From an optimization exercise on the open Yosys and OpenROAD flow, aimed at small area, a short achievable clock period and few clock cycles; shortcuts taken in it are not production practice. At most, simulation tests tie the RTL to the original design; equivalence was not proved. The series may have gaps, and a smaller design here may also do less where the tests do not look. Function not checked in runs 2, 3, 5 and 10: the RTL went through the layout flow alone.

**flow/config.mk**
```make
export PLATFORM = sky130hd
export DESIGN_NAME = divider
export DESIGN_NICKNAME = divider
export VERILOG_FILES = /design/flow/design.v
export SDC_FILE = /design/flow/constraint.sdc
export NUM_CORES = 4
export LEC_CHECK = 0
export CAP_MARGIN = 20
export CORE_MARGIN = 2
export CORE_UTILIZATION = 40
export SLEW_MARGIN = 20
```
**flow/constraint.sdc**
```tcl
create_clock -name core_clock -period 10.0 [get_ports {div_clk}]
set_input_delay 2.0000 -clock core_clock [delete_from_list [all_inputs] [get_ports {div_clk}]]
set_output_delay 2.0000 -clock core_clock [all_outputs]
set_load 0.01 [all_outputs]
```
**flow/design.v**
```verilog
module oppo (
    input [31:0] in,
    input        cin,
    output [31:0] in_abs
);
    assign in_abs = ({32{cin}} ^ in) + $unsigned(cin);
endmodule
module lzd_4 (
    input [3:0] in,
    output [1:0] out,
    output       zero
);
    assign zero = ~(|in); 
    assign out[0] = (in[2] | ~in[1]) & ~in[3];
    assign out[1] = ~(in[3] | in[2]);
endmodule
module lzd_16 (
    input [15:0] in,
    output [3:0] out,
    output       zero
);
    wire [3:0] z;
    wire [1:0] out_2 [3:0];
    lzd_4 lzd_4_0(in[15:12], out_2[0], z[0]);
    lzd_4 lzd_4_1(in[11: 8], out_2[1], z[1]);
    lzd_4 lzd_4_2(in[ 7: 4], out_2[2], z[2]);
    lzd_4 lzd_4_3(in[ 3: 0], out_2[3], z[3]);
    assign out[2] = z[0] & (~z[1] | z[2] & ~z[3]);
    assign out[3] = z[0] & z[1] & (~z[2] | ~z[3]);
    assign out[1:0] = {2{~out[3] & ~out[2]}} & out_2[0]
                    | {2{~out[3] &  out[2]}} & out_2[1]
                    | {2{ out[3] & ~out[2]}} & out_2[2]
                    | {2{ out[3] &  out[2]}} & out_2[3];
    assign zero = &z;
endmodule
module lzd_32 (
    input [31:0] in,
    output [4:0] out,
    output       zero
);
    wire [1:0] z;
    wire [3:0] out_3_0 [1:0];
    lzd_16 lzd_16_0(in[31:16], out_3_0[0], z[0]);
    lzd_16 lzd_16_1(in[15: 0], out_3_0[1], z[1]);
    assign out[4] = z[0];
    assign out[3:0] = {4{~z[0]}} & out_3_0[0] |
                      {4{ z[0]}} & out_3_0[1];
    assign zero = z[0] & z[1];
endmodule
module divider (
    input div_clk,
    input resetn,
    input div,
    input div_signed,
    input [31:0] x,
    input [31:0] y,
    output [31:0] s,
    output [31:0] r,
    output complete
);
    (*MAX_FANOUT = 50*) reg [64:0] rem;
    reg [31:0] quot;
    reg [31:0] quotM;
    reg [32:0] divisor;
    reg [ 5:0] cout;
    (*MAX_FANOUT = 50*) reg [ 4:0] current_state;
    reg [ 4:0] next_state;
    reg [31:0] x_abs_reg;
    reg [31:0] y_abs_reg;
    wire [31:0] s_abs;
    wire [31:0] r_abs;
    wire s_sign;
    wire r_sign;
    wire [31:0] x_abs;
    wire [31:0] y_abs;
    oppo oppo1(x, x[31] & div_signed, x_abs);
    oppo oppo2(y, y[31] & div_signed, y_abs);
    assign s_sign = x[31] ^ y[31];
    assign r_sign = x[31];
    always @(posedge div_clk) begin
        if (~resetn) begin
            x_abs_reg <= 0;
            y_abs_reg <= 0;
        end
        else if (current_state[0] & div)
            x_abs_reg <= x_abs;
            y_abs_reg <= y_abs;
    end
    wire [31:0] lzd_in;
    wire [ 4:0] lzd_out;
    wire [ 5:0] shft_amt;
    wire long_shft;
    wire short_shft;
    wire [ 5:0] lzd_shamt;
    wire [ 5:0] min_shamt;
    wire quot_one;
    wire [32:0] result;  
    wire zero;
    wire [64:0] shft_src;
    wire [64:0] shft_out;
    wire [32:0] add_A;
    wire [32:0] add_B;
    wire cin;
    wire [32:0] add_out;
    wire final_shift;
    reg  [5:0] first_shft;
    always @(posedge div_clk) begin
        if (~resetn)
            first_shft <= 6'b0;
        else if (current_state[1])
            first_shft <= shft_amt;
    end
    assign final_shift = cout <= lzd_shamt;
    assign shft_src = (current_state[1]) ? {33'b0, x_abs_reg}
                                         : rem;
    assign shft_out = shft_src << shft_amt;
    assign long_shft = ~(rem[64] ^ rem[63]);
    assign short_shft = rem[64] ^ rem[63];
    assign quot_one = shft_out[64] ^ shft_out[63];
    assign lzd_shamt = {zero, {5{~zero}} & lzd_out};
    assign min_shamt  = (~final_shift) ? lzd_shamt : cout;
    assign shft_amt = {6{short_shft}} & 6'b1
                    | {6{long_shft }} & min_shamt;
    assign lzd_in = (current_state[1]) ? y_abs_reg : rem[63:32] ^ {32{rem[64]}};
    assign add_A = shft_out[64:32];
    assign add_B = {33{~rem[64]}} ^ divisor;
    assign cin   = ~rem[64];
    assign add_out = add_A + add_B + $unsigned(cin);
    assign result = (quot_one) ? add_out
                               : shft_out[64:32];
    lzd_32 lzd(lzd_in, lzd_out, zero);
    always @(posedge div_clk) begin
        if (~resetn)
            divisor <= 33'b0;
        else if (current_state[1])
            divisor <= {1'b0, y_abs_reg << lzd_out};
    end
    always @(posedge div_clk) begin
        if (~resetn)
            rem <= 65'b0;
        else if (current_state[1])
            rem <= shft_out;
        else if (current_state[2])
            rem <= {result, rem[30:0], 1'b0};
    end
    wire [31:0] shft_quot = quot << shft_amt[4:0];
    wire [31:0] shft_quotM = ~(~quotM << shft_amt[4:0]);
    always @(posedge div_clk) begin
        if (~resetn | current_state[0]) begin
            quot  <= 32'b0;
            quotM <= 32'b0;
        end
        else if (current_state[2]) begin
            if (~shft_out[64] | shft_out[64] & shft_out[63]) 
                quot <= {shft_quot[31:1], ~shft_out[64] & shft_out[63]};
            else 
                quot <= {shft_quotM[31:1], 1'b1};
            if (~shft_out[64] & shft_out[63])
                quotM <= {shft_quot[31:1], 1'b0};
            else
                quotM <= {shft_quotM[31:1], ~(shft_out[64] & ~shft_out[63])};
        end
    end
    always @(posedge div_clk) begin
        if (~resetn | current_state[0])
            cout <= 6'b100000;
        else if (current_state[2])
            cout <= cout - shft_amt;
    end
    localparam IDLE = 5'b00001,
               INIT = 5'b00010,
               QUOT = 5'b00100,
               FIX  = 5'b01000,
               DONE = 5'b10000;
    always @(posedge div_clk) begin
        if (~resetn)
            current_state <= IDLE;
        else
            current_state <= next_state;
    end
    always @(*) begin
        case (current_state)
            IDLE: begin
                if (~resetn) 
                    next_state = IDLE;
                else if (div)
                    next_state = INIT;
                else
                    next_state = IDLE;
            end
            INIT: next_state = QUOT;
            QUOT: begin
                if (final_shift)
                    next_state = FIX;
                else 
                    next_state = QUOT;
            end
            FIX  :next_state = DONE;
            DONE: next_state = IDLE;
            default: next_state = IDLE;
        endcase
    end
    reg [31:0] s_abs_reg;
    reg [31:0] r_abs_reg;
    assign s_abs = (rem[64]) ? quotM : quot;
    assign r_abs = ((rem[64]) ? rem[63:32] + divisor[31:0] : rem[63:32]) >> first_shft;
    always @(posedge div_clk) begin
        if (~resetn) begin
            s_abs_reg <= 0;
            r_abs_reg <= 0;
        end
        else if (current_state[3])
            s_abs_reg <= s_abs;
            r_abs_reg <= r_abs;
    end
    oppo oppo3(s_abs_reg, s_sign & div_signed, s);
    oppo oppo4(r_abs_reg, r_sign & div_signed, r);
    assign complete = current_state[4];
endmodule
```
**flow/run.sh**
```bash
#!/bin/bash
# synth_recipe.tcl (not shown) runs the flow's synth.tcl, then flattens the netlist and writes it again
# the make line also repeats each setting of config.mk as NAME=value (left out here)
make -C /OpenROAD-flow-scripts/flow DESIGN_CONFIG=/design/flow/config.mk WORK_HOME=/design/flow/orfs CLKGATE_MAP_FILE= SYNTH_SCRIPT=/design/flow/synth_recipe.tcl finish
```
**Run 1: power grid**

Pins as bars on the die edge.
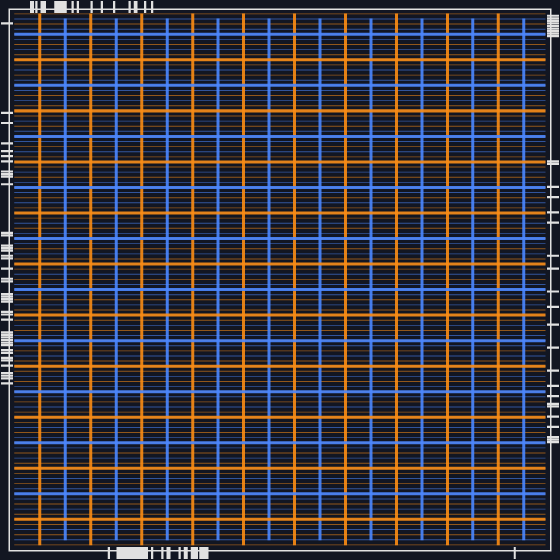
| color | net |
|---|---|
| orange | VSS |
| blue | VDD |
met1 rails: 105
met5 straps: 20

**Run 1: cells colored by class**

The bar under the picture is 100 um long. Fill, decap, tap and diode cells in gray.
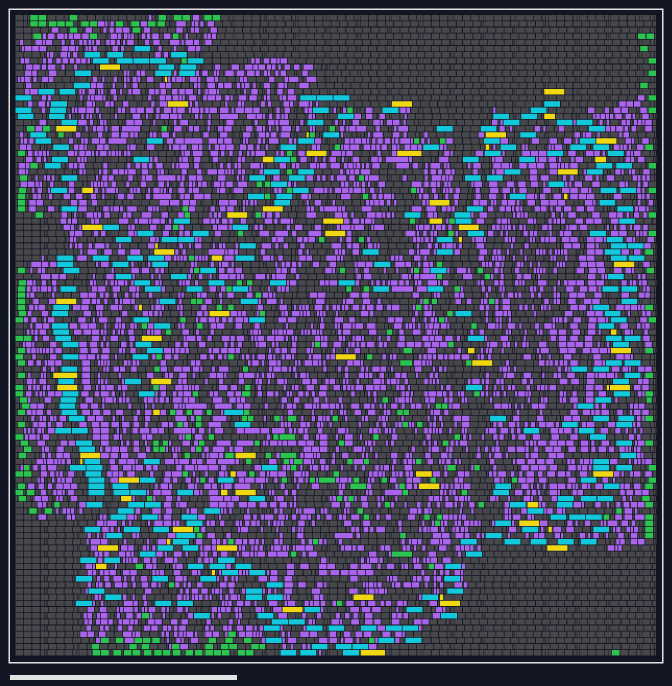
| color | class | cells |
|---|---|---|
| green | other buffers and delay cells | 298 |
| yellow | clock drivers and dummy loads | 72 |
| purple | all other logic | 3,825 |
| cyan | flops | 306 |

**Run 1: clock wires, drivers and flops**

The bar under the picture is 100 um long.
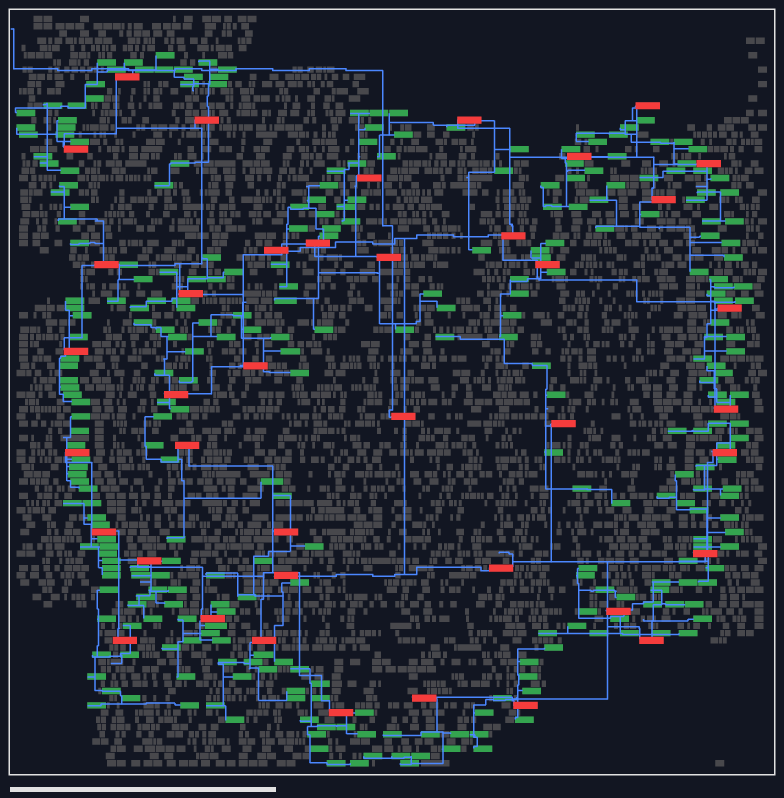
[blue] clock wires | length: 5,290 um
[red] cells driving clock nets | count: 40
[green] flip-flops | count: 306
routed clock nets: 41

**Run 1: wiring by layer**

The bar under the picture is 100 um long.
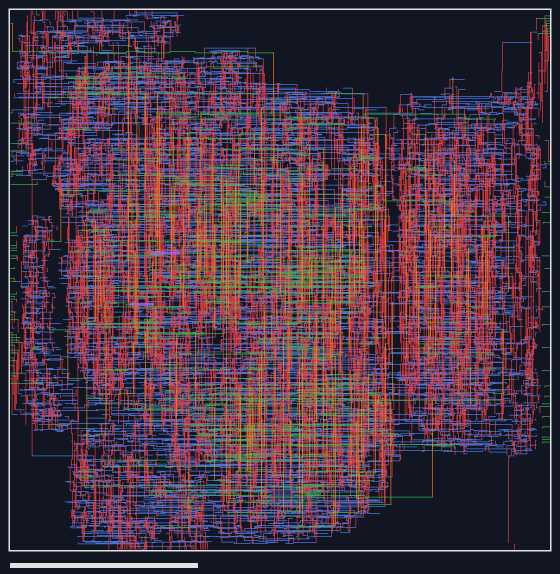
| color | layer | wire length |
|---|---|---|
| green | met3 | 9,730 um |
| blue | met1 | 56.4 mm |
| purple | met5 | 24.8 um |
| orange | met4 | 7,680 um |
| red | met2 | 56.1 mm |

==> results.txt, run 1 <==
• depth of the CTS H-tree: 2
• Post-Route M1 WL: 56.4 mm
• worst hold margin: 0.454 ns
• Post-CTS Hold Buffers: 0
• filler cell count: 8,308
• antenna-violating nets left: 0
• n_taps: 1,060
• number of top-level design ports: 133
• final worst path period share: 97.8%
• Final Util: 45.5%
• Cell Area, Placed: 34,800 um2
• number of resized instances in the post-cts repair step: 0
• most frequently used flop master after synthesis: sky130_fd_sc_hd__dfxtp_1
• endpoint of the worst register-to-register path: rem[62]$_SDFFE_PN0P_
• Mapped Area: 32,200 um2
• CTS Buf Count: 40
• Worst slew margin: 33.9%
• global routing usage on met2: 47.2%
• Setup Slack @ Placement: 0.133 ns
• result of the run: finished clean
• cell at the root of the clock tree: sky130_fd_sc_hd__clkbuf_16
• met2 wire length: 56.1 mm
• Die Footprint: 82,700 um2
• count of mapped cells out of synthesis: 4,480
• Initial Util: 40.2%
• top-area cell type share of the netlist area: 19.0%
• Worst Hold Launch: x_abs_reg[20]$_SDFFE_PN0P_
• total vias in the final route: 33,900
Testbench counts for the RTL of run 1, summed over its fixed seeds: cycles 236,442.
==> run 2, diff against run 1 <==
==> flow/design.v (replaced) <==
module oppo (
    input [31:0] in,
    input        cin,
    output [31:0] in_abs
);
    assign in_abs = ({32{cin}} ^ in) + $unsigned(cin);
endmodule
module lzd_4 (
    input [3:0] in,
    output [1:0] out,
    output       zero
);
    assign zero = ~(|in); 
    assign out[0] = (in[2] | ~in[1]) & ~in[3];
    assign out[1] = ~(in[3] | in[2]);
endmodule
module lzd_16 (
    input [15:0] in,
    output [3:0] out,
    output       zero
);
    wire [3:0] z;
    wire [1:0] out_2 [3:0];
    lzd_4 lzd_4_0(in[15:12], out_2[0], z[0]);
    lzd_4 lzd_4_1(in[11: 8], out_2[1], z[1]);
    lzd_4 lzd_4_2(in[ 7: 4], out_2[2], z[2]);
    lzd_4 lzd_4_3(in[ 3: 0], out_2[3], z[3]);
    assign out[2] = z[0] & (~z[1] | z[2] & ~z[3]);
    assign out[3] = z[0] & z[1] & (~z[2] | ~z[3]);
    assign out[1:0] = {2{~out[3] & ~out[2]}} & out_2[0]
                    | {2{~out[3] &  out[2]}} & out_2[1]
                    | {2{ out[3] & ~out[2]}} & out_2[2]
                    | {2{ out[3] &  out[2]}} & out_2[3];
    assign zero = &z;
endmodule
module lzd_32 (
    input [31:0] in,
    output [4:0] out,
    output       zero
);
    wire [1:0] z;
    wire [3:0] out_3_0 [1:0];
    lzd_16 lzd_16_0(in[31:16], out_3_0[0], z[0]);
    lzd_16 lzd_16_1(in[15: 0], out_3_0[1], z[1]);
    assign out[4] = z[0];
    assign out[3:0] = {4{~z[0]}} & out_3_0[0] |
                      {4{ z[0]}} & out_3_0[1];
    assign zero = z[0] & z[1];
endmodule
module divider (
    input div_clk,
    input resetn,
    input div,
    input div_signed,
    input [31:0] x,
    input [31:0] y,
    output [31:0] s,
    output [31:0] r,
    output complete
);
    localparam B  = 2;            
    localparam LB = 1;            
    localparam DW = 32 + B - 1;   
    wire sx = div_signed & x[31];
    wire sy = div_signed & y[31];
    wire [31:0] xa, ya;
    oppo oppo1(x, sx, xa);
    oppo oppo2(y, sy, ya);
    wire [4:0] lzx, lzy;
    wire zx, zy;
    lzd_32 lzd_x(xa, lzx, zx);
    lzd_32 lzd_y(ya, lzy, zy);
    wire        qzero = zx | (lzx > lzy);
    wire [4:0]  sh    = lzy - lzx;
    wire [4:0]  shp   = sh | (B - 1);
    wire [DW-1:0] dinit = {{(B-1){1'b0}}, ya} << shp;
    reg [31:0]   R;
    reg [DW-1:0] D;
    reg [31:0]   Q;
    reg [4-LB:0] cnt;
    reg          busy, fin;
    reg          sq, sr;
    wire [31:0] rs [0:B];
    wire [B-1:0] qb;
    assign rs[0] = R;
    genvar k;
    generate
        for (k = 0; k < B; k = k + 1) begin : step
            wire [DW-1:0] dk = D >> k;
            wire [32:0] t = {1'b0, rs[k]} - {1'b0, dk[31:0]};
            wire ok = ~t[32] & ~(|(dk >> 32));
            assign qb[B-1-k] = ok;
            assign rs[k+1] = ok ? t[31:0] : rs[k];
        end
    endgenerate
    always @(posedge div_clk) begin
        if (div) begin
            R  <= xa;
            D  <= dinit;
            Q  <= 32'b0;
            cnt <= sh >> LB;
            sq <= sx ^ sy;
            sr <= sx;
        end else begin
            R <= rs[B];
            D <= D >> B;
            Q <= {Q[31-B:0], qb};
            cnt <= cnt - 1'b1;
        end
    end
    always @(posedge div_clk) begin
        if (~resetn) begin
            busy <= 1'b0;
            fin  <= 1'b0;
        end else if (div) begin
            busy <= ~qzero;
            fin  <= qzero;
        end else begin
            busy <= busy & (cnt != 0);
            fin  <= busy & (cnt == 0);
        end
    end
    oppo oppo3(Q, sq, s);
    oppo oppo4(R, sr, r);
    assign complete = fin;
endmodule
**Run 2: cells colored by class**

The bar under the picture is 50 um long. Fill, decap, tap and diode cells in gray.
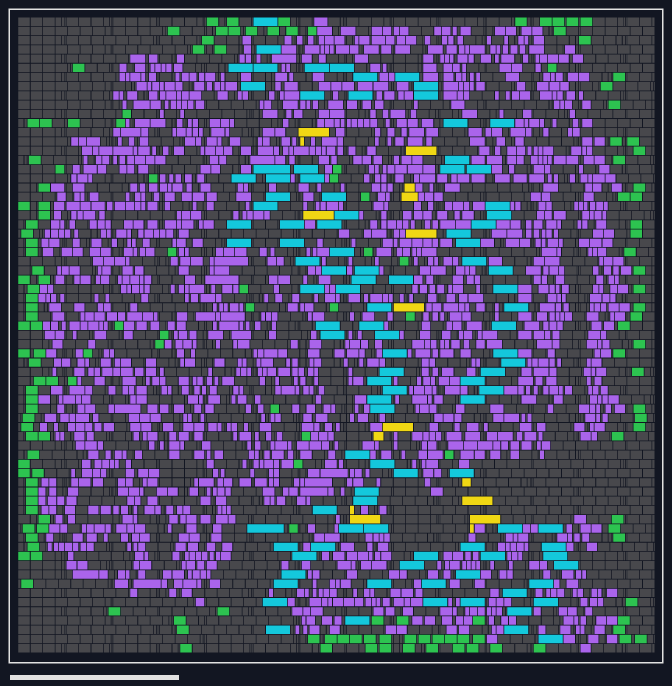
| color | class | cells |
|---|---|---|
| cyan | flops | 105 |
| purple | all other logic | 1,726 |
| green | other buffers and delay cells | 157 |
| yellow | clock drivers and dummy loads | 16 |

**Run 2: clock nets**

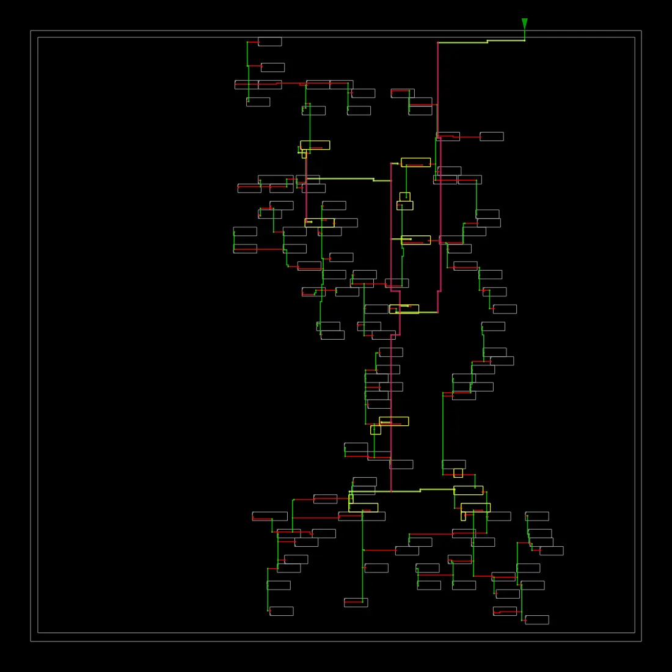
total number of clock tree sinks: 105
worst setup skew after layout: 0.0103 ns
clock latency of the later-clocked register in the worst-skew pair: 0.35 ns

**Run 2: wiring by layer**

The bar under the picture is 50 um long.
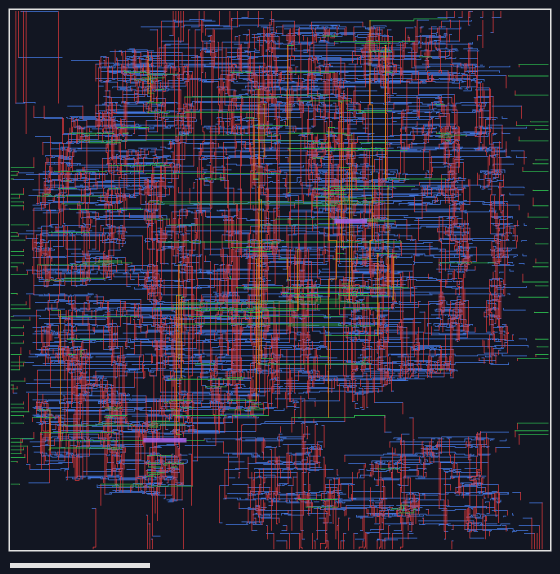
| color | layer | wire length |
|---|---|---|
| red | met2 | 18,500 um |
| blue | met1 | 21.1 mm |
| green | met3 | 2,920 um |
| purple | met5 | 23.9 um |
| orange | met4 | 1,010 um |

==> run 2 against run 1 <==
- sequential share of layout area fell by 3.7 points
- utilization rose by 0.23 points
- register-to-register slack improved by 0.69 ns
- clock skew fell by 0.034 ns
- fmax rose by 7.6%
==> results.txt, run 2 <==
• result of the run: finished clean
• final worst path period share: 90.9%, -6.9 points
• wire length reported by the detailed router: 43.6 mm
• met2 wire length: 18.5 mm, -67%
• I/O Buffers: 132
• number of resized instances in the post-cts repair step: 0, unchanged
• Clock buffer cells: 13
• Cell Area, Placed: 15,900 um2, -54%
• number of top-level design ports: 133, unchanged
• n_taps: 461, -57%
• detailed-route wire length per cell: 17.7 um
• Initial Util: 40.3%, +0.043 points
• cell at the root of the clock tree: sky130_fd_sc_hd__clkbuf_16
• endpoint of the worst register-to-register path: R[30]$_DFF_P_
• filler cell count: 3,551, -57%
• type of the worst min-delay path: flip-flop to flip-flop
• top-area cell type share of the netlist area: 14.5%, -4.5 points
• most frequently used flop master after synthesis: sky130_fd_sc_hd__dfxtp_1
• met3 layer wire length in the routed design: 2.92 mm
• number of cells traversed by the worst hold path: 2
• cell row count: 69
• Final Util: 45.7%, +0.23 points
• Setup Slack @ Placement: 0.940 ns, +0.806 ns
• Post-CTS Hold Buffers: 0, unchanged
• Worst Hold Launch: Q[0]$_SDFF_PP0_
• worst hold margin: 0.438 ns, -0.0157 ns
• antenna-violating nets left: 0, unchanged
• final instance area: 16,100 um2
• global routing usage on met2: 35.2%, -12 points
• DP Wirelength: 35.1 mm
• Worst path depth: 29
• busiest layer in global routing: met2
• count of mapped cells out of synthesis: 1,944, -57%
• Async SR Flop Fraction: 0%
• cell class contributing the biggest share of worst-path delay: compound AO/OA/AOI/OAI gates
• Mapped Area: 14,200 um2, -56%
• clock period minus worst slack: 9.09 ns
• total vias in the final route: 14,400, -58%
• Vert. Die Dim: 193 um
• fraction of the mapped netlist area in simple logic gates: 26.2%
• Worst slew margin: 30.9%, -3.0 points
• most used cells in the layout excluding fill and tap cells: sky130_fd_sc_hd__nor2_1 (183), sky130_fd_sc_hd__nand2_1 (155), sky130_fd_sc_hd__xnor2_1 (152)
• CTS Buf Count: 9, -78%
==> run 3, diff against run 2 <==
--- a/flow/design.v
+++ b/flow/design.v
@@ -60,49 +60,39 @@
 );
-    localparam B  = 2;            
-    localparam LB = 1;            
-    localparam DW = 32 + B - 1;   
     wire sx = div_signed & x[31];
     wire sy = div_signed & y[31];
-    wire [31:0] xa, ya;
-    oppo oppo1(x, sx, xa);
-    oppo oppo2(y, sy, ya);
+    wire [31:0] lx_in = sx ? {~x[30:0], 1'b1} : x;
+    wire [31:0] ly_in = sy ? {~y[31:1], 1'b1} : y;
     wire [4:0] lzx, lzy;
     wire zx, zy;
-    lzd_32 lzd_x(xa, lzx, zx);
-    lzd_32 lzd_y(ya, lzy, zy);
+    lzd_32 lzd_x(lx_in, lzx, zx);
+    lzd_32 lzd_y(ly_in, lzy, zy);
     wire        qzero = zx | (lzx > lzy);
     wire [4:0]  sh    = lzy - lzx;
-    wire [4:0]  shp   = sh | (B - 1);
-    wire [DW-1:0] dinit = {{(B-1){1'b0}}, ya} << shp;
-    reg [31:0]   R;
-    reg [DW-1:0] D;
-    reg [31:0]   Q;
-    reg [4-LB:0] cnt;
-    reg          busy, fin;
-    reg          sq, sr;
-    wire [31:0] rs [0:B];
-    wire [B-1:0] qb;
-    assign rs[0] = R;
-    genvar k;
-    generate
-        for (k = 0; k < B; k = k + 1) begin : step
-            wire [DW-1:0] dk = D >> k;
-            wire [32:0] t = {1'b0, rs[k]} - {1'b0, dk[31:0]};
-            wire ok = ~t[32] & ~(|(dk >> 32));
-            assign qb[B-1-k] = ok;
-            assign rs[k+1] = ok ? t[31:0] : rs[k];
-        end
-    endgenerate
+    wire [4:0]  shp   = sh | 5'd1;
+    wire [33:0] yin   = {2'b0, y ^ {32{sy}}};
+    wire [33:0] dinit = (yin << shp) | ({34{sy}} & ~({34{1'b1}} << shp));
+    reg [31:0] R;
+    reg [33:0] D;
+    reg [31:0] Q;
+    reg [3:0]  cnt;
+    reg        busy, fin;
+    reg        rx, rq;            
+    reg        rm;                
+    wire [31:0] rs0, rs1;
+    wire        a0, a1;
+    divstep st0(R,   D,         rx, rm, rs0, a0);
+    divstep st1(rs0, {1'b0, D[33:1]}, rx, rm, rs1, a1);
     always @(posedge div_clk) begin
         if (div) begin
-            R  <= xa;
-            D  <= dinit;
-            Q  <= 32'b0;
-            cnt <= sh >> LB;
-            sq <= sx ^ sy;
-            sr <= sx;
+            R   <= x;
+            D   <= dinit;
+            Q   <= 32'b0;
+            cnt <= sh[4:1];
+            rx  <= sx;
+            rq  <= sx ^ sy;
+            rm  <= sy;
         end else begin
-            R <= rs[B];
-            D <= D >> B;
-            Q <= {Q[31-B:0], qb};
+            R   <= rs1;
+            D   <= {2'b0, D[33:2]};
+            Q   <= {Q[29:0], a0, a1};
             cnt <= cnt - 1'b1;
@@ -118,9 +108,25 @@
         end else begin
-            busy <= busy & (cnt != 0);
-            fin  <= busy & (cnt == 0);
+            busy <= busy & (|cnt);
+            fin  <= busy & ~(|cnt);
         end
     end
-    oppo oppo3(Q, sq, s);
-    oppo oppo4(R, sr, r);
+    oppo oppo_s(Q, rq, s);
+    assign r = R;
     assign complete = fin;
 endmodule
+module divstep (
+    input  [31:0] v,
+    input  [33:0] d,
+    input         neg,
+    input         m,
+    output [31:0] nv,
+    output        take
+);
+    wire [32:0] a = {neg & v[31], v};
+    wire [32:0] b = {1'b0, d[31:0]} ^ {33{~neg}};
+    wire        ci = ~(neg ^ m);
+    wire [32:0] t = a + b + ci;
+    wire        zero = ~(|t);
+    assign take = ~(|d[33:32]) & ((t[32] ^ ~neg) | (neg & zero));
+    assign nv = take ? t[31:0] : v;
+endmodule
--- a/flow/config.mk
+++ b/flow/config.mk
@@ -7,2 +7,3 @@
 export LEC_CHECK = 0
+export ABC_CLOCK_PERIOD_IN_PS = 5000
 export CAP_MARGIN = 20
@@ -10,2 +11,3 @@
 export CORE_UTILIZATION = 40
+export SETUP_SLACK_MARGIN = 4.5
 export SLEW_MARGIN = 20
**Run 3: worst path highlighted**

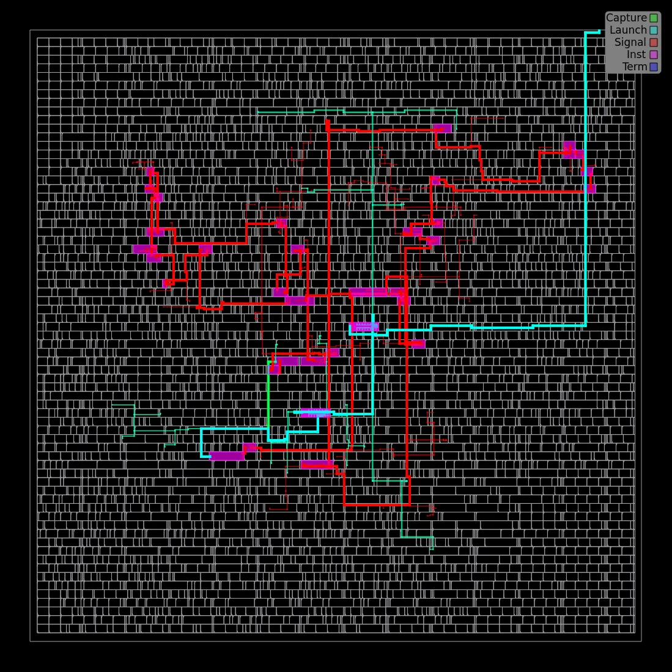
clock period minus worst slack: 7.47 ns
worst setup margin: 2.53 ns

**Run 3: wiring by layer**

The bar under the picture is 50 um long.
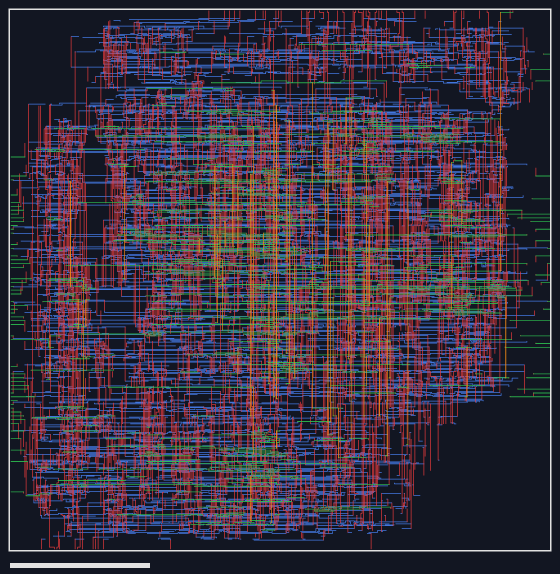
| color | layer | wire length |
|---|---|---|
| red | met2 | 26.0 mm |
| orange | met4 | 2,250 um |
| green | met3 | 6,530 um |
| blue | met1 | 27.6 mm |

**Run 3: clock nets**

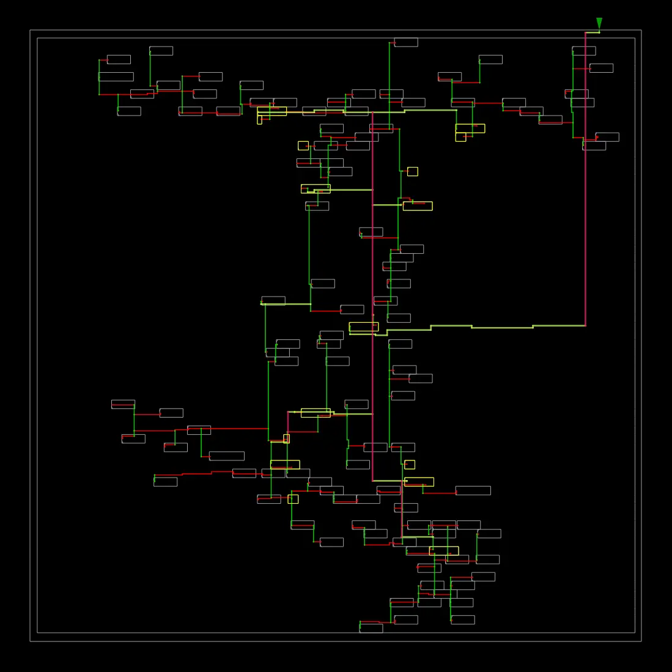
clock latency of the later-clocked register in the worst-skew pair: 0.38 ns
number of flip-flops and latches: 107
CTS Buf Count: 9
worst setup skew after layout: 0.0153 ns

==> run 3 against run 2 <==
- count of clock-buffer cells in the layout shrank 3
- hold slack improved by 0.050 ns
- global-route usage grew 8.4 points
- final cell count increased by 5.2%
- sequential share of layout area down 2.5 points
- critical endpoint is now R[8]$_DFF_P_
==> results.txt, run 3 <==
• sequential-to-total area share from yosys stat: 15.2%
• Worst path depth: 32, +10%
• filler cell count: 3,185, -10%
• cell at the root of the clock tree: sky130_fd_sc_hd__clkbuf_16
• Initial Util: 40.3%, +0.075 points
• total vias in the final route: 16,900, +18%
• Post-CTS Hold Buffers: 0, unchanged
• detailed-route wire length per cell: 24.0 um, +36%
• Cell Area, Placed: 16,300 um2, +2.6%
• I/O Buffers: 132, unchanged
• cell row count: 69, unchanged
• number of top-level design ports: 133, unchanged
• result of the run: finished clean
• count of mapped cells out of synthesis: 1,910, -1.7%
• number of cells traversed by the worst hold path: 1, -1
• Worst slew margin: 42.4%, +11 points
• final instance area: 20,300 um2, +26%
• met2 wire length: 26.0 mm, +40%
• cell class contributing the biggest share of worst-path delay: simple AND/OR/NAND/NOR gates
• total number of clock tree sinks: 107, +1.9%
• Final Util: 57.4%, +12 points
• Async SR Flop Fraction: 0%, unchanged
• worst hold margin: 0.488 ns, +0.0502 ns
• number of resized instances in the post-cts repair step: 321, +321
• antenna-violating nets left: 0, unchanged
• Setup Slack @ Placement: 1.16 ns, +0.217 ns
• met3 layer wire length in the routed design: 6.53 mm, +120%
• busiest layer in global routing: met1
• Worst Hold Launch: cnt[0]$_DFF_P_
• Mapped Area: 14,300 um2, +0.43%
• most frequently used flop master after synthesis: sky130_fd_sc_hd__dfxtp_1
• DP Wirelength: 44.9 mm, +28%
• fraction of the mapped netlist area in simple logic gates: 24.6%, -1.6 points
• type of the worst min-delay path: flip-flop to flip-flop
• n_taps: 461, unchanged
• top-area cell type share of the netlist area: 14.6%, +0.078 points
• endpoint of the worst register-to-register path: R[8]$_DFF_P_
==> run 4, diff against run 3 <==
--- a/flow/design.v
+++ b/flow/design.v
@@ -5,3 +5,18 @@
 );
-    assign in_abs = ({32{cin}} ^ in) + $unsigned(cin);
+    wire [31:0] lo;    
+    pfx_or #(.N(32)) por({in[30:0], 1'b0}, lo);
+    assign in_abs = in ^ ({32{cin}} & lo);
+endmodule
+module pfx_or #(parameter N = 32) (
+    input  [N-1:0] v,
+    output reg [N-1:0] o
+);
+    integer l, i;
+    always @(*) begin
+        o = v;
+        for (l = 0; (1 << l) < N; l = l + 1)
+            for (i = N - 1; i >= 0; i = i - 1)
+                if ((i >> l) & 1)
+                    o[i] = o[i] | o[((i >> l) << l) - 1];
+    end
 endmodule
@@ -15,2 +30,25 @@
     assign out[1] = ~(in[3] | in[2]);
+endmodule
+module padd #(parameter N = 33) (
+    input  [N-1:0] a,
+    input  [N-1:0] b,
+    input          ci,
+    output [N-1:0] s,
+    output         co
+);
+    wire [N-1:0] hp = a ^ b;
+    reg  [N:0] g, p;
+    integer l, i;
+    always @(*) begin
+        g = {a & b, ci};
+        p = {hp, 1'b0};
+        for (l = 0; (1 << l) < N + 1; l = l + 1)
+            for (i = N; i >= 0; i = i - 1)
+                if ((i >> l) & 1) begin
+                    g[i] = g[i] | (p[i] & g[((i >> l) << l) - 1]);
+                    p[i] = p[i] & p[((i >> l) << l) - 1];
+                end
+    end
+    assign s  = hp ^ g[N-1:0];
+    assign co = g[N];
 endmodule
@@ -62,2 +100,4 @@
     wire sy = div_signed & y[31];
+    wire [31:0] xa;
+    oppo oppo_x(x, sx, xa);
     wire [31:0] lx_in = sx ? {~x[30:0], 1'b1} : x;
@@ -71,4 +111,5 @@
     wire [4:0]  shp   = sh | 5'd1;
-    wire [33:0] yin   = {2'b0, y ^ {32{sy}}};
-    wire [33:0] dinit = (yin << shp) | ({34{sy}} & ~({34{1'b1}} << shp));
+    wire [33:0] ysrc  = {2'b11, y ^ {32{~sy}}};
+    wire [33:0] fill  = {34{~sy}} & ~({34{1'b1}} << shp);
+    wire [33:0] dinit = (ysrc << shp) | fill;
     reg [31:0] R;
@@ -78,11 +119,10 @@
     reg        busy, fin;
-    reg        rx, rq;            
-    reg        rm;                
+    reg        rc, rq, rr;
     wire [31:0] rs0, rs1;
     wire        a0, a1;
-    divstep st0(R,   D,         rx, rm, rs0, a0);
-    divstep st1(rs0, {1'b0, D[33:1]}, rx, rm, rs1, a1);
+    divstep st0(R,   D,              rc, rs0, a0);
+    divstep st1(rs0, {1'b1, D[33:1]}, rc, rs1, a1);
     always @(posedge div_clk) begin
         if (div) begin
-            R   <= x;
+            R   <= xa;
             D   <= dinit;
@@ -90,8 +130,8 @@
             cnt <= sh[4:1];
-            rx  <= sx;
+            rc  <= ~sy;
             rq  <= sx ^ sy;
-            rm  <= sy;
+            rr  <= sx;
         end else begin
             R   <= rs1;
-            D   <= {2'b0, D[33:2]};
+            D   <= {2'b11, D[33:2]};
             Q   <= {Q[29:0], a0, a1};
@@ -113,3 +153,3 @@
     oppo oppo_s(Q, rq, s);
-    assign r = R;
+    oppo oppo_r(R, rr, r);
     assign complete = fin;
@@ -119,4 +159,3 @@
     input  [33:0] d,
-    input         neg,
-    input         m,
+    input         ci,
     output [31:0] nv,
@@ -124,9 +163,7 @@
 );
-    wire [32:0] a = {neg & v[31], v};
-    wire [32:0] b = {1'b0, d[31:0]} ^ {33{~neg}};
-    wire        ci = ~(neg ^ m);
-    wire [32:0] t = a + b + ci;
-    wire        zero = ~(|t);
-    assign take = ~(|d[33:32]) & ((t[32] ^ ~neg) | (neg & zero));
-    assign nv = take ? t[31:0] : v;
+    wire [31:0] t;
+    wire        co;
+    padd #(.N(32)) add(v, d[31:0], ci, t, co);
+    assign take = co & d[33] & d[32];
+    assign nv = take ? t : v;
 endmodule
--- a/flow/config.mk
+++ b/flow/config.mk
@@ -7,3 +7,2 @@
 export LEC_CHECK = 0
-export ABC_CLOCK_PERIOD_IN_PS = 5000
 export CAP_MARGIN = 20
@@ -11,3 +10,2 @@
 export CORE_UTILIZATION = 40
-export SETUP_SLACK_MARGIN = 4.5
 export SLEW_MARGIN = 20
**Run 4: clock wires, drivers and flops**

The bar under the picture is 50 um long.
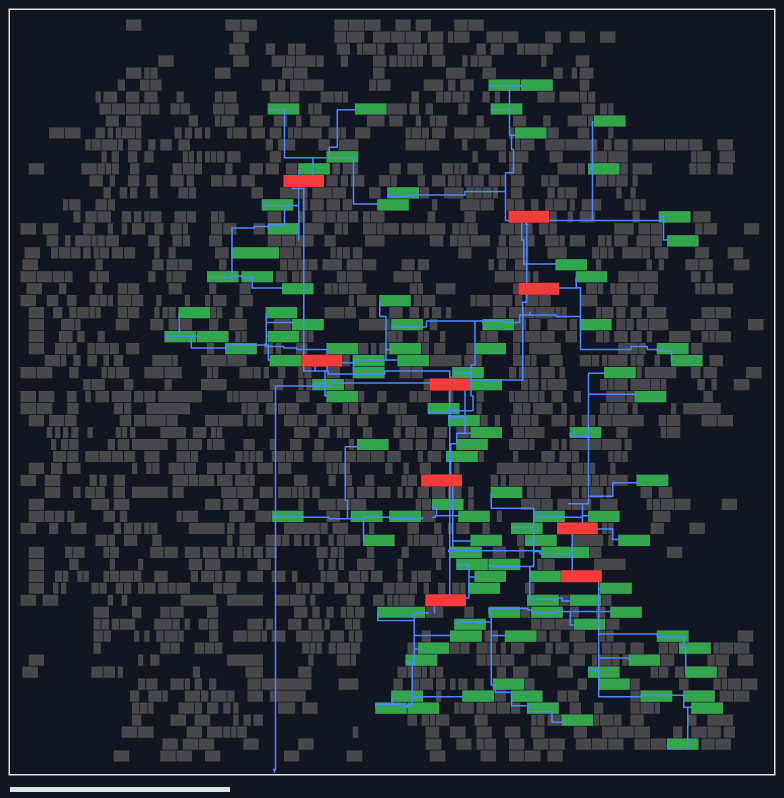
clock latency of the later-clocked register in the worst-skew pair: 0.37 ns
worst setup skew after layout: 0.0133 ns

**Run 4: power grid**

Pins as bars on the die edge.
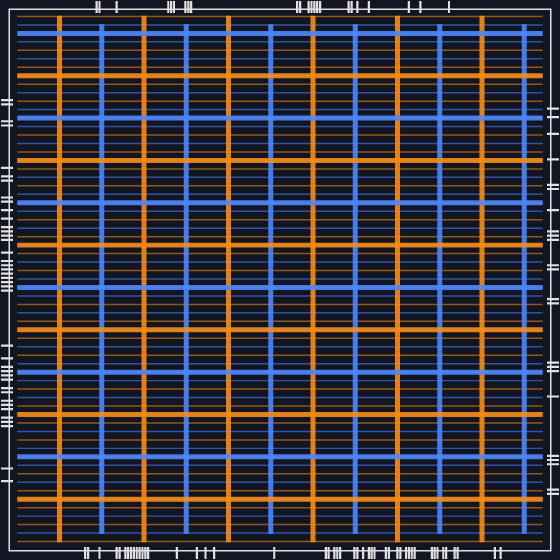
| color | net |
|---|---|
| orange | VSS |
| blue | VDD |
signal pins: 133
met4 straps: 12
met5 straps: 12
met1 rails: 63
rows: 62

**Run 4: worst path highlighted**

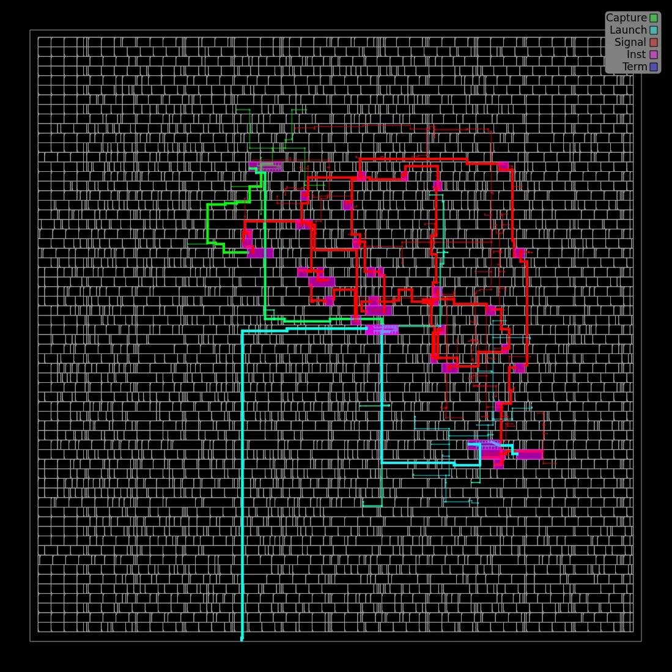
Final Util: 47.0%
clock period minus worst slack: 9.22 ns
Final Non-Filler Cells: 1,943
Setup TNS Final: 0 ns

==> run 4 against run 3 <==
- count of clock-buffer cells in the layout is 1 lower
- highest routed layer unchanged
- critical path depth did not move
- utilization down 10 points
- fmax is 19% lower
- routed wire length fell by 42%
- largest cell class unchanged
- final area decreased by 34%
- non-clock buffer count down 181
==> results.txt, run 4 <==
• clock slew at reported path FFs: 0.09 ns
• Post-CTS Hold Buffers: 0, unchanged
• count of mapped cells out of synthesis: 1,490, -22%
• Initial Util: 40.3%, about the same
• sequential-to-total area share from yosys stat: 18.9%, +3.7 points
• Max Buffers Root-to-Sink: 2
• Mapped Area: 11,500 um2, -20%
• cell at the root of the clock tree: sky130_fd_sc_hd__clkbuf_16
• final instance area: 13,400 um2, -34%
• met2 wire length: 16.3 mm, -37%
• antenna-violating nets left: 0, unchanged
• CTS Buf Count: 9, unchanged
• detailed-route wire length per cell: 18.4 um, -23%
• busiest layer in global routing: met2
• DP Wirelength: 28.1 mm, -38%
• Post-CTS Setup Inserts: 0
• type of the worst min-delay path: flip-flop to flip-flop
• Worst Setup EP: R[29]$_DFF_P_
• number of top-level design ports: 133, unchanged
• most frequently used flop master after synthesis: sky130_fd_sc_hd__dfxtp_1
• Worst path depth: 32, unchanged
• top-area cell type share of the netlist area: 18.1%, +3.5 points
• endpoint of the worst register-to-register path: R[29]$_DFF_P_
• Worst Hold Launch: Q[25]$_SDFF_PP0_
• Worst slew margin: 31.9%, -11 points
• result of the run: finished clean
• worst setup margin: 0.778 ns, -1.75 ns
• top cells by area, synth: sky130_fd_sc_hd__dfxtp_1 (18%), sky130_fd_sc_hd__xnor2_1 (11%), sky130_fd_sc_hd__ha_1 (7.2%)
• Async SR Flop Fraction: 0%, unchanged
• Cell Area, Placed: 13,100 um2, -20%
• fraction of the mapped netlist area in simple logic gates: 20.7%, -3.8 points
• n_taps: 384, -17%
• total number of clock tree sinks: 107, unchanged
• worst hold margin: 0.489 ns, +0.000430 ns
• number of resized instances in the post-cts repair step: 0, -100%
• number of flip-flops and latches: 107, unchanged
• total vias in the final route: 11,400, -33%
• met3 layer wire length in the routed design: 2.55 mm, -61%
• filler cell count: 2,863, -10%
• cell class contributing the biggest share of worst-path delay: compound AO/OA/AOI/OAI gates
• Setup Slack @ Placement: 0.808 ns, -0.348 ns
• number of cells traversed by the worst hold path: 1, unchanged
Testbench counts for the RTL of run 4, summed over its fixed seeds: cycles 162,833.
==> run 5, diff against run 4 <==
--- a/flow/design.v
+++ b/flow/design.v
@@ -110,6 +110,7 @@
     wire [4:0]  sh    = lzy - lzx;
-    wire [4:0]  shp   = sh | 5'd1;
+    reg [3:0]  shr;
+    wire [4:0]  she   = {shr, 1'b0};
     wire [33:0] ysrc  = {2'b11, y ^ {32{~sy}}};
-    wire [33:0] fill  = {34{~sy}} & ~({34{1'b1}} << shp);
-    wire [33:0] dinit = (ysrc << shp) | fill;
+    wire [33:0] fill  = {34{~sy}} & ~({34{1'b1}} << she);
+    wire [33:0] dinit = (ysrc << she) | fill;
     reg [31:0] R;
@@ -118,10 +119,26 @@
     reg [3:0]  cnt;
-    reg        busy, fin;
+    reg        ld, busy, fin;
     reg        rc, rq, rr;
-    wire [31:0] rs0, rs1;
-    wire        a0, a1;
-    divstep st0(R,   D,              rc, rs0, a0);
-    divstep st1(rs0, {1'b1, D[33:1]}, rc, rs1, a1);
+    wire [35:0] a  = {4'b0, R};
+    wire [35:0] b1 = {2'b11, D};
+    wire [35:0] b2 = {1'b1, D, rc};
+    wire [35:0] cs = a ^ b1 ^ b2;
+    wire [35:0] cc = {(a[34:0] & b1[34:0]) | (a[34:0] & b2[34:0]) | (b1[34:0] & b2[34:0]), rc};
+    wire [35:0] t1, t2, t3;
+    wire        c1, c2, c3;
+    padd #(.N(36)) add1(a,  b1, rc, t1, c1);
+    padd #(.N(36)) add2(a,  b2, rc, t2, c2);
+    padd #(.N(36)) add3(cs, cc, rc, t3, c3);
+    wire ok1 = ~t1[35];
+    wire ok2 = ~t2[35];
+    wire ok3 = ~t3[35];
+    wire [31:0] rn = ok3 ? t3[31:0] : ok2 ? t2[31:0] : ok1 ? t1[31:0] : R;
     always @(posedge div_clk) begin
         if (div) begin
+            shr <= sh[4:1];
+            rc  <= ~sy;
+            rq  <= sx ^ sy;
+            rr  <= sx;
+        end
+        if (div | ld) begin
             R   <= xa;
@@ -129,10 +146,7 @@
             Q   <= 32'b0;
-            cnt <= sh[4:1];
-            rc  <= ~sy;
-            rq  <= sx ^ sy;
-            rr  <= sx;
+            cnt <= shr;
         end else begin
-            R   <= rs1;
+            R   <= rn;
             D   <= {2'b11, D[33:2]};
-            Q   <= {Q[29:0], a0, a1};
+            Q   <= {Q[29:0], ok2, ok3 | (ok1 & ~ok2)};
             cnt <= cnt - 1'b1;
@@ -142,10 +156,9 @@
         if (~resetn) begin
+            ld   <= 1'b0;
             busy <= 1'b0;
             fin  <= 1'b0;
-        end else if (div) begin
-            busy <= ~qzero;
-            fin  <= qzero;
         end else begin
-            busy <= busy & (|cnt);
-            fin  <= busy & ~(|cnt);
+            ld   <= div & ~qzero;
+            busy <= ld | (busy & (|cnt));
+            fin  <= (div & qzero) | (busy & ~(|cnt));
         end
@@ -156,14 +169 @@
 endmodule
-module divstep (
-    input  [31:0] v,
-    input  [33:0] d,
-    input         ci,
-    output [31:0] nv,
-    output        take
-);
-    wire [31:0] t;
-    wire        co;
-    padd #(.N(32)) add(v, d[31:0], ci, t, co);
-    assign take = co & d[33] & d[32];
-    assign nv = take ? t : v;
-endmodule
--- a/flow/config.mk
+++ b/flow/config.mk
@@ -10,2 +10,3 @@
 export CORE_UTILIZATION = 40
+export SETUP_SLACK_MARGIN = 5
 export SLEW_MARGIN = 20
**Run 5: clock wires, drivers and flops**

The bar under the picture is 50 um long.
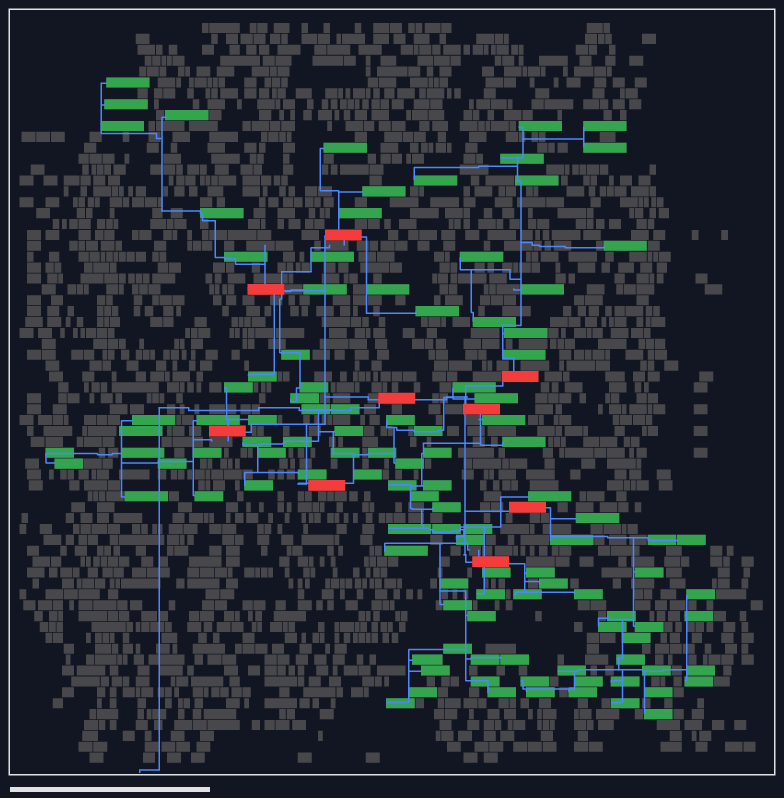
[blue] clock wires | length: 1,610 um
[green] flip-flops | count: 112
[red] cells driving clock nets | count: 9
routed clock nets: 10

**Run 5: clock nets**

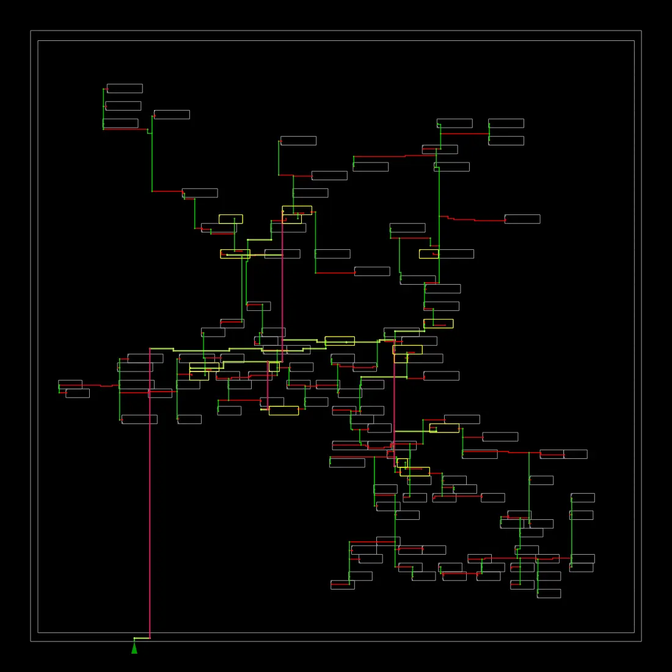
worst setup skew after layout: 0.0139 ns
number of flip-flops and latches: 112
total number of clock tree sinks: 112

**Run 5: wiring by layer**

The bar under the picture is 50 um long.
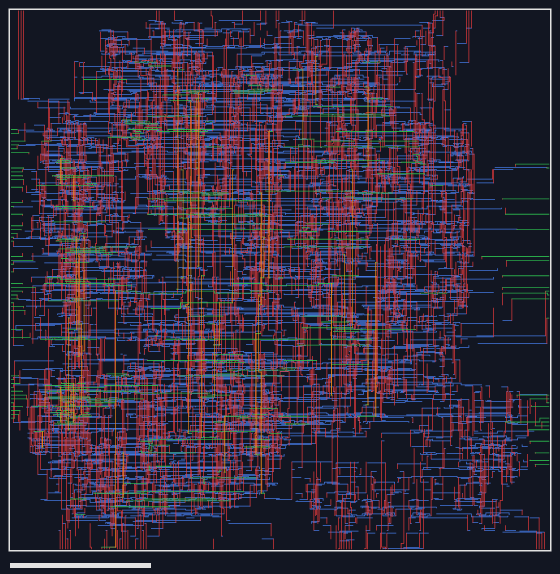
| color | layer | wire length |
|---|---|---|
| green | met3 | 2,850 um |
| orange | met4 | 1,380 um |
| blue | met1 | 21.1 mm |
| red | met2 | 21.4 mm |

==> run 5 against run 4 <==
- still clean
- final cell count increased by 21%
- non-clock buffer count increased by 67
- fmax increased by 42%
- first-iteration DRC count increased by 24%
- die area increased by 21%
- register-to-register slack improved by 4.6 ns
- clock skew increased by 0.00055 ns
- synthesized cell count increased by 17%
==> results.txt, run 5 <==
• cell class contributing the biggest share of worst-path delay: simple AND/OR/NAND/NOR gates
• clock period minus worst slack: 6.50 ns, -2.72 ns
• total vias in the final route: 14,000, +23%
• DP Wirelength: 34.6 mm, +23%
• most frequently used flop master after synthesis: sky130_fd_sc_hd__dfxtp_1
• count of mapped cells out of synthesis: 1,739, +17%
• endpoint type of the worst setup path: primary output
• fraction of the mapped netlist area in simple logic gates: 19.1%, -1.6 points
• Post-CTS Setup Inserts: 42, +42
• top-area cell type share of the netlist area: 10.6%, -7.5 points
• n_taps: 455, +18%
• wire length reported by the detailed router: 46.7 mm
• Final Util: 49.5%, +2.4 points
• top cells by area, synth: sky130_fd_sc_hd__xnor2_1 (11%), sky130_fd_sc_hd__dfxtp_1 (10%), sky130_fd_sc_hd__ha_1 (9.5%)
• antenna-violating nets left: 0, unchanged
• Worst Setup EP: r[31]
• Worst slew margin: 27.5%, -4.4 points
• Cell Area, Placed: 15,700 um2, +20%
• Worst Hold Launch: cnt[0]$_DFF_P_
• detailed-route wire length per cell: 19.9 um, +8.0%
• endpoint of the worst register-to-register path: R[14]$_DFFE_PP_
• worst hold margin: 0.496 ns, +0.00709 ns
• sequential-to-total area share from yosys stat: 18.9%, -0.058 points
• type of the worst min-delay path: flip-flop to flip-flop
• result of the run: finished clean
• busiest layer in global routing: met2
• Mapped Area: 14,000 um2, +22%
• Final Non-Filler Cells: 2,342, +21%
• multi-input gates: 1,482
• number of resized instances in the post-cts repair step: 229, +229
• Setup TNS Final: 0 ns, unchanged
• Worst path depth: 10, -69%
• met3 layer wire length in the routed design: 2.85 mm, +12%
• number of top-level design ports: 133, unchanged
• met2 wire length: 21.4 mm, +31%
• filler cell count: 3,397, +19%
• Setup Slack @ Placement: 3.18 ns, +2.38 ns
• Initial Util: 40.5%, +0.18 points
• Post-CTS Hold Buffers: 0, unchanged
• number of cells traversed by the worst hold path: 1, unchanged
• clock latency of the later-clocked register in the worst-skew pair: 0.37 ns, about the same
• worst setup margin: 3.50 ns, +2.72 ns
• final instance area: 17,100 um2, +27%
• cell at the root of the clock tree: sky130_fd_sc_hd__clkbuf_16
• Max Buffers Root-to-Sink: 2, unchanged
• number of synthesized register bits: 112
==> run 6, diff against run 5 <==
--- a/flow/design.v
+++ b/flow/design.v
@@ -30,25 +30,2 @@
     assign out[1] = ~(in[3] | in[2]);
-endmodule
-module padd #(parameter N = 33) (
-    input  [N-1:0] a,
-    input  [N-1:0] b,
-    input          ci,
-    output [N-1:0] s,
-    output         co
-);
-    wire [N-1:0] hp = a ^ b;
-    reg  [N:0] g, p;
-    integer l, i;
-    always @(*) begin
-        g = {a & b, ci};
-        p = {hp, 1'b0};
-        for (l = 0; (1 << l) < N + 1; l = l + 1)
-            for (i = N; i >= 0; i = i - 1)
-                if ((i >> l) & 1) begin
-                    g[i] = g[i] | (p[i] & g[((i >> l) << l) - 1]);
-                    p[i] = p[i] & p[((i >> l) << l) - 1];
-                end
-    end
-    assign s  = hp ^ g[N-1:0];
-    assign co = g[N];
 endmodule
@@ -87,2 +64,20 @@
 endmodule
+module align (
+    input        div_signed,
+    input [31:0] x,
+    input [31:0] y,
+    output       qzero,
+    output [4:0] sh
+);
+    wire sx = div_signed & x[31];
+    wire sy = div_signed & y[31];
+    wire [31:0] lx_in = sx ? {~x[30:0], 1'b1} : x;
+    wire [31:0] ly_in = sy ? {~y[31:1], 1'b1} : y;
+    wire [4:0] lzx, lzy;
+    wire zx, zy;
+    lzd_32 lzd_x(lx_in, lzx, zx);
+    lzd_32 lzd_y(ly_in, lzy, zy);
+    assign qzero = zx | (lzx > lzy);
+    assign sh    = lzy - lzx;
+endmodule
 module divider (
@@ -102,10 +97,5 @@
     oppo oppo_x(x, sx, xa);
-    wire [31:0] lx_in = sx ? {~x[30:0], 1'b1} : x;
-    wire [31:0] ly_in = sy ? {~y[31:1], 1'b1} : y;
-    wire [4:0] lzx, lzy;
-    wire zx, zy;
-    lzd_32 lzd_x(lx_in, lzx, zx);
-    lzd_32 lzd_y(ly_in, lzy, zy);
-    wire        qzero = zx | (lzx > lzy);
-    wire [4:0]  sh    = lzy - lzx;
+    wire        qzero;
+    wire [4:0]  sh;
+    align al(div_signed, x, y, qzero, sh);
     reg [3:0]  shr;
@@ -126,7 +116,5 @@
     wire [35:0] cc = {(a[34:0] & b1[34:0]) | (a[34:0] & b2[34:0]) | (b1[34:0] & b2[34:0]), rc};
-    wire [35:0] t1, t2, t3;
-    wire        c1, c2, c3;
-    padd #(.N(36)) add1(a,  b1, rc, t1, c1);
-    padd #(.N(36)) add2(a,  b2, rc, t2, c2);
-    padd #(.N(36)) add3(cs, cc, rc, t3, c3);
+    wire [35:0] t1 = padd(a,  b1, rc);
+    wire [35:0] t2 = padd(a,  b2, rc);
+    wire [35:0] t3 = padd(cs, cc, rc);
     wire ok1 = ~t1[35];
@@ -168,2 +156,22 @@
     assign complete = fin;
+    function [35:0] padd;
+        input [35:0] a;
+        input [35:0] b;
+        input        ci;
+        reg   [35:0] hp;
+        reg   [36:0] g, p;
+        integer l, i;
+        begin
+            hp = a ^ b;
+            g = {a & b, ci};
+            p = {hp, 1'b0};
+            for (l = 0; l < 6; l = l + 1)
+                for (i = 36; i >= 0; i = i - 1)
+                    if ((i >> l) & 1) begin
+                        g[i] = g[i] | (p[i] & g[((i >> l) << l) - 1]);
+                        p[i] = p[i] & p[((i >> l) << l) - 1];
+                    end
+            padd = hp ^ g[35:0];
+        end
+    endfunction
 endmodule
--- a/flow/config.mk
+++ b/flow/config.mk
@@ -12 +12,3 @@
 export SLEW_MARGIN = 20
+export SYNTH_HIERARCHICAL = 1
+export SYNTH_MINIMUM_KEEP_SIZE = 0
**Run 6: cells colored by class**

The bar under the picture is 50 um long. Fill, decap, tap and diode cells in gray.
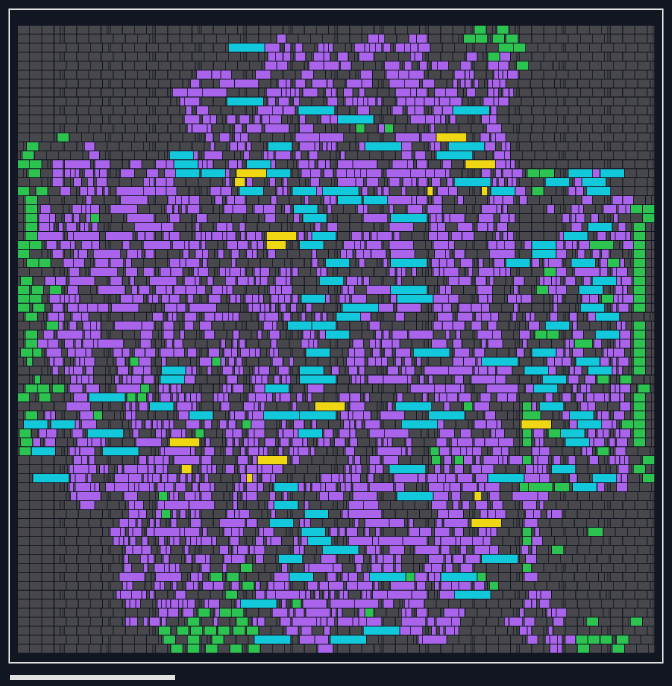
| color | class | cells |
|---|---|---|
| cyan | flops | 112 |
| purple | all other logic | 1,665 |
| green | other buffers and delay cells | 166 |
| yellow | clock drivers and dummy loads | 16 |

**Run 6: worst path highlighted**

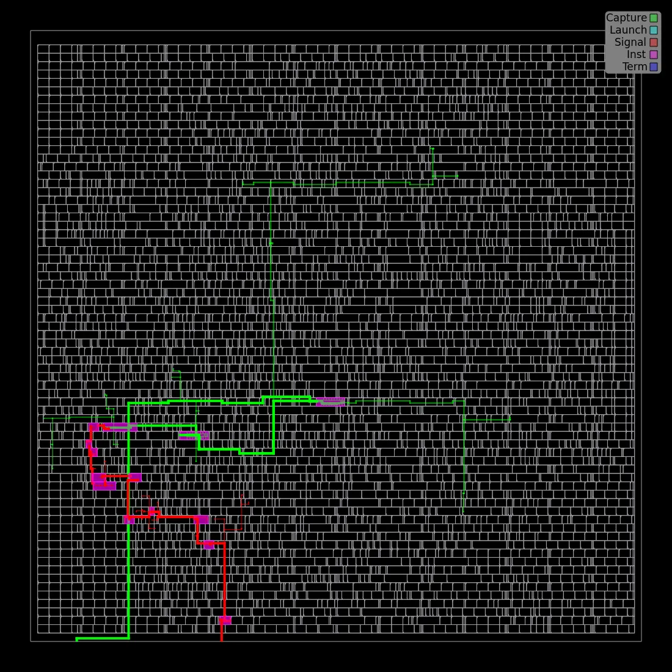
Final Non-Filler Cells: 2,427
clock period minus worst slack: 4.93 ns

**Run 6: wiring by layer**

The bar under the picture is 50 um long.
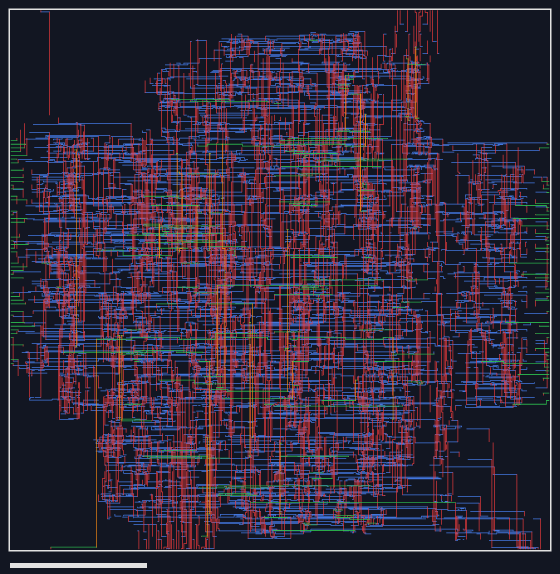
| color | layer | wire length |
|---|---|---|
| green | met3 | 2,060 um |
| orange | met4 | 909 um |
| blue | met1 | 20.6 mm |
| red | met2 | 20.2 mm |

==> run 6 against run 5 <==
- still clean on timing, DRC and antenna
- fmax increased by 32%
- via count decreased by 2.8%
- hold slack improved by 0.0024 ns
- setup slack improved by 1.6 ns
==> results.txt, run 6 <==
• result of the run: finished clean
• Setup Slack @ Placement: 3.49 ns, +0.307 ns
• Post-CTS Setup Inserts: 7, -83%
• total vias in the final route: 13,600, -2.8%
• n_taps: 468, +2.9%
• final instance area: 17,200 um2, +1.1%
• worst setup skew after layout: 0.0203 ns, +0.00638 ns
• endpoint of the worst register-to-register path: R[13]$_DFFE_PP_
• multi-input gates: 1,560, +5.3%
• Worst Setup EP: shr[3]$_DFFE_PP_
• Max Buffers Root-to-Sink: 2, unchanged
• detailed-route wire length per cell: 18.0 um, -9.4%
• Cell Area, Placed: 16,500 um2, +5.3%
• endpoint type of the worst setup path: flip-flop
• Worst slew margin: 41.0%, +14 points
• total number of clock tree sinks: 112, unchanged
• antenna-violating nets left: 0, unchanged
• count of mapped cells out of synthesis: 1,851, +6.4%
• met2 wire length: 20.2 mm, -5.5%
• number of top-level design ports: 133, unchanged
• Worst Hold Launch: cnt[0]$_DFF_P_
• Final Util: 46.8%, -2.6 points
• number of cells traversed by the worst hold path: 1, unchanged
• type of the worst min-delay path: flip-flop to flip-flop
• number of resized instances in the post-cts repair step: 26, -89%
• wire length reported by the detailed router: 43.8 mm, -6.1%
• worst setup margin: 5.07 ns, +1.57 ns
Testbench counts for the RTL of run 6, summed over its fixed seeds: cycles 179,558.
==> run 7, diff against run 6 <==
==> flow/flow/run.sh (new file) <==
#!/bin/bash
# The standard layout (standard.sh, so the standard synthesis, floorplan,
# power grid, placement, clock tree and routing), with two changes:
# - the ports are buffered with sky130_fd_sc_hd__buf_1 rather than the delay
#   cell the standard buffer_ports picks on its own;
# - timing repair aims at a 4 ns period (setup margin 6 ns).
# make's full output goes to flow_make.log here; each ORFS step also writes
# its own log under orfs/logs/.
set -euo pipefail
bash standard.sh "BUFFER_PORTS_ARGS=-buffer_cell sky130_fd_sc_hd__buf_1" \
    SETUP_SLACK_MARGIN=6 finish > flow_make.log 2>&1
==> flow/standard.sh (new file) <==
#!/bin/bash
# synth_recipe.tcl (not shown) runs the flow's synth.tcl, then flattens the netlist and writes it again
# the make line also repeats each setting of config.mk as NAME=value (left out here)
make -C /OpenROAD-flow-scripts/flow DESIGN_CONFIG=/design/flow/config.mk WORK_HOME=/design/flow/orfs CLKGATE_MAP_FILE= SYNTH_SCRIPT=/design/flow/synth_recipe.tcl "${@:-finish}"
--- a/flow/config.mk
+++ b/flow/config.mk
@@ -10,3 +10,2 @@
 export CORE_UTILIZATION = 40
-export SETUP_SLACK_MARGIN = 5
 export SLEW_MARGIN = 20
removed: flow/run.sh
**Run 7: worst path highlighted**

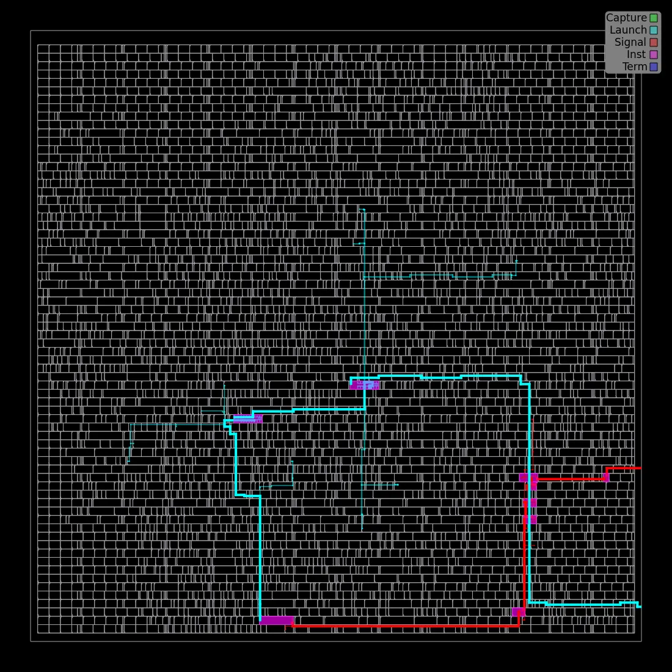
worst setup margin: 5.44 ns
clock period minus worst slack: 4.56 ns

**Run 7: wiring by layer**

The bar under the picture is 50 um long.
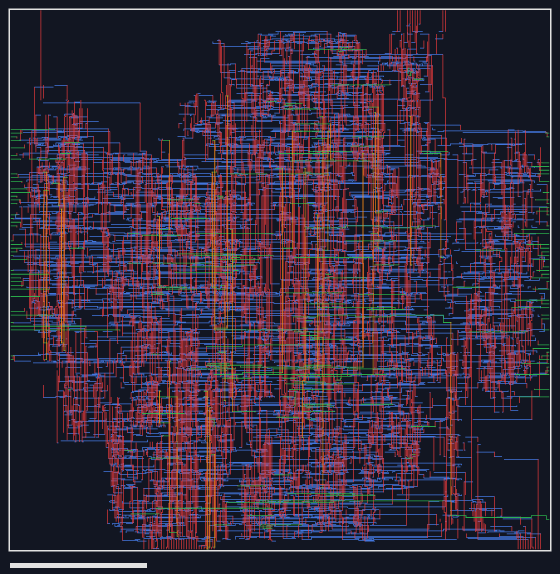
| color | layer | wire length |
|---|---|---|
| blue | met1 | 22.6 mm |
| orange | met4 | 1,750 um |
| red | met2 | 24.2 mm |
| green | met3 | 2,190 um |

**Run 7: clock wires, drivers and flops**

The bar under the picture is 50 um long.
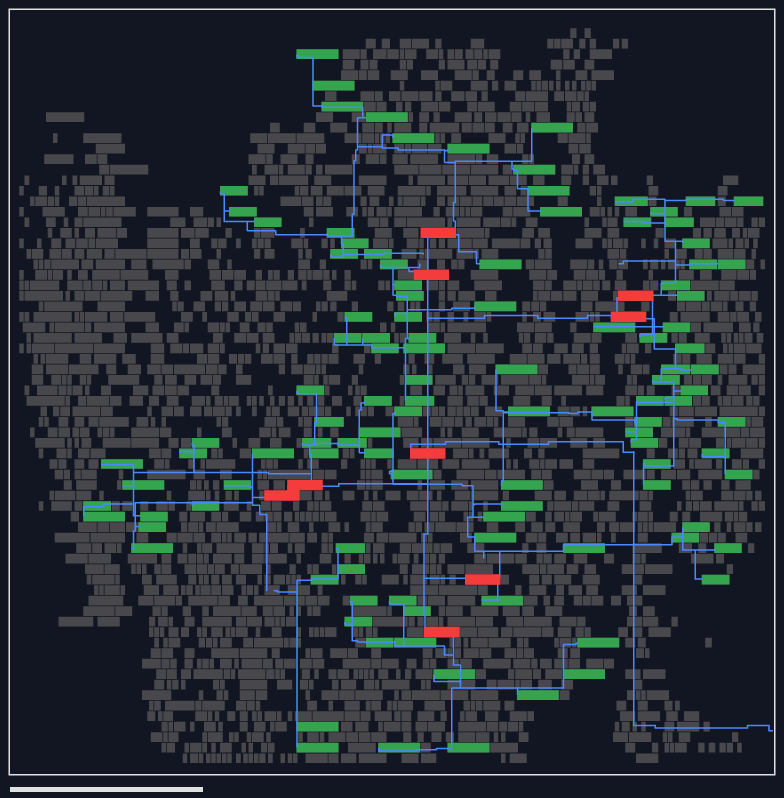
worst setup skew after layout: 0.0204 ns
clock latency of the later-clocked register in the worst-skew pair: 0.38 ns

==> run 7 against run 6 <==
- non-clock buffer count rose by 129
- sequential share of layout area decreased by 1.7 points
- clock skew hardly changed
- routed wire length rose by 16%
==> results.txt, run 7 <==
• registers with the most flip-flops: D x34, Q x32, R x32
• Max Buffers Root-to-Sink: 2, unchanged
• met2 wire length: 24.2 mm, +20%
• multi-input gate share of total cell area: 68.1%
• Worst Hold Launch: Q[14]$_SDFF_PN0_
• Worst Setup EP: r[10]
• sequential cell area in the final layout: 2650 um2
• Final Util: 53.0%, +6.2 points
• area of the multi-input gates: 13,300 um2
• overflow left after global routing: 0
• result of the run: finished clean
• antenna-violating nets left: 0, unchanged
• endpoint type of the worst setup path: primary output
• total number of clock tree sinks: 112, unchanged
• met3 layer wire length in the routed design: 2.19 mm
• type of the worst min-delay path: flip-flop to flip-flop
• count of mapped cells out of synthesis: 1,851, unchanged
• Post-CTS Setup Inserts: 104, +97
• overall die width: 198 um
• Cell Area, Placed: 16,000 um2, -3.2%
• number of resized instances in the post-cts repair step: 256, +880%
• wire length reported by the detailed router: 50.7 mm, +16%
• Initial Util: 40.8%
• n_taps: 468, unchanged
• Worst slew margin: 35.0%, -6.0 points
• Final Non-Filler Cells: 2,570, +5.9%
• Vert. Die Dim: 198 um
• number of top-level design ports: 133, unchanged
• global-route track usage on met1: 33.5%
• total vias in the final route: 14,500, +6.3%
• multi-input gates: 1,572, +0.77%
• final number of hold-violating endpoints: 0
• number of cells traversed by the worst hold path: 1, unchanged
• final instance area: 19,500 um2, +13%
• Setup Slack @ Placement: 3.99 ns, +0.497 ns
==> run 8, diff against run 7 <==
--- a/flow/flow/run.sh
+++ b/flow/flow/run.sh
@@ -5,3 +5,3 @@
 #   cell the standard buffer_ports picks on its own;
-# - timing repair aims at a 4 ns period (setup margin 6 ns).
+# - timing repair aims at a 5 ns period (setup margin 5 ns).
 # make's full output goes to flow_make.log here; each ORFS step also writes
@@ -10,2 +10,2 @@
 bash standard.sh "BUFFER_PORTS_ARGS=-buffer_cell sky130_fd_sc_hd__buf_1" \
-    SETUP_SLACK_MARGIN=6 finish > flow_make.log 2>&1
+    SETUP_SLACK_MARGIN=5 finish > flow_make.log 2>&1
**Run 8: worst path highlighted**

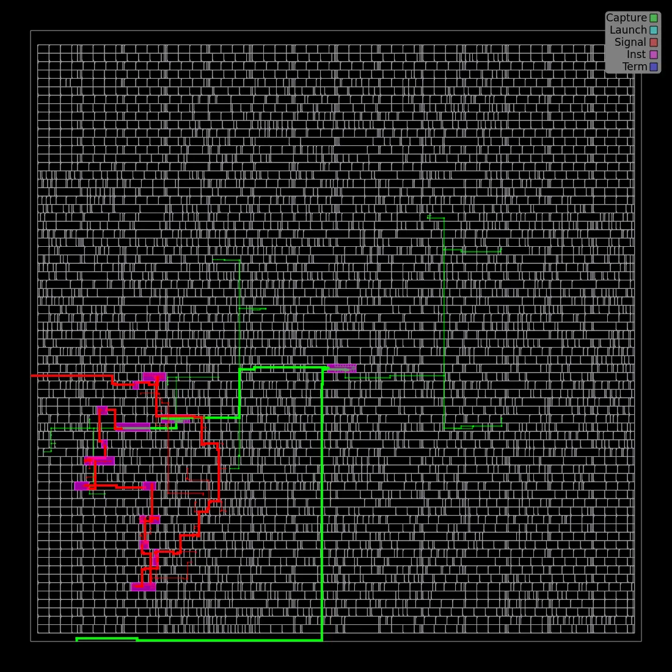
clock period minus worst slack: 4.87 ns
worst setup margin: 5.13 ns
Final Non-Filler Cells: 2,412

**Run 8: wiring by layer**

The bar under the picture is 50 um long.
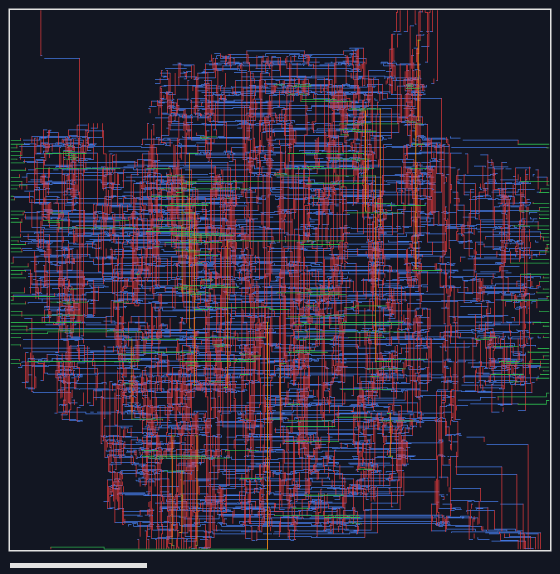
wire length reported by the detailed router: 43.9 mm
detailed-route wire length per cell: 18.2 um
all-layer global routing usage: 22.5%

**Run 8: cells colored by class**

The bar under the picture is 50 um long. Fill, decap, tap and diode cells in gray.
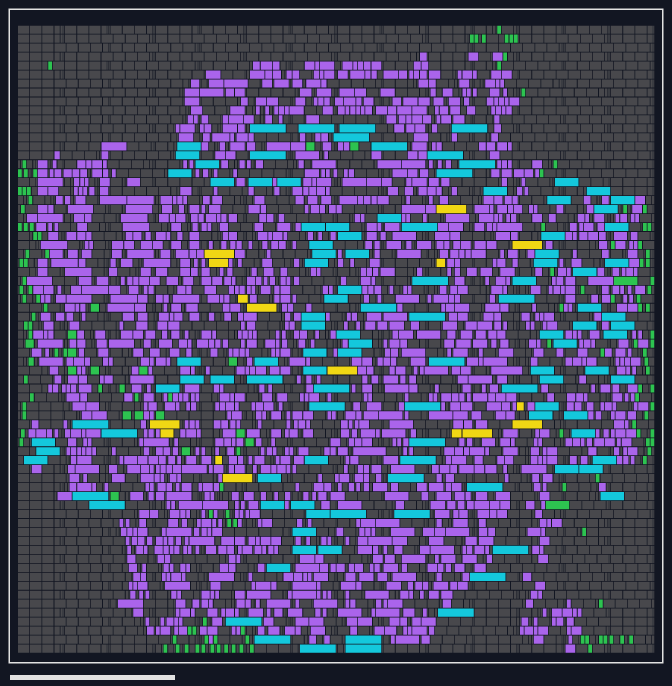
fraction of area in registers: 16.2%
Final Util: 44.3%
cell row count: 70

==> run 8 against run 7 <==
- critical path type is now primary input to flip-flop
- fmax decreased by 6.4%
- largest cell class unchanged
- routed wire length down 13%
- still clean on timing, DRC and antenna
- final area fell by 16%
- utilization shrank 8.7 points
- synthesized cell count unchanged
- via count decreased by 5.6%
- hold slack better by 0.0099 ns
- critical path depth rose by 8
==> results.txt, run 8 <==
• met2 wire length: 20.2 mm, -17%
• final number of hold-violating endpoints: 0, unchanged
• sequential cell area in the final layout: 2630 um2, -0.75%
• overall die width: 198 um, unchanged
• Cell Area, Placed: 15,700 um2, -1.8%
• total number of clock tree sinks: 112, unchanged
• n_taps: 468, unchanged
• area of the multi-input gates: 11,700 um2, -12%
• cell class contributing the biggest share of worst-path delay: simple AND/OR/NAND/NOR gates
• final instance area: 16,300 um2, -16%
• met3 layer wire length in the routed design: 2.29 mm, +4.5%
• endpoint type of the worst setup path: flip-flop
• Worst Setup EP: shr[3]$_DFFE_PP_
• number of cells traversed by the worst hold path: 1, unchanged
• Initial Util: 40.8%, unchanged
• Worst slew margin: 26.2%, -8.8 points
• multi-input gates: 1,560, -0.76%
• Setup Slack @ Placement: 3.73 ns, -0.257 ns
• worst setup skew after layout: 0.0212 ns, +0.000818 ns
• Post-CTS Setup Inserts: 1, -99%
• Worst Hold Launch: cnt[0]$_DFF_P_
• Max Buffers Root-to-Sink: 2, unchanged
• number of resized instances in the post-cts repair step: 13, -95%
• type of the worst min-delay path: flip-flop to flip-flop
• number of nets in the finished design: 2,157
• result of the run: finished clean
• count of mapped cells out of synthesis: 1,851, unchanged
• clock latency of the later-clocked register in the worst-skew pair: 0.39 ns, about the same
• multi-input gate share of total cell area: 72.0%, +3.8 points
• total vias in the final route: 13,700, -5.6%
• antenna-violating nets left: 0, unchanged
• Vert. Die Dim: 198 um, unchanged
• global-route track usage on met1: 31.9%, -1.7 points
==> run 9, diff against run 8 <==
--- a/flow/design.v
+++ b/flow/design.v
@@ -5,18 +5,12 @@
 );
-    wire [31:0] lo;    
-    pfx_or #(.N(32)) por({in[30:0], 1'b0}, lo);
+    reg [31:0] lo;
+    integer l, k;
+    always @(*) begin
+        lo = {in[30:0], 1'b0};
+        for (l = 0; l < 5; l = l + 1)
+            for (k = 31; k >= 0; k = k - 1)
+                if ((k >> l) & 1)
+                    lo[k] = lo[k] | lo[((k >> l) << l) - 1];
+    end
     assign in_abs = in ^ ({32{cin}} & lo);
-endmodule
-module pfx_or #(parameter N = 32) (
-    input  [N-1:0] v,
-    output reg [N-1:0] o
-);
-    integer l, i;
-    always @(*) begin
-        o = v;
-        for (l = 0; (1 << l) < N; l = l + 1)
-            for (i = N - 1; i >= 0; i = i - 1)
-                if ((i >> l) & 1)
-                    o[i] = o[i] | o[((i >> l) << l) - 1];
-    end
 endmodule
@@ -75,8 +69,37 @@
     wire [31:0] ly_in = sy ? {~y[31:1], 1'b1} : y;
-    wire [4:0] lzx, lzy;
-    wire zx, zy;
-    lzd_32 lzd_x(lx_in, lzx, zx);
-    lzd_32 lzd_y(ly_in, lzy, zy);
-    assign qzero = zx | (lzx > lzy);
-    assign sh    = lzy - lzx;
+    wire [5:0] lzx = lzc(lx_in);
+    wire [5:0] lzy = lzc(ly_in);
+    assign qzero = lzx > lzy;
+    assign sh    = lzy[4:0] - lzx[4:0];
+    function [5:0] lzc;
+        input [31:0] v;
+        reg [7:0] z;           
+        reg [15:0] n;          
+        reg [3:0] zh;          
+        reg [1:0] c16 [0:1];
+        reg [3:0] o16 [0:1];
+        reg [1:0] z16;
+        integer k, h;
+        reg [3:0] nb;
+        begin
+            for (k = 0; k < 8; k = k + 1) begin
+                nb = v[31 - 4*k -: 4];
+                z[k] = ~(|nb);
+                n[2*k]   = (nb[2] | ~nb[1]) & ~nb[3];
+                n[2*k+1] = ~(nb[3] | nb[2]);
+            end
+            for (h = 0; h < 2; h = h + 1) begin
+                o16[h][2] = z[4*h] & (~z[4*h+1] | z[4*h+2] & ~z[4*h+3]);
+                o16[h][3] = z[4*h] & z[4*h+1] & (~z[4*h+2] | ~z[4*h+3]);
+                o16[h][1:0] = {2{~o16[h][3] & ~o16[h][2]}} & n[8*h+1 -: 2]
+                            | {2{~o16[h][3] &  o16[h][2]}} & n[8*h+3 -: 2]
+                            | {2{ o16[h][3] & ~o16[h][2]}} & n[8*h+5 -: 2]
+                            | {2{ o16[h][3] &  o16[h][2]}} & n[8*h+7 -: 2];
+                z16[h] = &z[4*h+3 -: 4];
+            end
+            lzc[5] = z16[0] & z16[1];
+            lzc[4] = z16[0] & ~z16[1];
+            lzc[3:0] = z16[0] ? o16[1] : o16[0];
+        end
+    endfunction
 endmodule
**Run 9: power grid**

Pins as bars on the die edge.
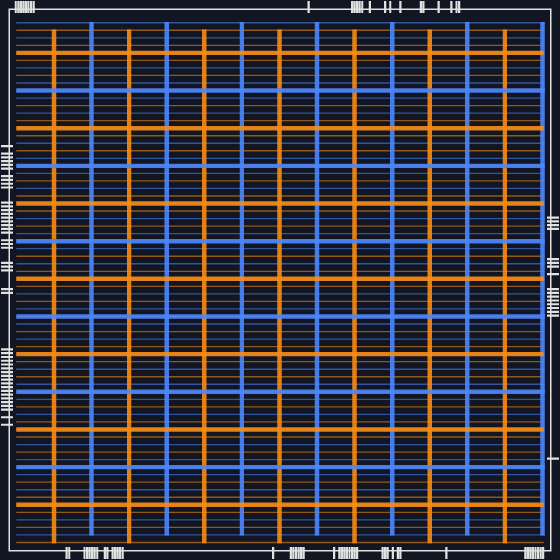
| color | net |
|---|---|
| blue | VDD |
| orange | VSS |
met1 rails: 70
rows: 69
met4 straps: 14
met5 straps: 13

**Run 9: wiring by layer**

The bar under the picture is 50 um long.
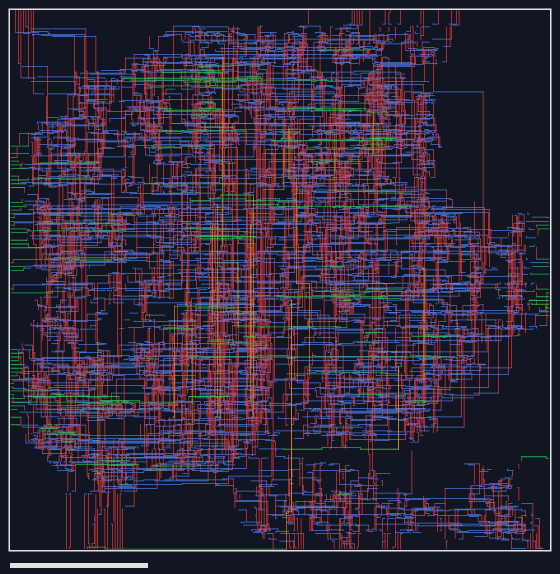
detailed-route wire length per cell: 19.1 um
wire length reported by the detailed router: 44.6 mm
all-layer global routing usage: 23.3%
total vias in the final route: 13,700

**Run 9: clock nets**

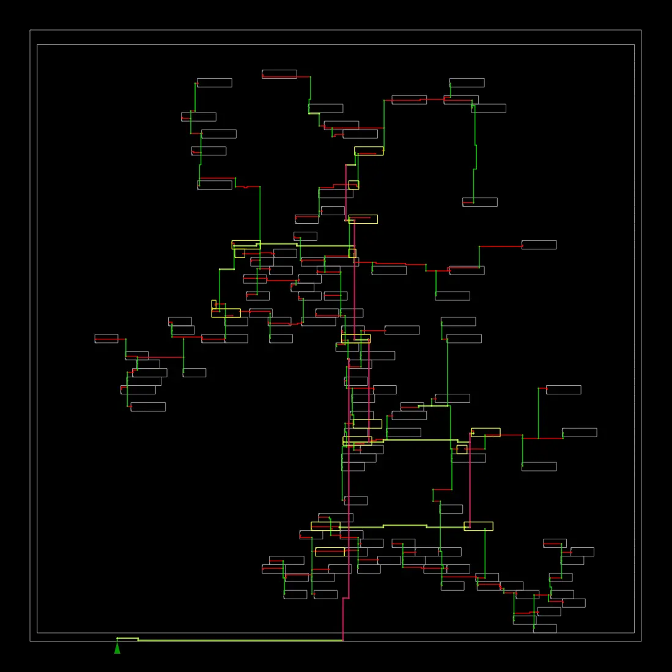
clock latency of the later-clocked register in the worst-skew pair: 0.37 ns
worst setup skew after layout: 0.0141 ns

==> run 9 against run 8 <==
- global-route usage rose by 0.83 points
- flip-flop and latch count unchanged
- non-clock buffer count fell by 1
- fmax shrank 0.99%
- final area fell by 3.0%
- count of clock-buffer cells in the layout up 2
- critical path type unchanged
- highest routed layer unchanged
==> results.txt, run 9 <==
• result of the run: finished clean
• number of nets in the finished design: 2,088, -3.2%
• Initial Util: 40.8%, about the same
• overall die width: 195 um, -1.4%
• fraction of area in registers: 16.7%, +0.50 points
• Post-CTS Setup Inserts: 0, -1
• Vert. Die Dim: 195 um, -1.4%
• Final Util: 44.2%, -0.087 points
• cell class contributing the biggest share of worst-path delay: compound AO/OA/AOI/OAI gates
• sequential cell area in the final layout: 2630 um2, unchanged
• global-route track usage on met1: 32.9%, +1.1 points
• Worst slew margin: 25.8%, -0.45 points
• area of the multi-input gates: 11,200 um2, -4.0%
• multi-input gates: 1,491, -4.4%
• Worst Hold Launch: cnt[0]$_DFF_P_
• worst setup margin: 5.08 ns, -0.0488 ns
• met3 layer wire length in the routed design: 2.48 mm, +8.5%
• Final Non-Filler Cells: 2,331, -3.4%
• count of mapped cells out of synthesis: 1,785, -3.6%
• cell row count: 69, -1.4%
• final instance area: 15,800 um2, -3.0%
• Setup Slack @ Placement: 4.12 ns, +0.391 ns
• endpoint type of the worst setup path: flip-flop
• met2 wire length: 20.0 mm, -0.57%
• Worst Setup EP: fin$_SDFF_PN0_
• Max Buffers Root-to-Sink: 2, unchanged
• Cell Area, Placed: 15,400 um2, -1.9%
• number of cells traversed by the worst hold path: 1, unchanged
• final number of hold-violating endpoints: 0, unchanged
Testbench counts for the RTL of run 9, summed over its fixed seeds: cycles 179,558.
==> run 10, diff against run 9 <==
--- a/flow/design.v
+++ b/flow/design.v
@@ -63,3 +63,4 @@
     output       qzero,
-    output [4:0] sh
+    output [4:0] sh,
+    output       short
 );
@@ -73,2 +74,3 @@
     assign sh    = lzy[4:0] - lzx[4:0];
+    assign short = (lzy == lzx) | (lzy == lzx + 6'd1);
     function [5:0] lzc;
@@ -122,5 +124,6 @@
     wire [4:0]  sh;
-    align al(div_signed, x, y, qzero, sh);
-    reg [3:0]  shr;
-    wire [4:0]  she   = {shr, 1'b0};
+    wire        short;
+    align al(div_signed, x, y, qzero, sh, short);
+    reg [3:0]  cnt;
+    wire [4:0]  she   = {cnt & {4{ld}}, 1'b0};
     wire [33:0] ysrc  = {2'b11, y ^ {32{~sy}}};
@@ -131,3 +134,2 @@
     reg [31:0] Q;
-    reg [3:0]  cnt;
     reg        ld, busy, fin;
@@ -148,3 +150,3 @@
         if (div) begin
-            shr <= sh[4:1];
+            cnt <= sh[4:1];
             rc  <= ~sy;
@@ -157,3 +159,2 @@
             Q   <= 32'b0;
-            cnt <= shr;
         end else begin
@@ -171,4 +172,4 @@
         end else begin
-            ld   <= div & ~qzero;
-            busy <= ld | (busy & (|cnt));
+            ld   <= div & ~qzero & ~short;
+            busy <= (div & short) | ld | (busy & (|cnt));
             fin  <= (div & qzero) | (busy & ~(|cnt));
**Run 10: worst path highlighted**

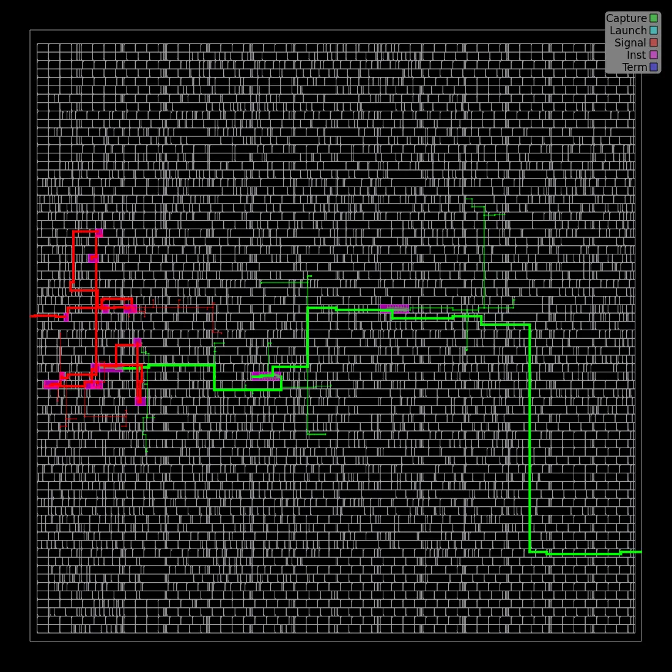
worst setup margin: 5.16 ns
Final Util: 44.1%
clock period minus worst slack: 4.84 ns

**Run 10: wiring by layer**

The bar under the picture is 50 um long.
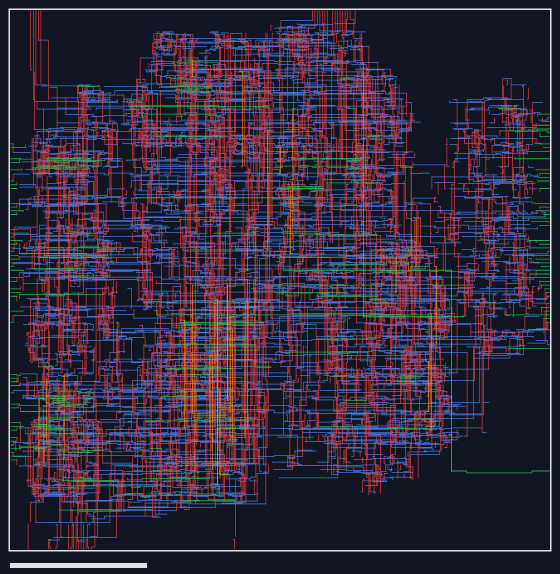
detailed-route wire length per cell: 19.9 um
all-layer global routing usage: 24.5%
wire length reported by the detailed router: 48.0 mm

**Run 10: power grid**

Pins as bars on the die edge.
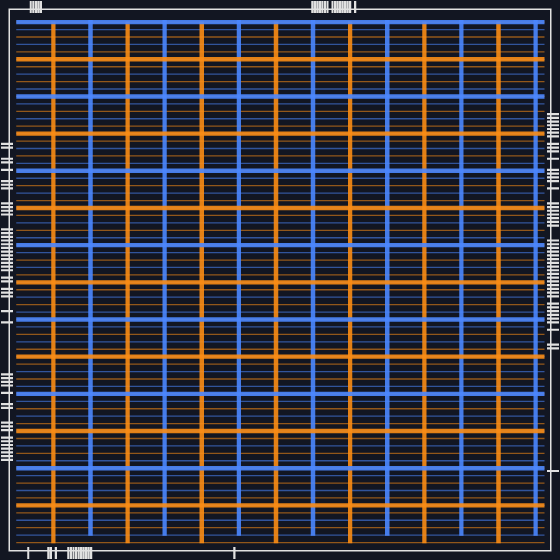
| color | net |
|---|---|
| blue | VDD |
| orange | VSS |
met1 rails: 71
rows: 70
signal pins: 133
met4 straps: 14

==> run 10 against run 9 <==
- still clean on timing, DRC and antenna
- critical path depth shrank 5
- hold slack gained 0.012 ns
- final area grew 2.7%
- synthesized cell count grew 4.5%
- synthesized area grew 2.7%
- flip-flop and latch count shrank 4
- non-clock buffer count shrank 3
- critical endpoint unchanged
==> results.txt, run 10 <==
• result of the run: finished clean
• Worst Hold Launch: Q[28]$_SDFF_PN0_
• cell row count: 70, +1.4%
• met2 wire length: 21.9 mm, +9.3%
• Max Buffers Root-to-Sink: 2, unchanged
• depth of the CTS H-tree: 3
• Vert. Die Dim: 198 um, +1.3%
• buffers outside the clock class: 146
• overflow left after global routing: 0
• n_diodes: 0
• number of cells traversed by the worst hold path: 1, unchanged
• Cell Area, Placed: 15,700 um2, +2.2%
• top post-synthesis cells by count: sky130_fd_sc_hd__xnor2_1 (167), sky130_fd_sc_hd__nand2_1 (159), sky130_fd_sc_hd__o21ai_0 (133), sky130_fd_sc_hd__a21oi_1 (128), sky130_fd_sc_hd__nor2_1 (114)
• overall die width: 198 um, +1.3%
• Initial Util: 40.7%, -0.090 points
• sequential cell area in the final layout: 2550 um2, -3.0%
• Post-CTS Setup Inserts: 0, unchanged
• count of mapped cells out of synthesis: 1,866, +4.5%
• area of the multi-input gates: 11,800 um2, +4.5%
• most used cells in the layout excluding fill and tap cells: sky130_fd_sc_hd__xnor2_1 (167), sky130_fd_sc_hd__nand2_1 (156), sky130_fd_sc_hd__o21ai_0 (133)
• Non-clock buffering overhead: 3.86%
• Final Non-Filler Cells: 2,412, +3.5%
• worst setup skew after layout: 0.00960 ns, -0.00453 ns
• cell class contributing the biggest share of worst-path delay: compound AO/OA/AOI/OAI gates
• top-area cell type share of the netlist area: 9.76%
• final instance area: 16,200 um2, +2.7%
• Worst slew margin: 23.2%, -2.6 points
• Setup Slack @ Placement: 3.74 ns, -0.377 ns
• global-route track usage on met1: 34.1%, +1.2 points
• number of nets in the finished design: 2,164, +3.6%
• met3 layer wire length in the routed design: 3.14 mm, +26%
• total vias in the final route: 14,600, +6.8%
• multi-input gates: 1,568, +5.2%
• fraction of area in registers: 15.7%, -0.94 points
==> run 11, diff against run 10 <==
--- a/flow/design.v
+++ b/flow/design.v
@@ -64,3 +64,4 @@
     output [4:0] sh,
-    output       short
+    output       short,
+    output       one
 );
@@ -75,2 +76,3 @@
     assign short = (lzy == lzx) | (lzy == lzx + 6'd1);
+    assign one   = (y == 32'd1) | (div_signed & (&y));
     function [5:0] lzc;
@@ -124,4 +126,5 @@
     wire [4:0]  sh;
-    wire        short;
-    align al(div_signed, x, y, qzero, sh, short);
+    wire        short, one;
+    align al(div_signed, x, y, qzero, sh, short, one);
+    wire        fast = qzero | one;
     reg [3:0]  cnt;
@@ -156,5 +159,5 @@
         if (div | ld) begin
-            R   <= xa;
+            R   <= xa & {32{~one}};
             D   <= dinit;
-            Q   <= 32'b0;
+            Q   <= xa & {32{one}};
         end else begin
@@ -172,5 +175,5 @@
         end else begin
-            ld   <= div & ~qzero & ~short;
-            busy <= (div & short) | ld | (busy & (|cnt));
-            fin  <= (div & qzero) | (busy & ~(|cnt));
+            ld   <= div & ~fast & ~short;
+            busy <= (div & ~one & short) | ld | (busy & (|cnt));
+            fin  <= (div & fast) | (busy & ~(|cnt));
         end
**Run 11: clock wires, drivers and flops**

The bar under the picture is 50 um long.
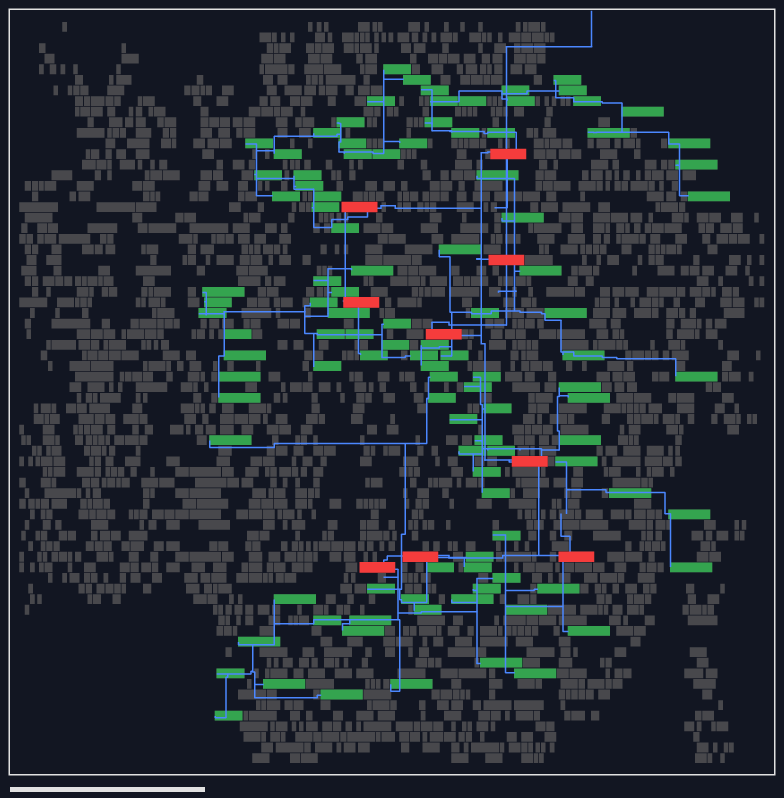
worst setup skew after layout: 0.0150 ns

**Run 11: cells colored by class**

The bar under the picture is 50 um long. Fill, decap, tap and diode cells in gray.
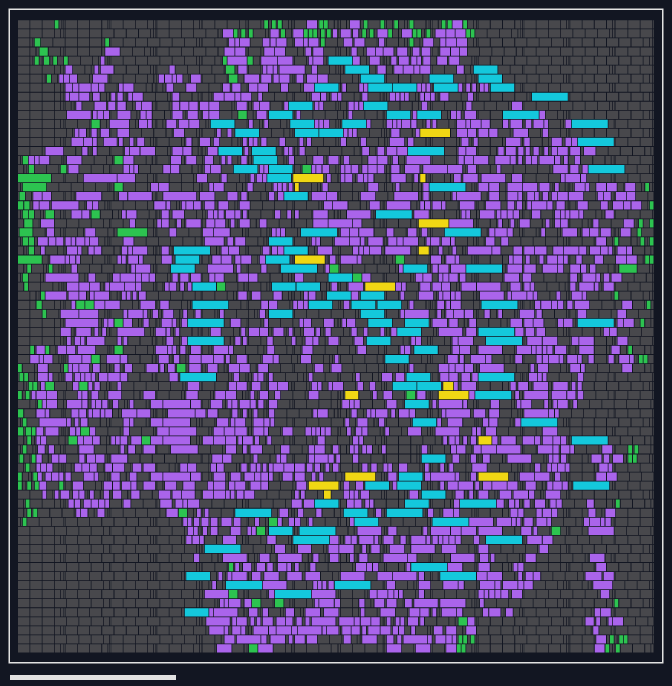
placeable core region: 36,400 um2
fraction of area in registers: 15.5%
Final Util: 45.1%

**Run 11: clock nets**

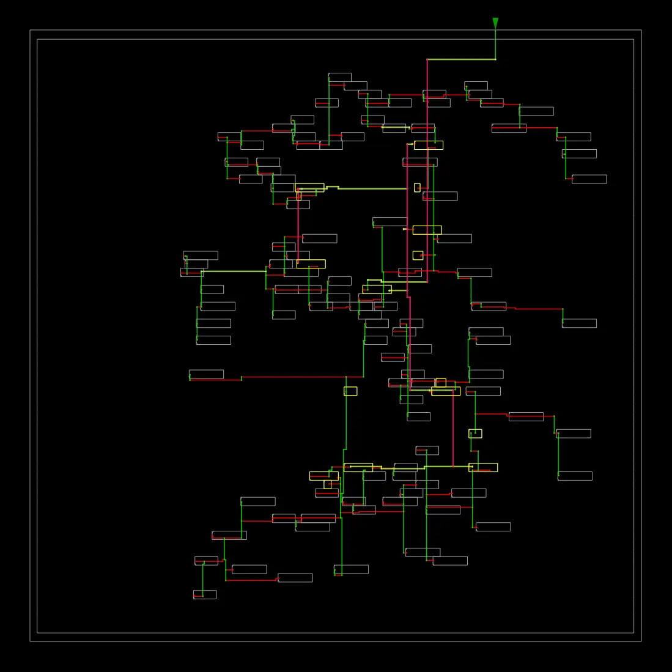
Clock buffer cells: 10
total number of clock tree sinks: 108
number of flip-flops and latches: 108

==> run 11 against run 10 <==
- still clean on timing, DRC and antenna
- global-route usage up 0.30 points
- sequential share of layout area shrank 0.20 points
- utilization grew 1.0 points
- critical path depth rose by 5
- register-to-register slack improved by 0.10 ns
- flip-flop and latch count stayed put
- fmax is 2.9% lower
- critical endpoint is now busy$_SDFF_PN0_
==> results.txt, run 11 <==
• final instance area: 16,400 um2, +1.3%
• number of nets in the finished design: 2,185, +0.97%
• Hold Crit Endpoint: Q[23]$_DFF_P_
• overflow left after global routing: 0, unchanged
• worst setup margin: 5.01 ns, -0.145 ns
• total vias in the final route: 14,500, -0.77%
• depth of the CTS H-tree: 3, unchanged
• Final Non-Filler Cells: 2,433, +0.87%
• global routing usage on met2: 39.6%
• clock period minus worst slack: 4.99 ns, +0.145 ns
• wire length reported by the detailed router: 48.7 mm, +1.5%
• Worst Hold Launch: Q[21]$_DFF_P_
• met3 layer wire length in the routed design: 2.49 mm, -21%
• antenna-violating nets left: 0
• multi-input gates: 1,591, +1.5%
• global-route track usage on met1: 36.5%, +2.4 points
• detailed-route wire length per cell: 20.0 um, +0.63%
• cell row count: 70, unchanged
• n_diodes: 0, unchanged
• n_taps: 468
• Non-clock buffering overhead: 5.32%, +1.5 points
• clock latency of the later-clocked register in the worst-skew pair: 0.37 ns
• met2 wire length: 21.7 mm, -0.83%
• number of cells traversed by the worst hold path: 2, +1
• total count of max-transition violations in the final report: 0
• number of top-level design ports: 133
• Worst slew margin: 30.4%, +7.2 points
• cell class contributing the biggest share of worst-path delay: compound AO/OA/AOI/OAI gates
• worst-case register-to-register setup slack: 5.28 ns
• Vert. Die Dim: 196 um, -0.74%
• count of mapped cells out of synthesis: 1,867, +0.054%
• sequential cell area in the final layout: 2550 um2, unchanged
• Post-CTS Setup Inserts: 4, +4
• Initial Util: 40.5%, -0.23 points
• Cell Area, Placed: 15,600 um2, -0.84%
• buffers outside the clock class: 165, +13%
• overall die width: 196 um, -0.74%
• result of the run: finished clean
• number of non-clock inverters in the layout: 85
• most used cells in the layout excluding fill and tap cells: sky130_fd_sc_hd__nand2_1 (205), sky130_fd_sc_hd__xnor2_1 (175), sky130_fd_sc_hd__nor2_1 (131), sky130_fd_sc_hd__o21ai_0 (131), sky130_fd_sc_hd__a21oi_1 (114)
Testbench counts for the RTL of run 11, summed over its fixed seeds: cycles 159,385.
==> run 12, diff against run 11 <==
--- a/flow/design.v
+++ b/flow/design.v
@@ -69,6 +69,8 @@
     wire sy = div_signed & y[31];
-    wire [31:0] lx_in = sx ? {~x[30:0], 1'b1} : x;
-    wire [31:0] ly_in = sy ? {~y[31:1], 1'b1} : y;
-    wire [5:0] lzx = lzc(lx_in);
-    wire [5:0] lzy = lzc(ly_in);
+    wire [5:0] lzxp = lzc(x);
+    wire [5:0] lzxn = lzc({~x[30:0], 1'b1});
+    wire [5:0] lzyp = lzc(y);
+    wire [5:0] lzyn = lzc({~y[31:1], 1'b1});
+    wire [5:0] lzx = sx ? lzxn : lzxp;
+    wire [5:0] lzy = sy ? lzyn : lzyp;
     assign qzero = lzx > lzy;
**Run 12: worst path highlighted**

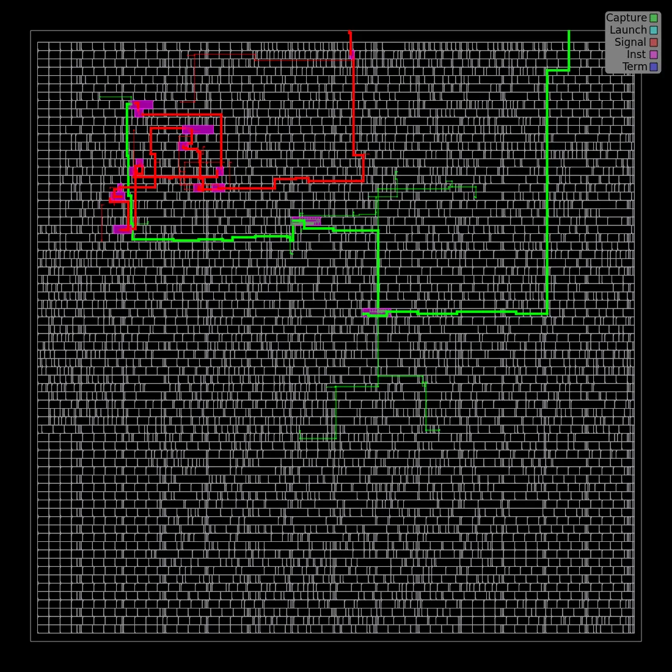
clock period minus worst slack: 4.88 ns
Final Non-Filler Cells: 2,524

**Run 12: power grid**

Pins as bars on the die edge.
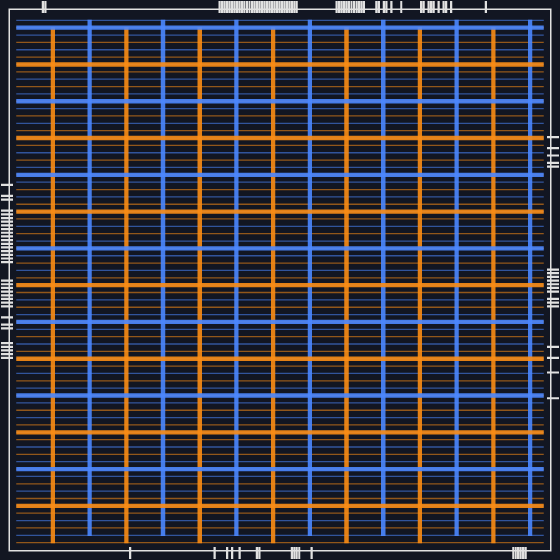
| color | net |
|---|---|
| blue | VDD |
| orange | VSS |
signal pins: 133
met5 straps: 14
met1 rails: 72
met4 straps: 14

**Run 12: clock nets**

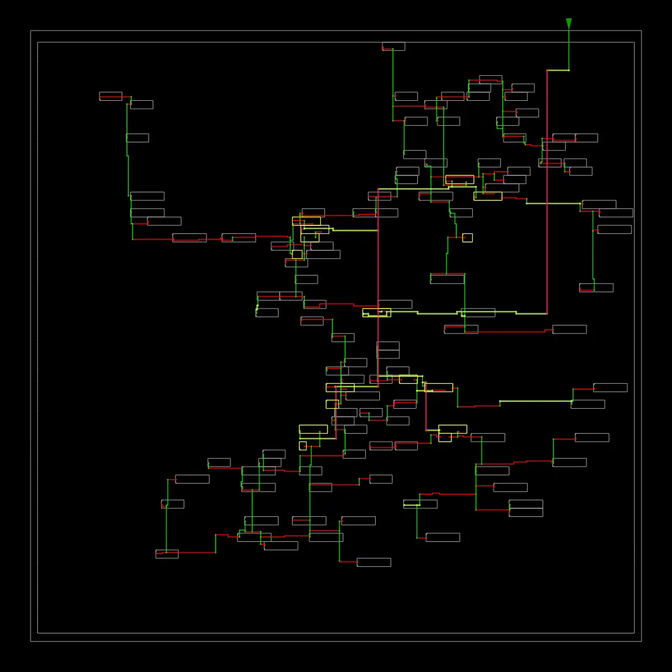
Clock buffer cells: 9
worst setup skew after layout: 0.0247 ns
clock latency of the later-clocked register in the worst-skew pair: 0.38 ns

==> run 12 against run 11 <==
- count of clock-buffer cells in the layout decreased by 1
- final cell count increased by 3.7%
- global-route usage increased by 1.5 points
- die area increased by 3.7%
- critical path depth decreased by 5
- flip-flop and latch count unchanged
- utilization decreased by 0.98 points
- critical endpoint unchanged
==> results.txt, run 12 <==
• Cell Area, Placed: 16,200 um2, +3.8%
• Post-CTS Setup Inserts: 0, -4
• result of the run: finished clean
• total count of max-transition violations in the final report: 0, unchanged
• total number of clock tree sinks: 108, unchanged
• area added between synthesis and finish: 8.56%
• number of nets in the finished design: 2,233, +2.2%
• Worst slew margin: 27.2%, -3.2 points
• Highest Signal Layer: met4
• cell row count: 71, +1.4%
• n_diodes: 0, unchanged
• Vert. Die Dim: 200 um, +1.8%
• final instance area: 16,600 um2, +1.1%
• n_taps: 511, +9.2%
• number of non-clock inverters in the layout: 98, +15%
• met2 wire length: 23.9 mm, +10%
• placeable core region: 37,700 um2, +3.4%
• clock slew at reported path FFs: 0.09 ns
• detailed-route wire length per cell: 21.0 um, +4.8%
• overall die width: 200 um, +1.8%
• count of mapped cells out of synthesis: 1,930, +3.4%
• sequential cell area in the final layout: 2550 um2, unchanged
• number of flip-flops and latches: 108, unchanged
• met3 layer wire length in the routed design: 2.62 mm, +5.5%
• most used cells in the layout excluding fill and tap cells: sky130_fd_sc_hd__nand2_1 (214), sky130_fd_sc_hd__xnor2_1 (172), sky130_fd_sc_hd__a21oi_1 (130)
• kind of critical path: primary input to flip-flop
• worst setup margin: 5.12 ns, +0.109 ns
• Max Buffers Root-to-Sink: 2
• number of top-level design ports: 133, unchanged
• fraction of area in registers: 15.4%, -0.18 points
• worst-case register-to-register setup slack: 5.42 ns, +0.14 ns
• I/O Buffers: 132
• wire length reported by the detailed router: 53.0 mm, +8.7%
• global routing usage on met2: 41.3%, +1.6 points
• antenna-violating nets left: 0, unchanged
• Die Footprint: 39,900 um2
• Worst Hold Launch: busy$_SDFF_PN0_
• multi-input gates: 1,643, +3.3%
• Final Util: 44.1%, -0.98 points
• all-layer global routing usage: 26.3%
• Hold Crit Endpoint: busy$_SDFF_PN0_
• cell class contributing the biggest share of worst-path delay: compound AO/OA/AOI/OAI gates
• overflow left after global routing: 0, unchanged
• Non-clock buffering overhead: 3.83%, -1.5 points
• Worst setup SP type: primary input
• number of cells traversed by the worst hold path: 2, unchanged
• total vias in the final route: 15,100, +3.8%
• global-route track usage on met1: 37.5%, +0.95 points
• Initial Util: 40.7%, +0.15 points
• buffers outside the clock class: 148, -10%
• depth of the CTS H-tree: 3, unchanged
Testbench counts for the RTL of run 12, summed over its fixed seeds: cycles 159,385.
==> run 13, diff against run 12 <==
--- a/flow/flow/run.sh
+++ b/flow/flow/run.sh
@@ -5,3 +5,3 @@
 #   cell the standard buffer_ports picks on its own;
-# - timing repair aims at a 5 ns period (setup margin 5 ns).
+# - timing repair aims at a 4 ns period (setup margin 6 ns).
 # make's full output goes to flow_make.log here; each ORFS step also writes
@@ -10,2 +10,2 @@
 bash standard.sh "BUFFER_PORTS_ARGS=-buffer_cell sky130_fd_sc_hd__buf_1" \
-    SETUP_SLACK_MARGIN=5 finish > flow_make.log 2>&1
+    SETUP_SLACK_MARGIN=6 finish > flow_make.log 2>&1
**Run 13: cells colored by class**

The bar under the picture is 50 um long. Fill, decap, tap and diode cells in gray.
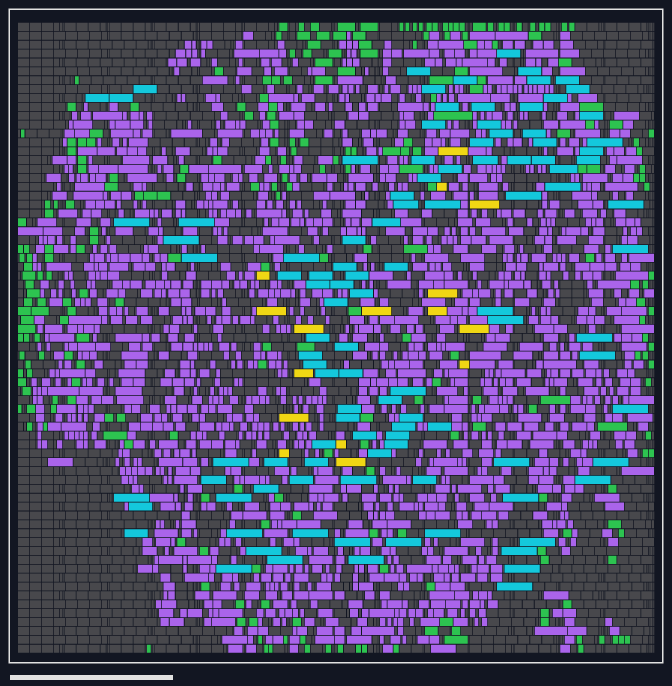
| color | class | cells |
|---|---|---|
| yellow | clock drivers and dummy loads | 16 |
| green | other buffers and delay cells | 264 |
| purple | all other logic | 1,744 |
| cyan | flops | 108 |

**Run 13: wiring by layer**

The bar under the picture is 50 um long.
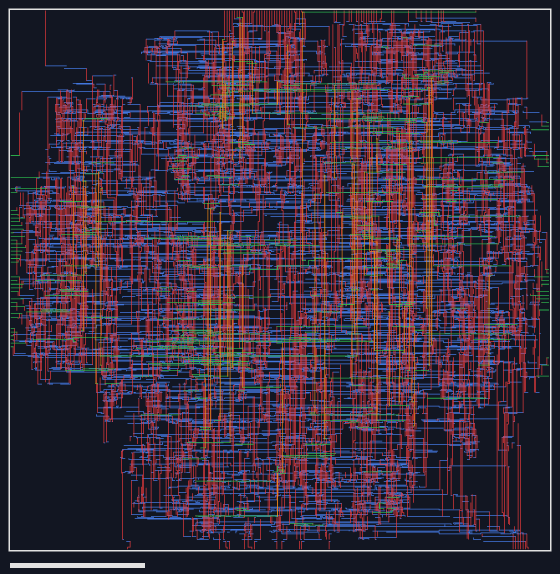
| color | layer | wire length |
|---|---|---|
| green | met3 | 3,290 um |
| red | met2 | 27.0 mm |
| orange | met4 | 2,630 um |
| blue | met1 | 25.7 mm |

**Run 13: worst path highlighted**

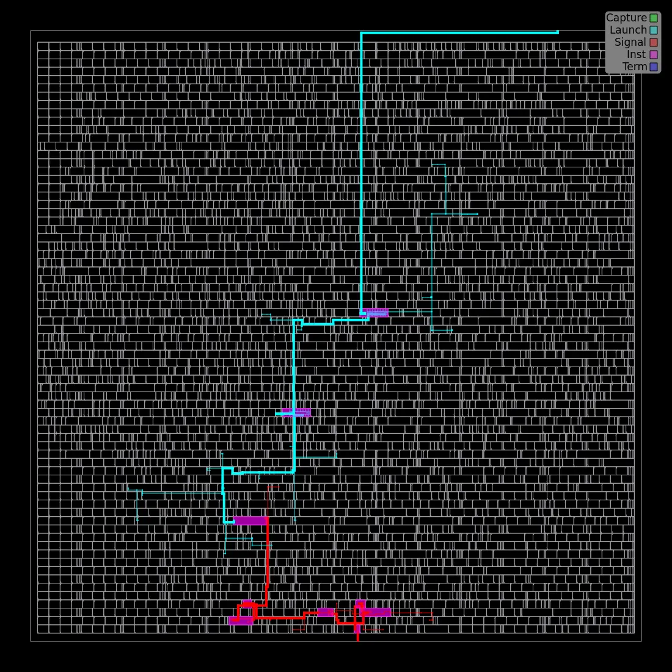
worst setup margin: 5.56 ns
clock period minus worst slack: 4.44 ns

==> run 13 against run 12 <==
- sequential share of layout area shrank 2.2 points
- utilization grew 7.8 points
- flip-flop and latch count is the same
- clock skew is essentially flat
- final area grew 18%
- critical endpoint is now r[10]
==> results.txt, run 13 <==
• result of the run: finished clean
• overall die width: 200 um, unchanged
• Highest Signal Layer: met4
• most used cells in the layout excluding fill and tap cells: sky130_fd_sc_hd__nand2_1 (197), sky130_fd_sc_hd__xnor2_1 (163), sky130_fd_sc_hd__a21oi_1 (121)
• buffers outside the clock class: 264, +78%
• Vert. Die Dim: 200 um, unchanged
• cell class contributing the biggest share of worst-path delay: simple AND/OR/NAND/NOR gates
• depth of the CTS H-tree: 3, unchanged
• total vias in the final route: 16,000, +6.4%
• multi-input gates: 1,646, +0.18%
• Clock buffer cells: 9, unchanged
• number of top-level design ports: 133, unchanged
• met2 wire length: 27.0 mm, +13%
• overflow left after global routing: 0, unchanged
• clock slew at reported path FFs: 0.09 ns, about the same
• Worst slew margin: 40.3%, +13 points
• area added between synthesis and finish: 27.7%
• Worst Hold Launch: busy$_SDFF_PN0_
• global-route track usage on met1: 38.2%, +0.71 points
• Post-CTS Setup Inserts: 71, +71
• antenna-violating nets left: 0, unchanged
• number of flip-flops and latches: 108, unchanged
• Max Buffers Root-to-Sink: 2, unchanged
• detailed-route wire length per cell: 22.1 um, +5.5%
• n_diodes: 4, +4
• Initial Util: 40.7%, unchanged
• Final Util: 51.9%, +7.8 points
• sequential cell area in the final layout: 2560 um2, +0.49%
• clock latency of the later-clocked register in the worst-skew pair: 0.38 ns, about the same
• number of non-clock inverters in the layout: 98, unchanged
• worst setup skew after layout: 0.0252 ns, +0.000462 ns
• Hold Crit Endpoint: busy$_SDFF_PN0_
==> run 14, diff against run 13 <==
--- a/flow/flow/run.sh
+++ b/flow/flow/run.sh
@@ -5,3 +5,3 @@
 #   cell the standard buffer_ports picks on its own;
-# - timing repair aims at a 4 ns period (setup margin 6 ns).
+# - timing repair aims at a 4.5 ns period (setup margin 5.5 ns).
 # make's full output goes to flow_make.log here; each ORFS step also writes
@@ -10,2 +10,2 @@
 bash standard.sh "BUFFER_PORTS_ARGS=-buffer_cell sky130_fd_sc_hd__buf_1" \
-    SETUP_SLACK_MARGIN=6 finish > flow_make.log 2>&1
+    SETUP_SLACK_MARGIN=5.5 finish > flow_make.log 2>&1
**Run 14: clock wires, drivers and flops**

The bar under the picture is 50 um long.
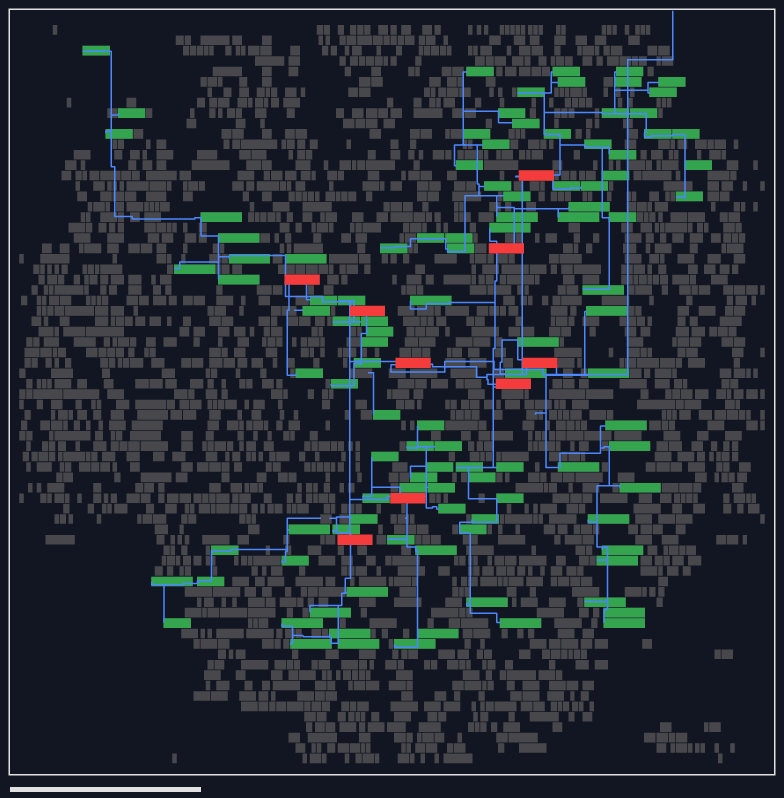
[red] cells driving clock nets | count: 9
[blue] clock wires | length: 1,660 um
[green] flip-flops | count: 108
routed clock nets: 10

**Run 14: clock nets**

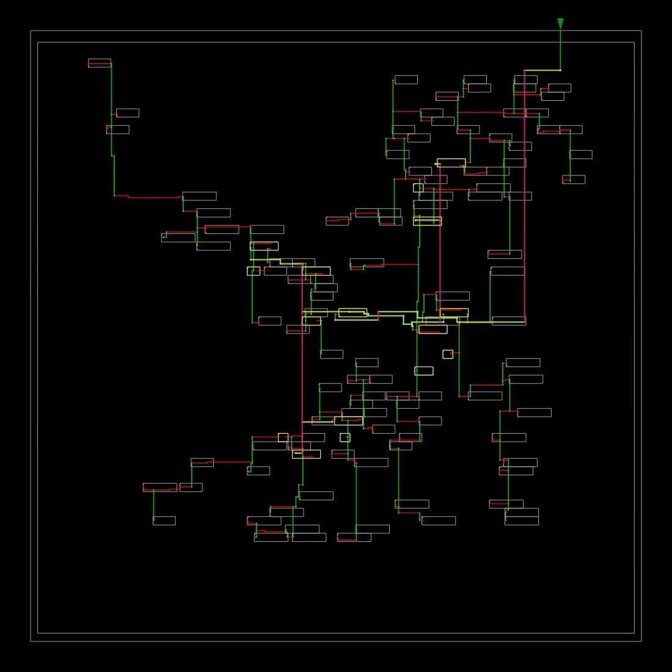
worst setup skew after layout: 0.0214 ns
clock latency of the later-clocked register in the worst-skew pair: 0.37 ns

**Run 14: worst path highlighted**

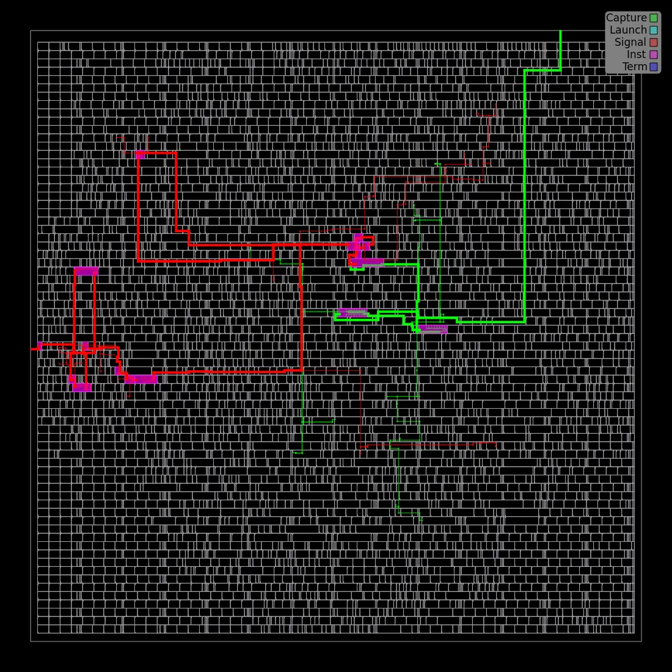
worst setup margin: 5.50 ns
clock period minus worst slack: 4.50 ns
Final Util: 46.4%
Final Non-Filler Cells: 2,574

==> run 14 against run 13 <==
- synthesized cell count stayed put
- flip-flop and latch count stayed put
- fmax shrank 1.4%
- synthesized area unchanged
- count of clock-buffer cells in the layout is the same
- setup slack lost 0.063 ns
- first-iteration DRC count shrank 6.2%
- die area stayed put
- hold slack improved by 0.0083 ns
==> results.txt, run 14 <==
• result of the run: finished clean
• n_diodes: 0, -4
• buffers outside the clock class: 198, -25%
• number of non-clock inverters in the layout: 98, unchanged
• Max Buffers Root-to-Sink: 2, unchanged
• met2 wire length: 25.1 mm, -7.1%
• global routing usage on met2: 43.6%
• Vert. Die Dim: 200 um, unchanged
• most used cells in the layout excluding fill and tap cells: sky130_fd_sc_hd__nand2_1 (208), sky130_fd_sc_hd__xnor2_1 (172), sky130_fd_sc_hd__a21oi_1 (127)
• wire length of the first global-routing pass: 82.1 mm
• total vias in the final route: 15,300, -4.2%
• overall die width: 200 um, unchanged
• depth of the CTS H-tree: 3, unchanged
• Hold Crit Endpoint: Q[17]$_DFF_P_
• cell class contributing the biggest share of worst-path delay: simple AND/OR/NAND/NOR gates
• Clock buffer cells: 9, unchanged
• Initial Util: 40.7%, unchanged
• multi-input gates: 1,643, -0.18%
• global-route track usage on met1: 36.9%, -1.2 points
• clock slew at reported path FFs: 0.09 ns, about the same
• DR DRC count: 0
• Post-CTS Setup Inserts: 17, -76%
• Worst slew margin: 27.3%, -13 points
• number of top-level design ports: 133, unchanged
• detailed-route wire length per cell: 21.1 um, -4.8%
• area added between synthesis and finish: 14.2%
• final worst path period share: 45.0%
• number of flip-flops and latches: 108, unchanged
==> run 15, diff against run 14 <==
--- a/flow/config.mk
+++ b/flow/config.mk
@@ -9,3 +9,3 @@
 export CORE_MARGIN = 2
-export CORE_UTILIZATION = 40
+export CORE_UTILIZATION = 55
 export SLEW_MARGIN = 20
**Run 15: clock nets**

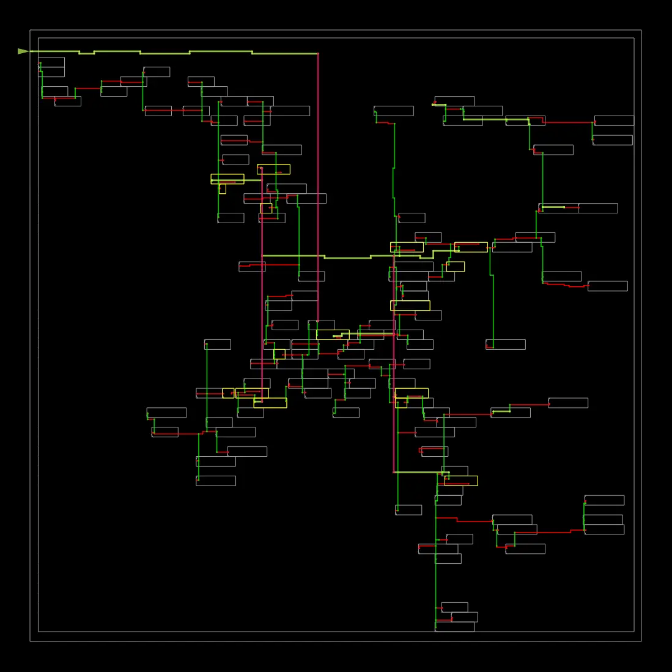
Clock buffer cells: 10
clock latency of the later-clocked register in the worst-skew pair: 0.38 ns
worst setup skew after layout: 0.0232 ns

**Run 15: power grid**

Pins as bars on the die edge.
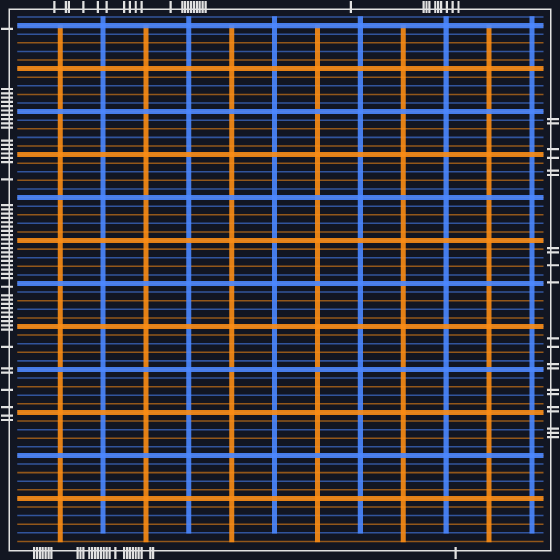
overall die width: 171 um
placeable core region: 27,600 um2

**Run 15: wiring by layer**

The bar under the picture is 50 um long.
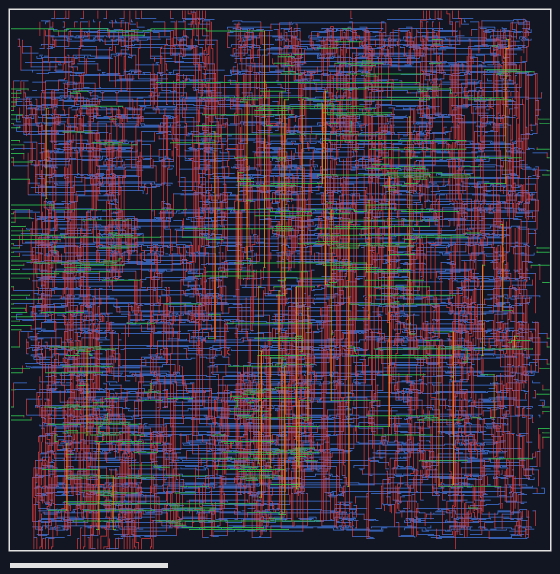
| color | layer | wire length |
|---|---|---|
| red | met2 | 23.9 mm |
| blue | met1 | 23.0 mm |
| green | met3 | 3,770 um |
| orange | met4 | 1,560 um |

==> run 15 against run 14 <==
- still clean
- hold slack got worse by 0.010 ns
- non-clock buffer count increased by 1
- fmax increased by 0.43%
- sequential share of layout area increased by 0.092 points
- global-route usage increased by 8.6 points
- die area decreased by 27%
- via count increased by 2.5%
==> results.txt, run 15 <==
• Hold Crit Endpoint: busy$_SDFF_PN0_
• all-layer global routing usage: 35.1%
• met2 wire length: 23.9 mm, -4.7%
• most used cells in the layout excluding fill and tap cells: sky130_fd_sc_hd__nand2_1 (206), sky130_fd_sc_hd__xnor2_1 (172), sky130_fd_sc_hd__a21oi_1 (125)
• result of the run: finished clean
• detailed-route wire length per cell: 21.4 um, +1.5%
• final worst path period share: 44.8%, -0.19 points
• signal arrival time at the worst endpoint: 2.48 ns
• Initial Util: 55.4%, +15 points
• depth of the CTS H-tree: 3, unchanged
• area added between synthesis and finish: 13.5%
• longest individual stage delay on the worst path: 0.51 ns
• overflow left after global routing: 0
• clock period minus worst slack: 4.48 ns, -0.0194 ns
• global routing usage on met2: 56.3%, +13 points
• number of top-level design ports: 133, unchanged
• Setup Viol. Count Final: 0
• total count of max-transition violations in the final report: 0
• Final Non-Filler Cells: 2,442, -5.1%
• clock slew at reported path FFs: 0.08 ns, about the same
• wire length of the first global-routing pass: 80.3 mm, -2.2%
• DR DRC count: 0, unchanged
• worst setup margin: 5.52 ns, +0.0194 ns
• total vias in the final route: 15,700, +2.5%
• endpoint of the worst register-to-register path: R[10]$_DFFE_PP_
• data required time at the worst endpoint: 8.00 ns
• cell class contributing the biggest share of worst-path delay: simple AND/OR/NAND/NOR gates
• busiest layer in global routing: met2
• Post-CTS Setup Inserts: 14, -3
• number of flip-flops and latches: 108, unchanged
• number of non-clock inverters in the layout: 98, unchanged
• Final Util: 62.9%, +16 points
• Cell Area, Placed: 16,100 um2
• antenna-violating nets left: 0
• wire length reported by the detailed router: 52.2 mm
• multi-input gates: 1,643, unchanged
• global-route track usage on met1: 49.5%, +13 points
• Worst slew margin: 33.5%, +6.2 points

re-timing with driven ports:
No port has a modelled driver above. Below, the same layouts with a new extraction and two added sets of constraints. Step 1: set_driving_cell puts a clkbuf_16 on div_clk and a buf_2 on each other input, an assumption about the parent block. Step 2 also shifts input and output timing later by t, the mid clock arrival at the registers, as if the neighbouring blocks saw the same clock. a / b / c = ideal ports / drivers / drivers and shift; a / b = the first two.
run | shift t [ns] | slack for setup (ns) | worst data-port slew with drivers (ns)
run 1 | 0.660 | 0.224 / 0.224 / 0.224 | 0.06
run 2 | 0.395 | 0.914 / 0.914 / 0.886 | 0.04
run 3 | 0.431 | 2.530 / 2.530 / 2.530 | 0.04
run 4 | 0.410 | 0.778 / 0.778 / 0.778 | 0.04
run 5 | 0.414 | 3.501 / 3.450 / 3.864 | 0.04
run 6 | 0.423 | 5.069 / 5.075 / 4.663 | 0.05
run 7 | 0.419 | 5.444 / 5.389 / 4.972 | 0.18
run 8 | 0.421 | 5.133 / 5.133 / 4.712 | 0.07
run 9 | 0.410 | 5.084 / 5.112 / 4.701 | 0.04
run 10 | 0.407 | 5.157 / 5.178 / 4.770 | 0.04
run 11 | 0.409 | 5.013 / 4.936 / 4.526 | 0.15
run 12 | 0.420 | 5.121 / 5.150 / 4.730 | 0.06
run 13 | 0.414 | 5.565 / 5.517 / 5.212 | 0.09
run 14 | 0.413 | 5.502 / 5.537 / 5.123 | 0.05
run 15 | 0.417 | 5.521 / 5.471 / 5.164 | 0.07
After both steps setup and hold are still met in every run listed. For run 11, which loses most, drivers alone change the setup slack by -0.077 ns; drivers and shift together by -0.487 ns.
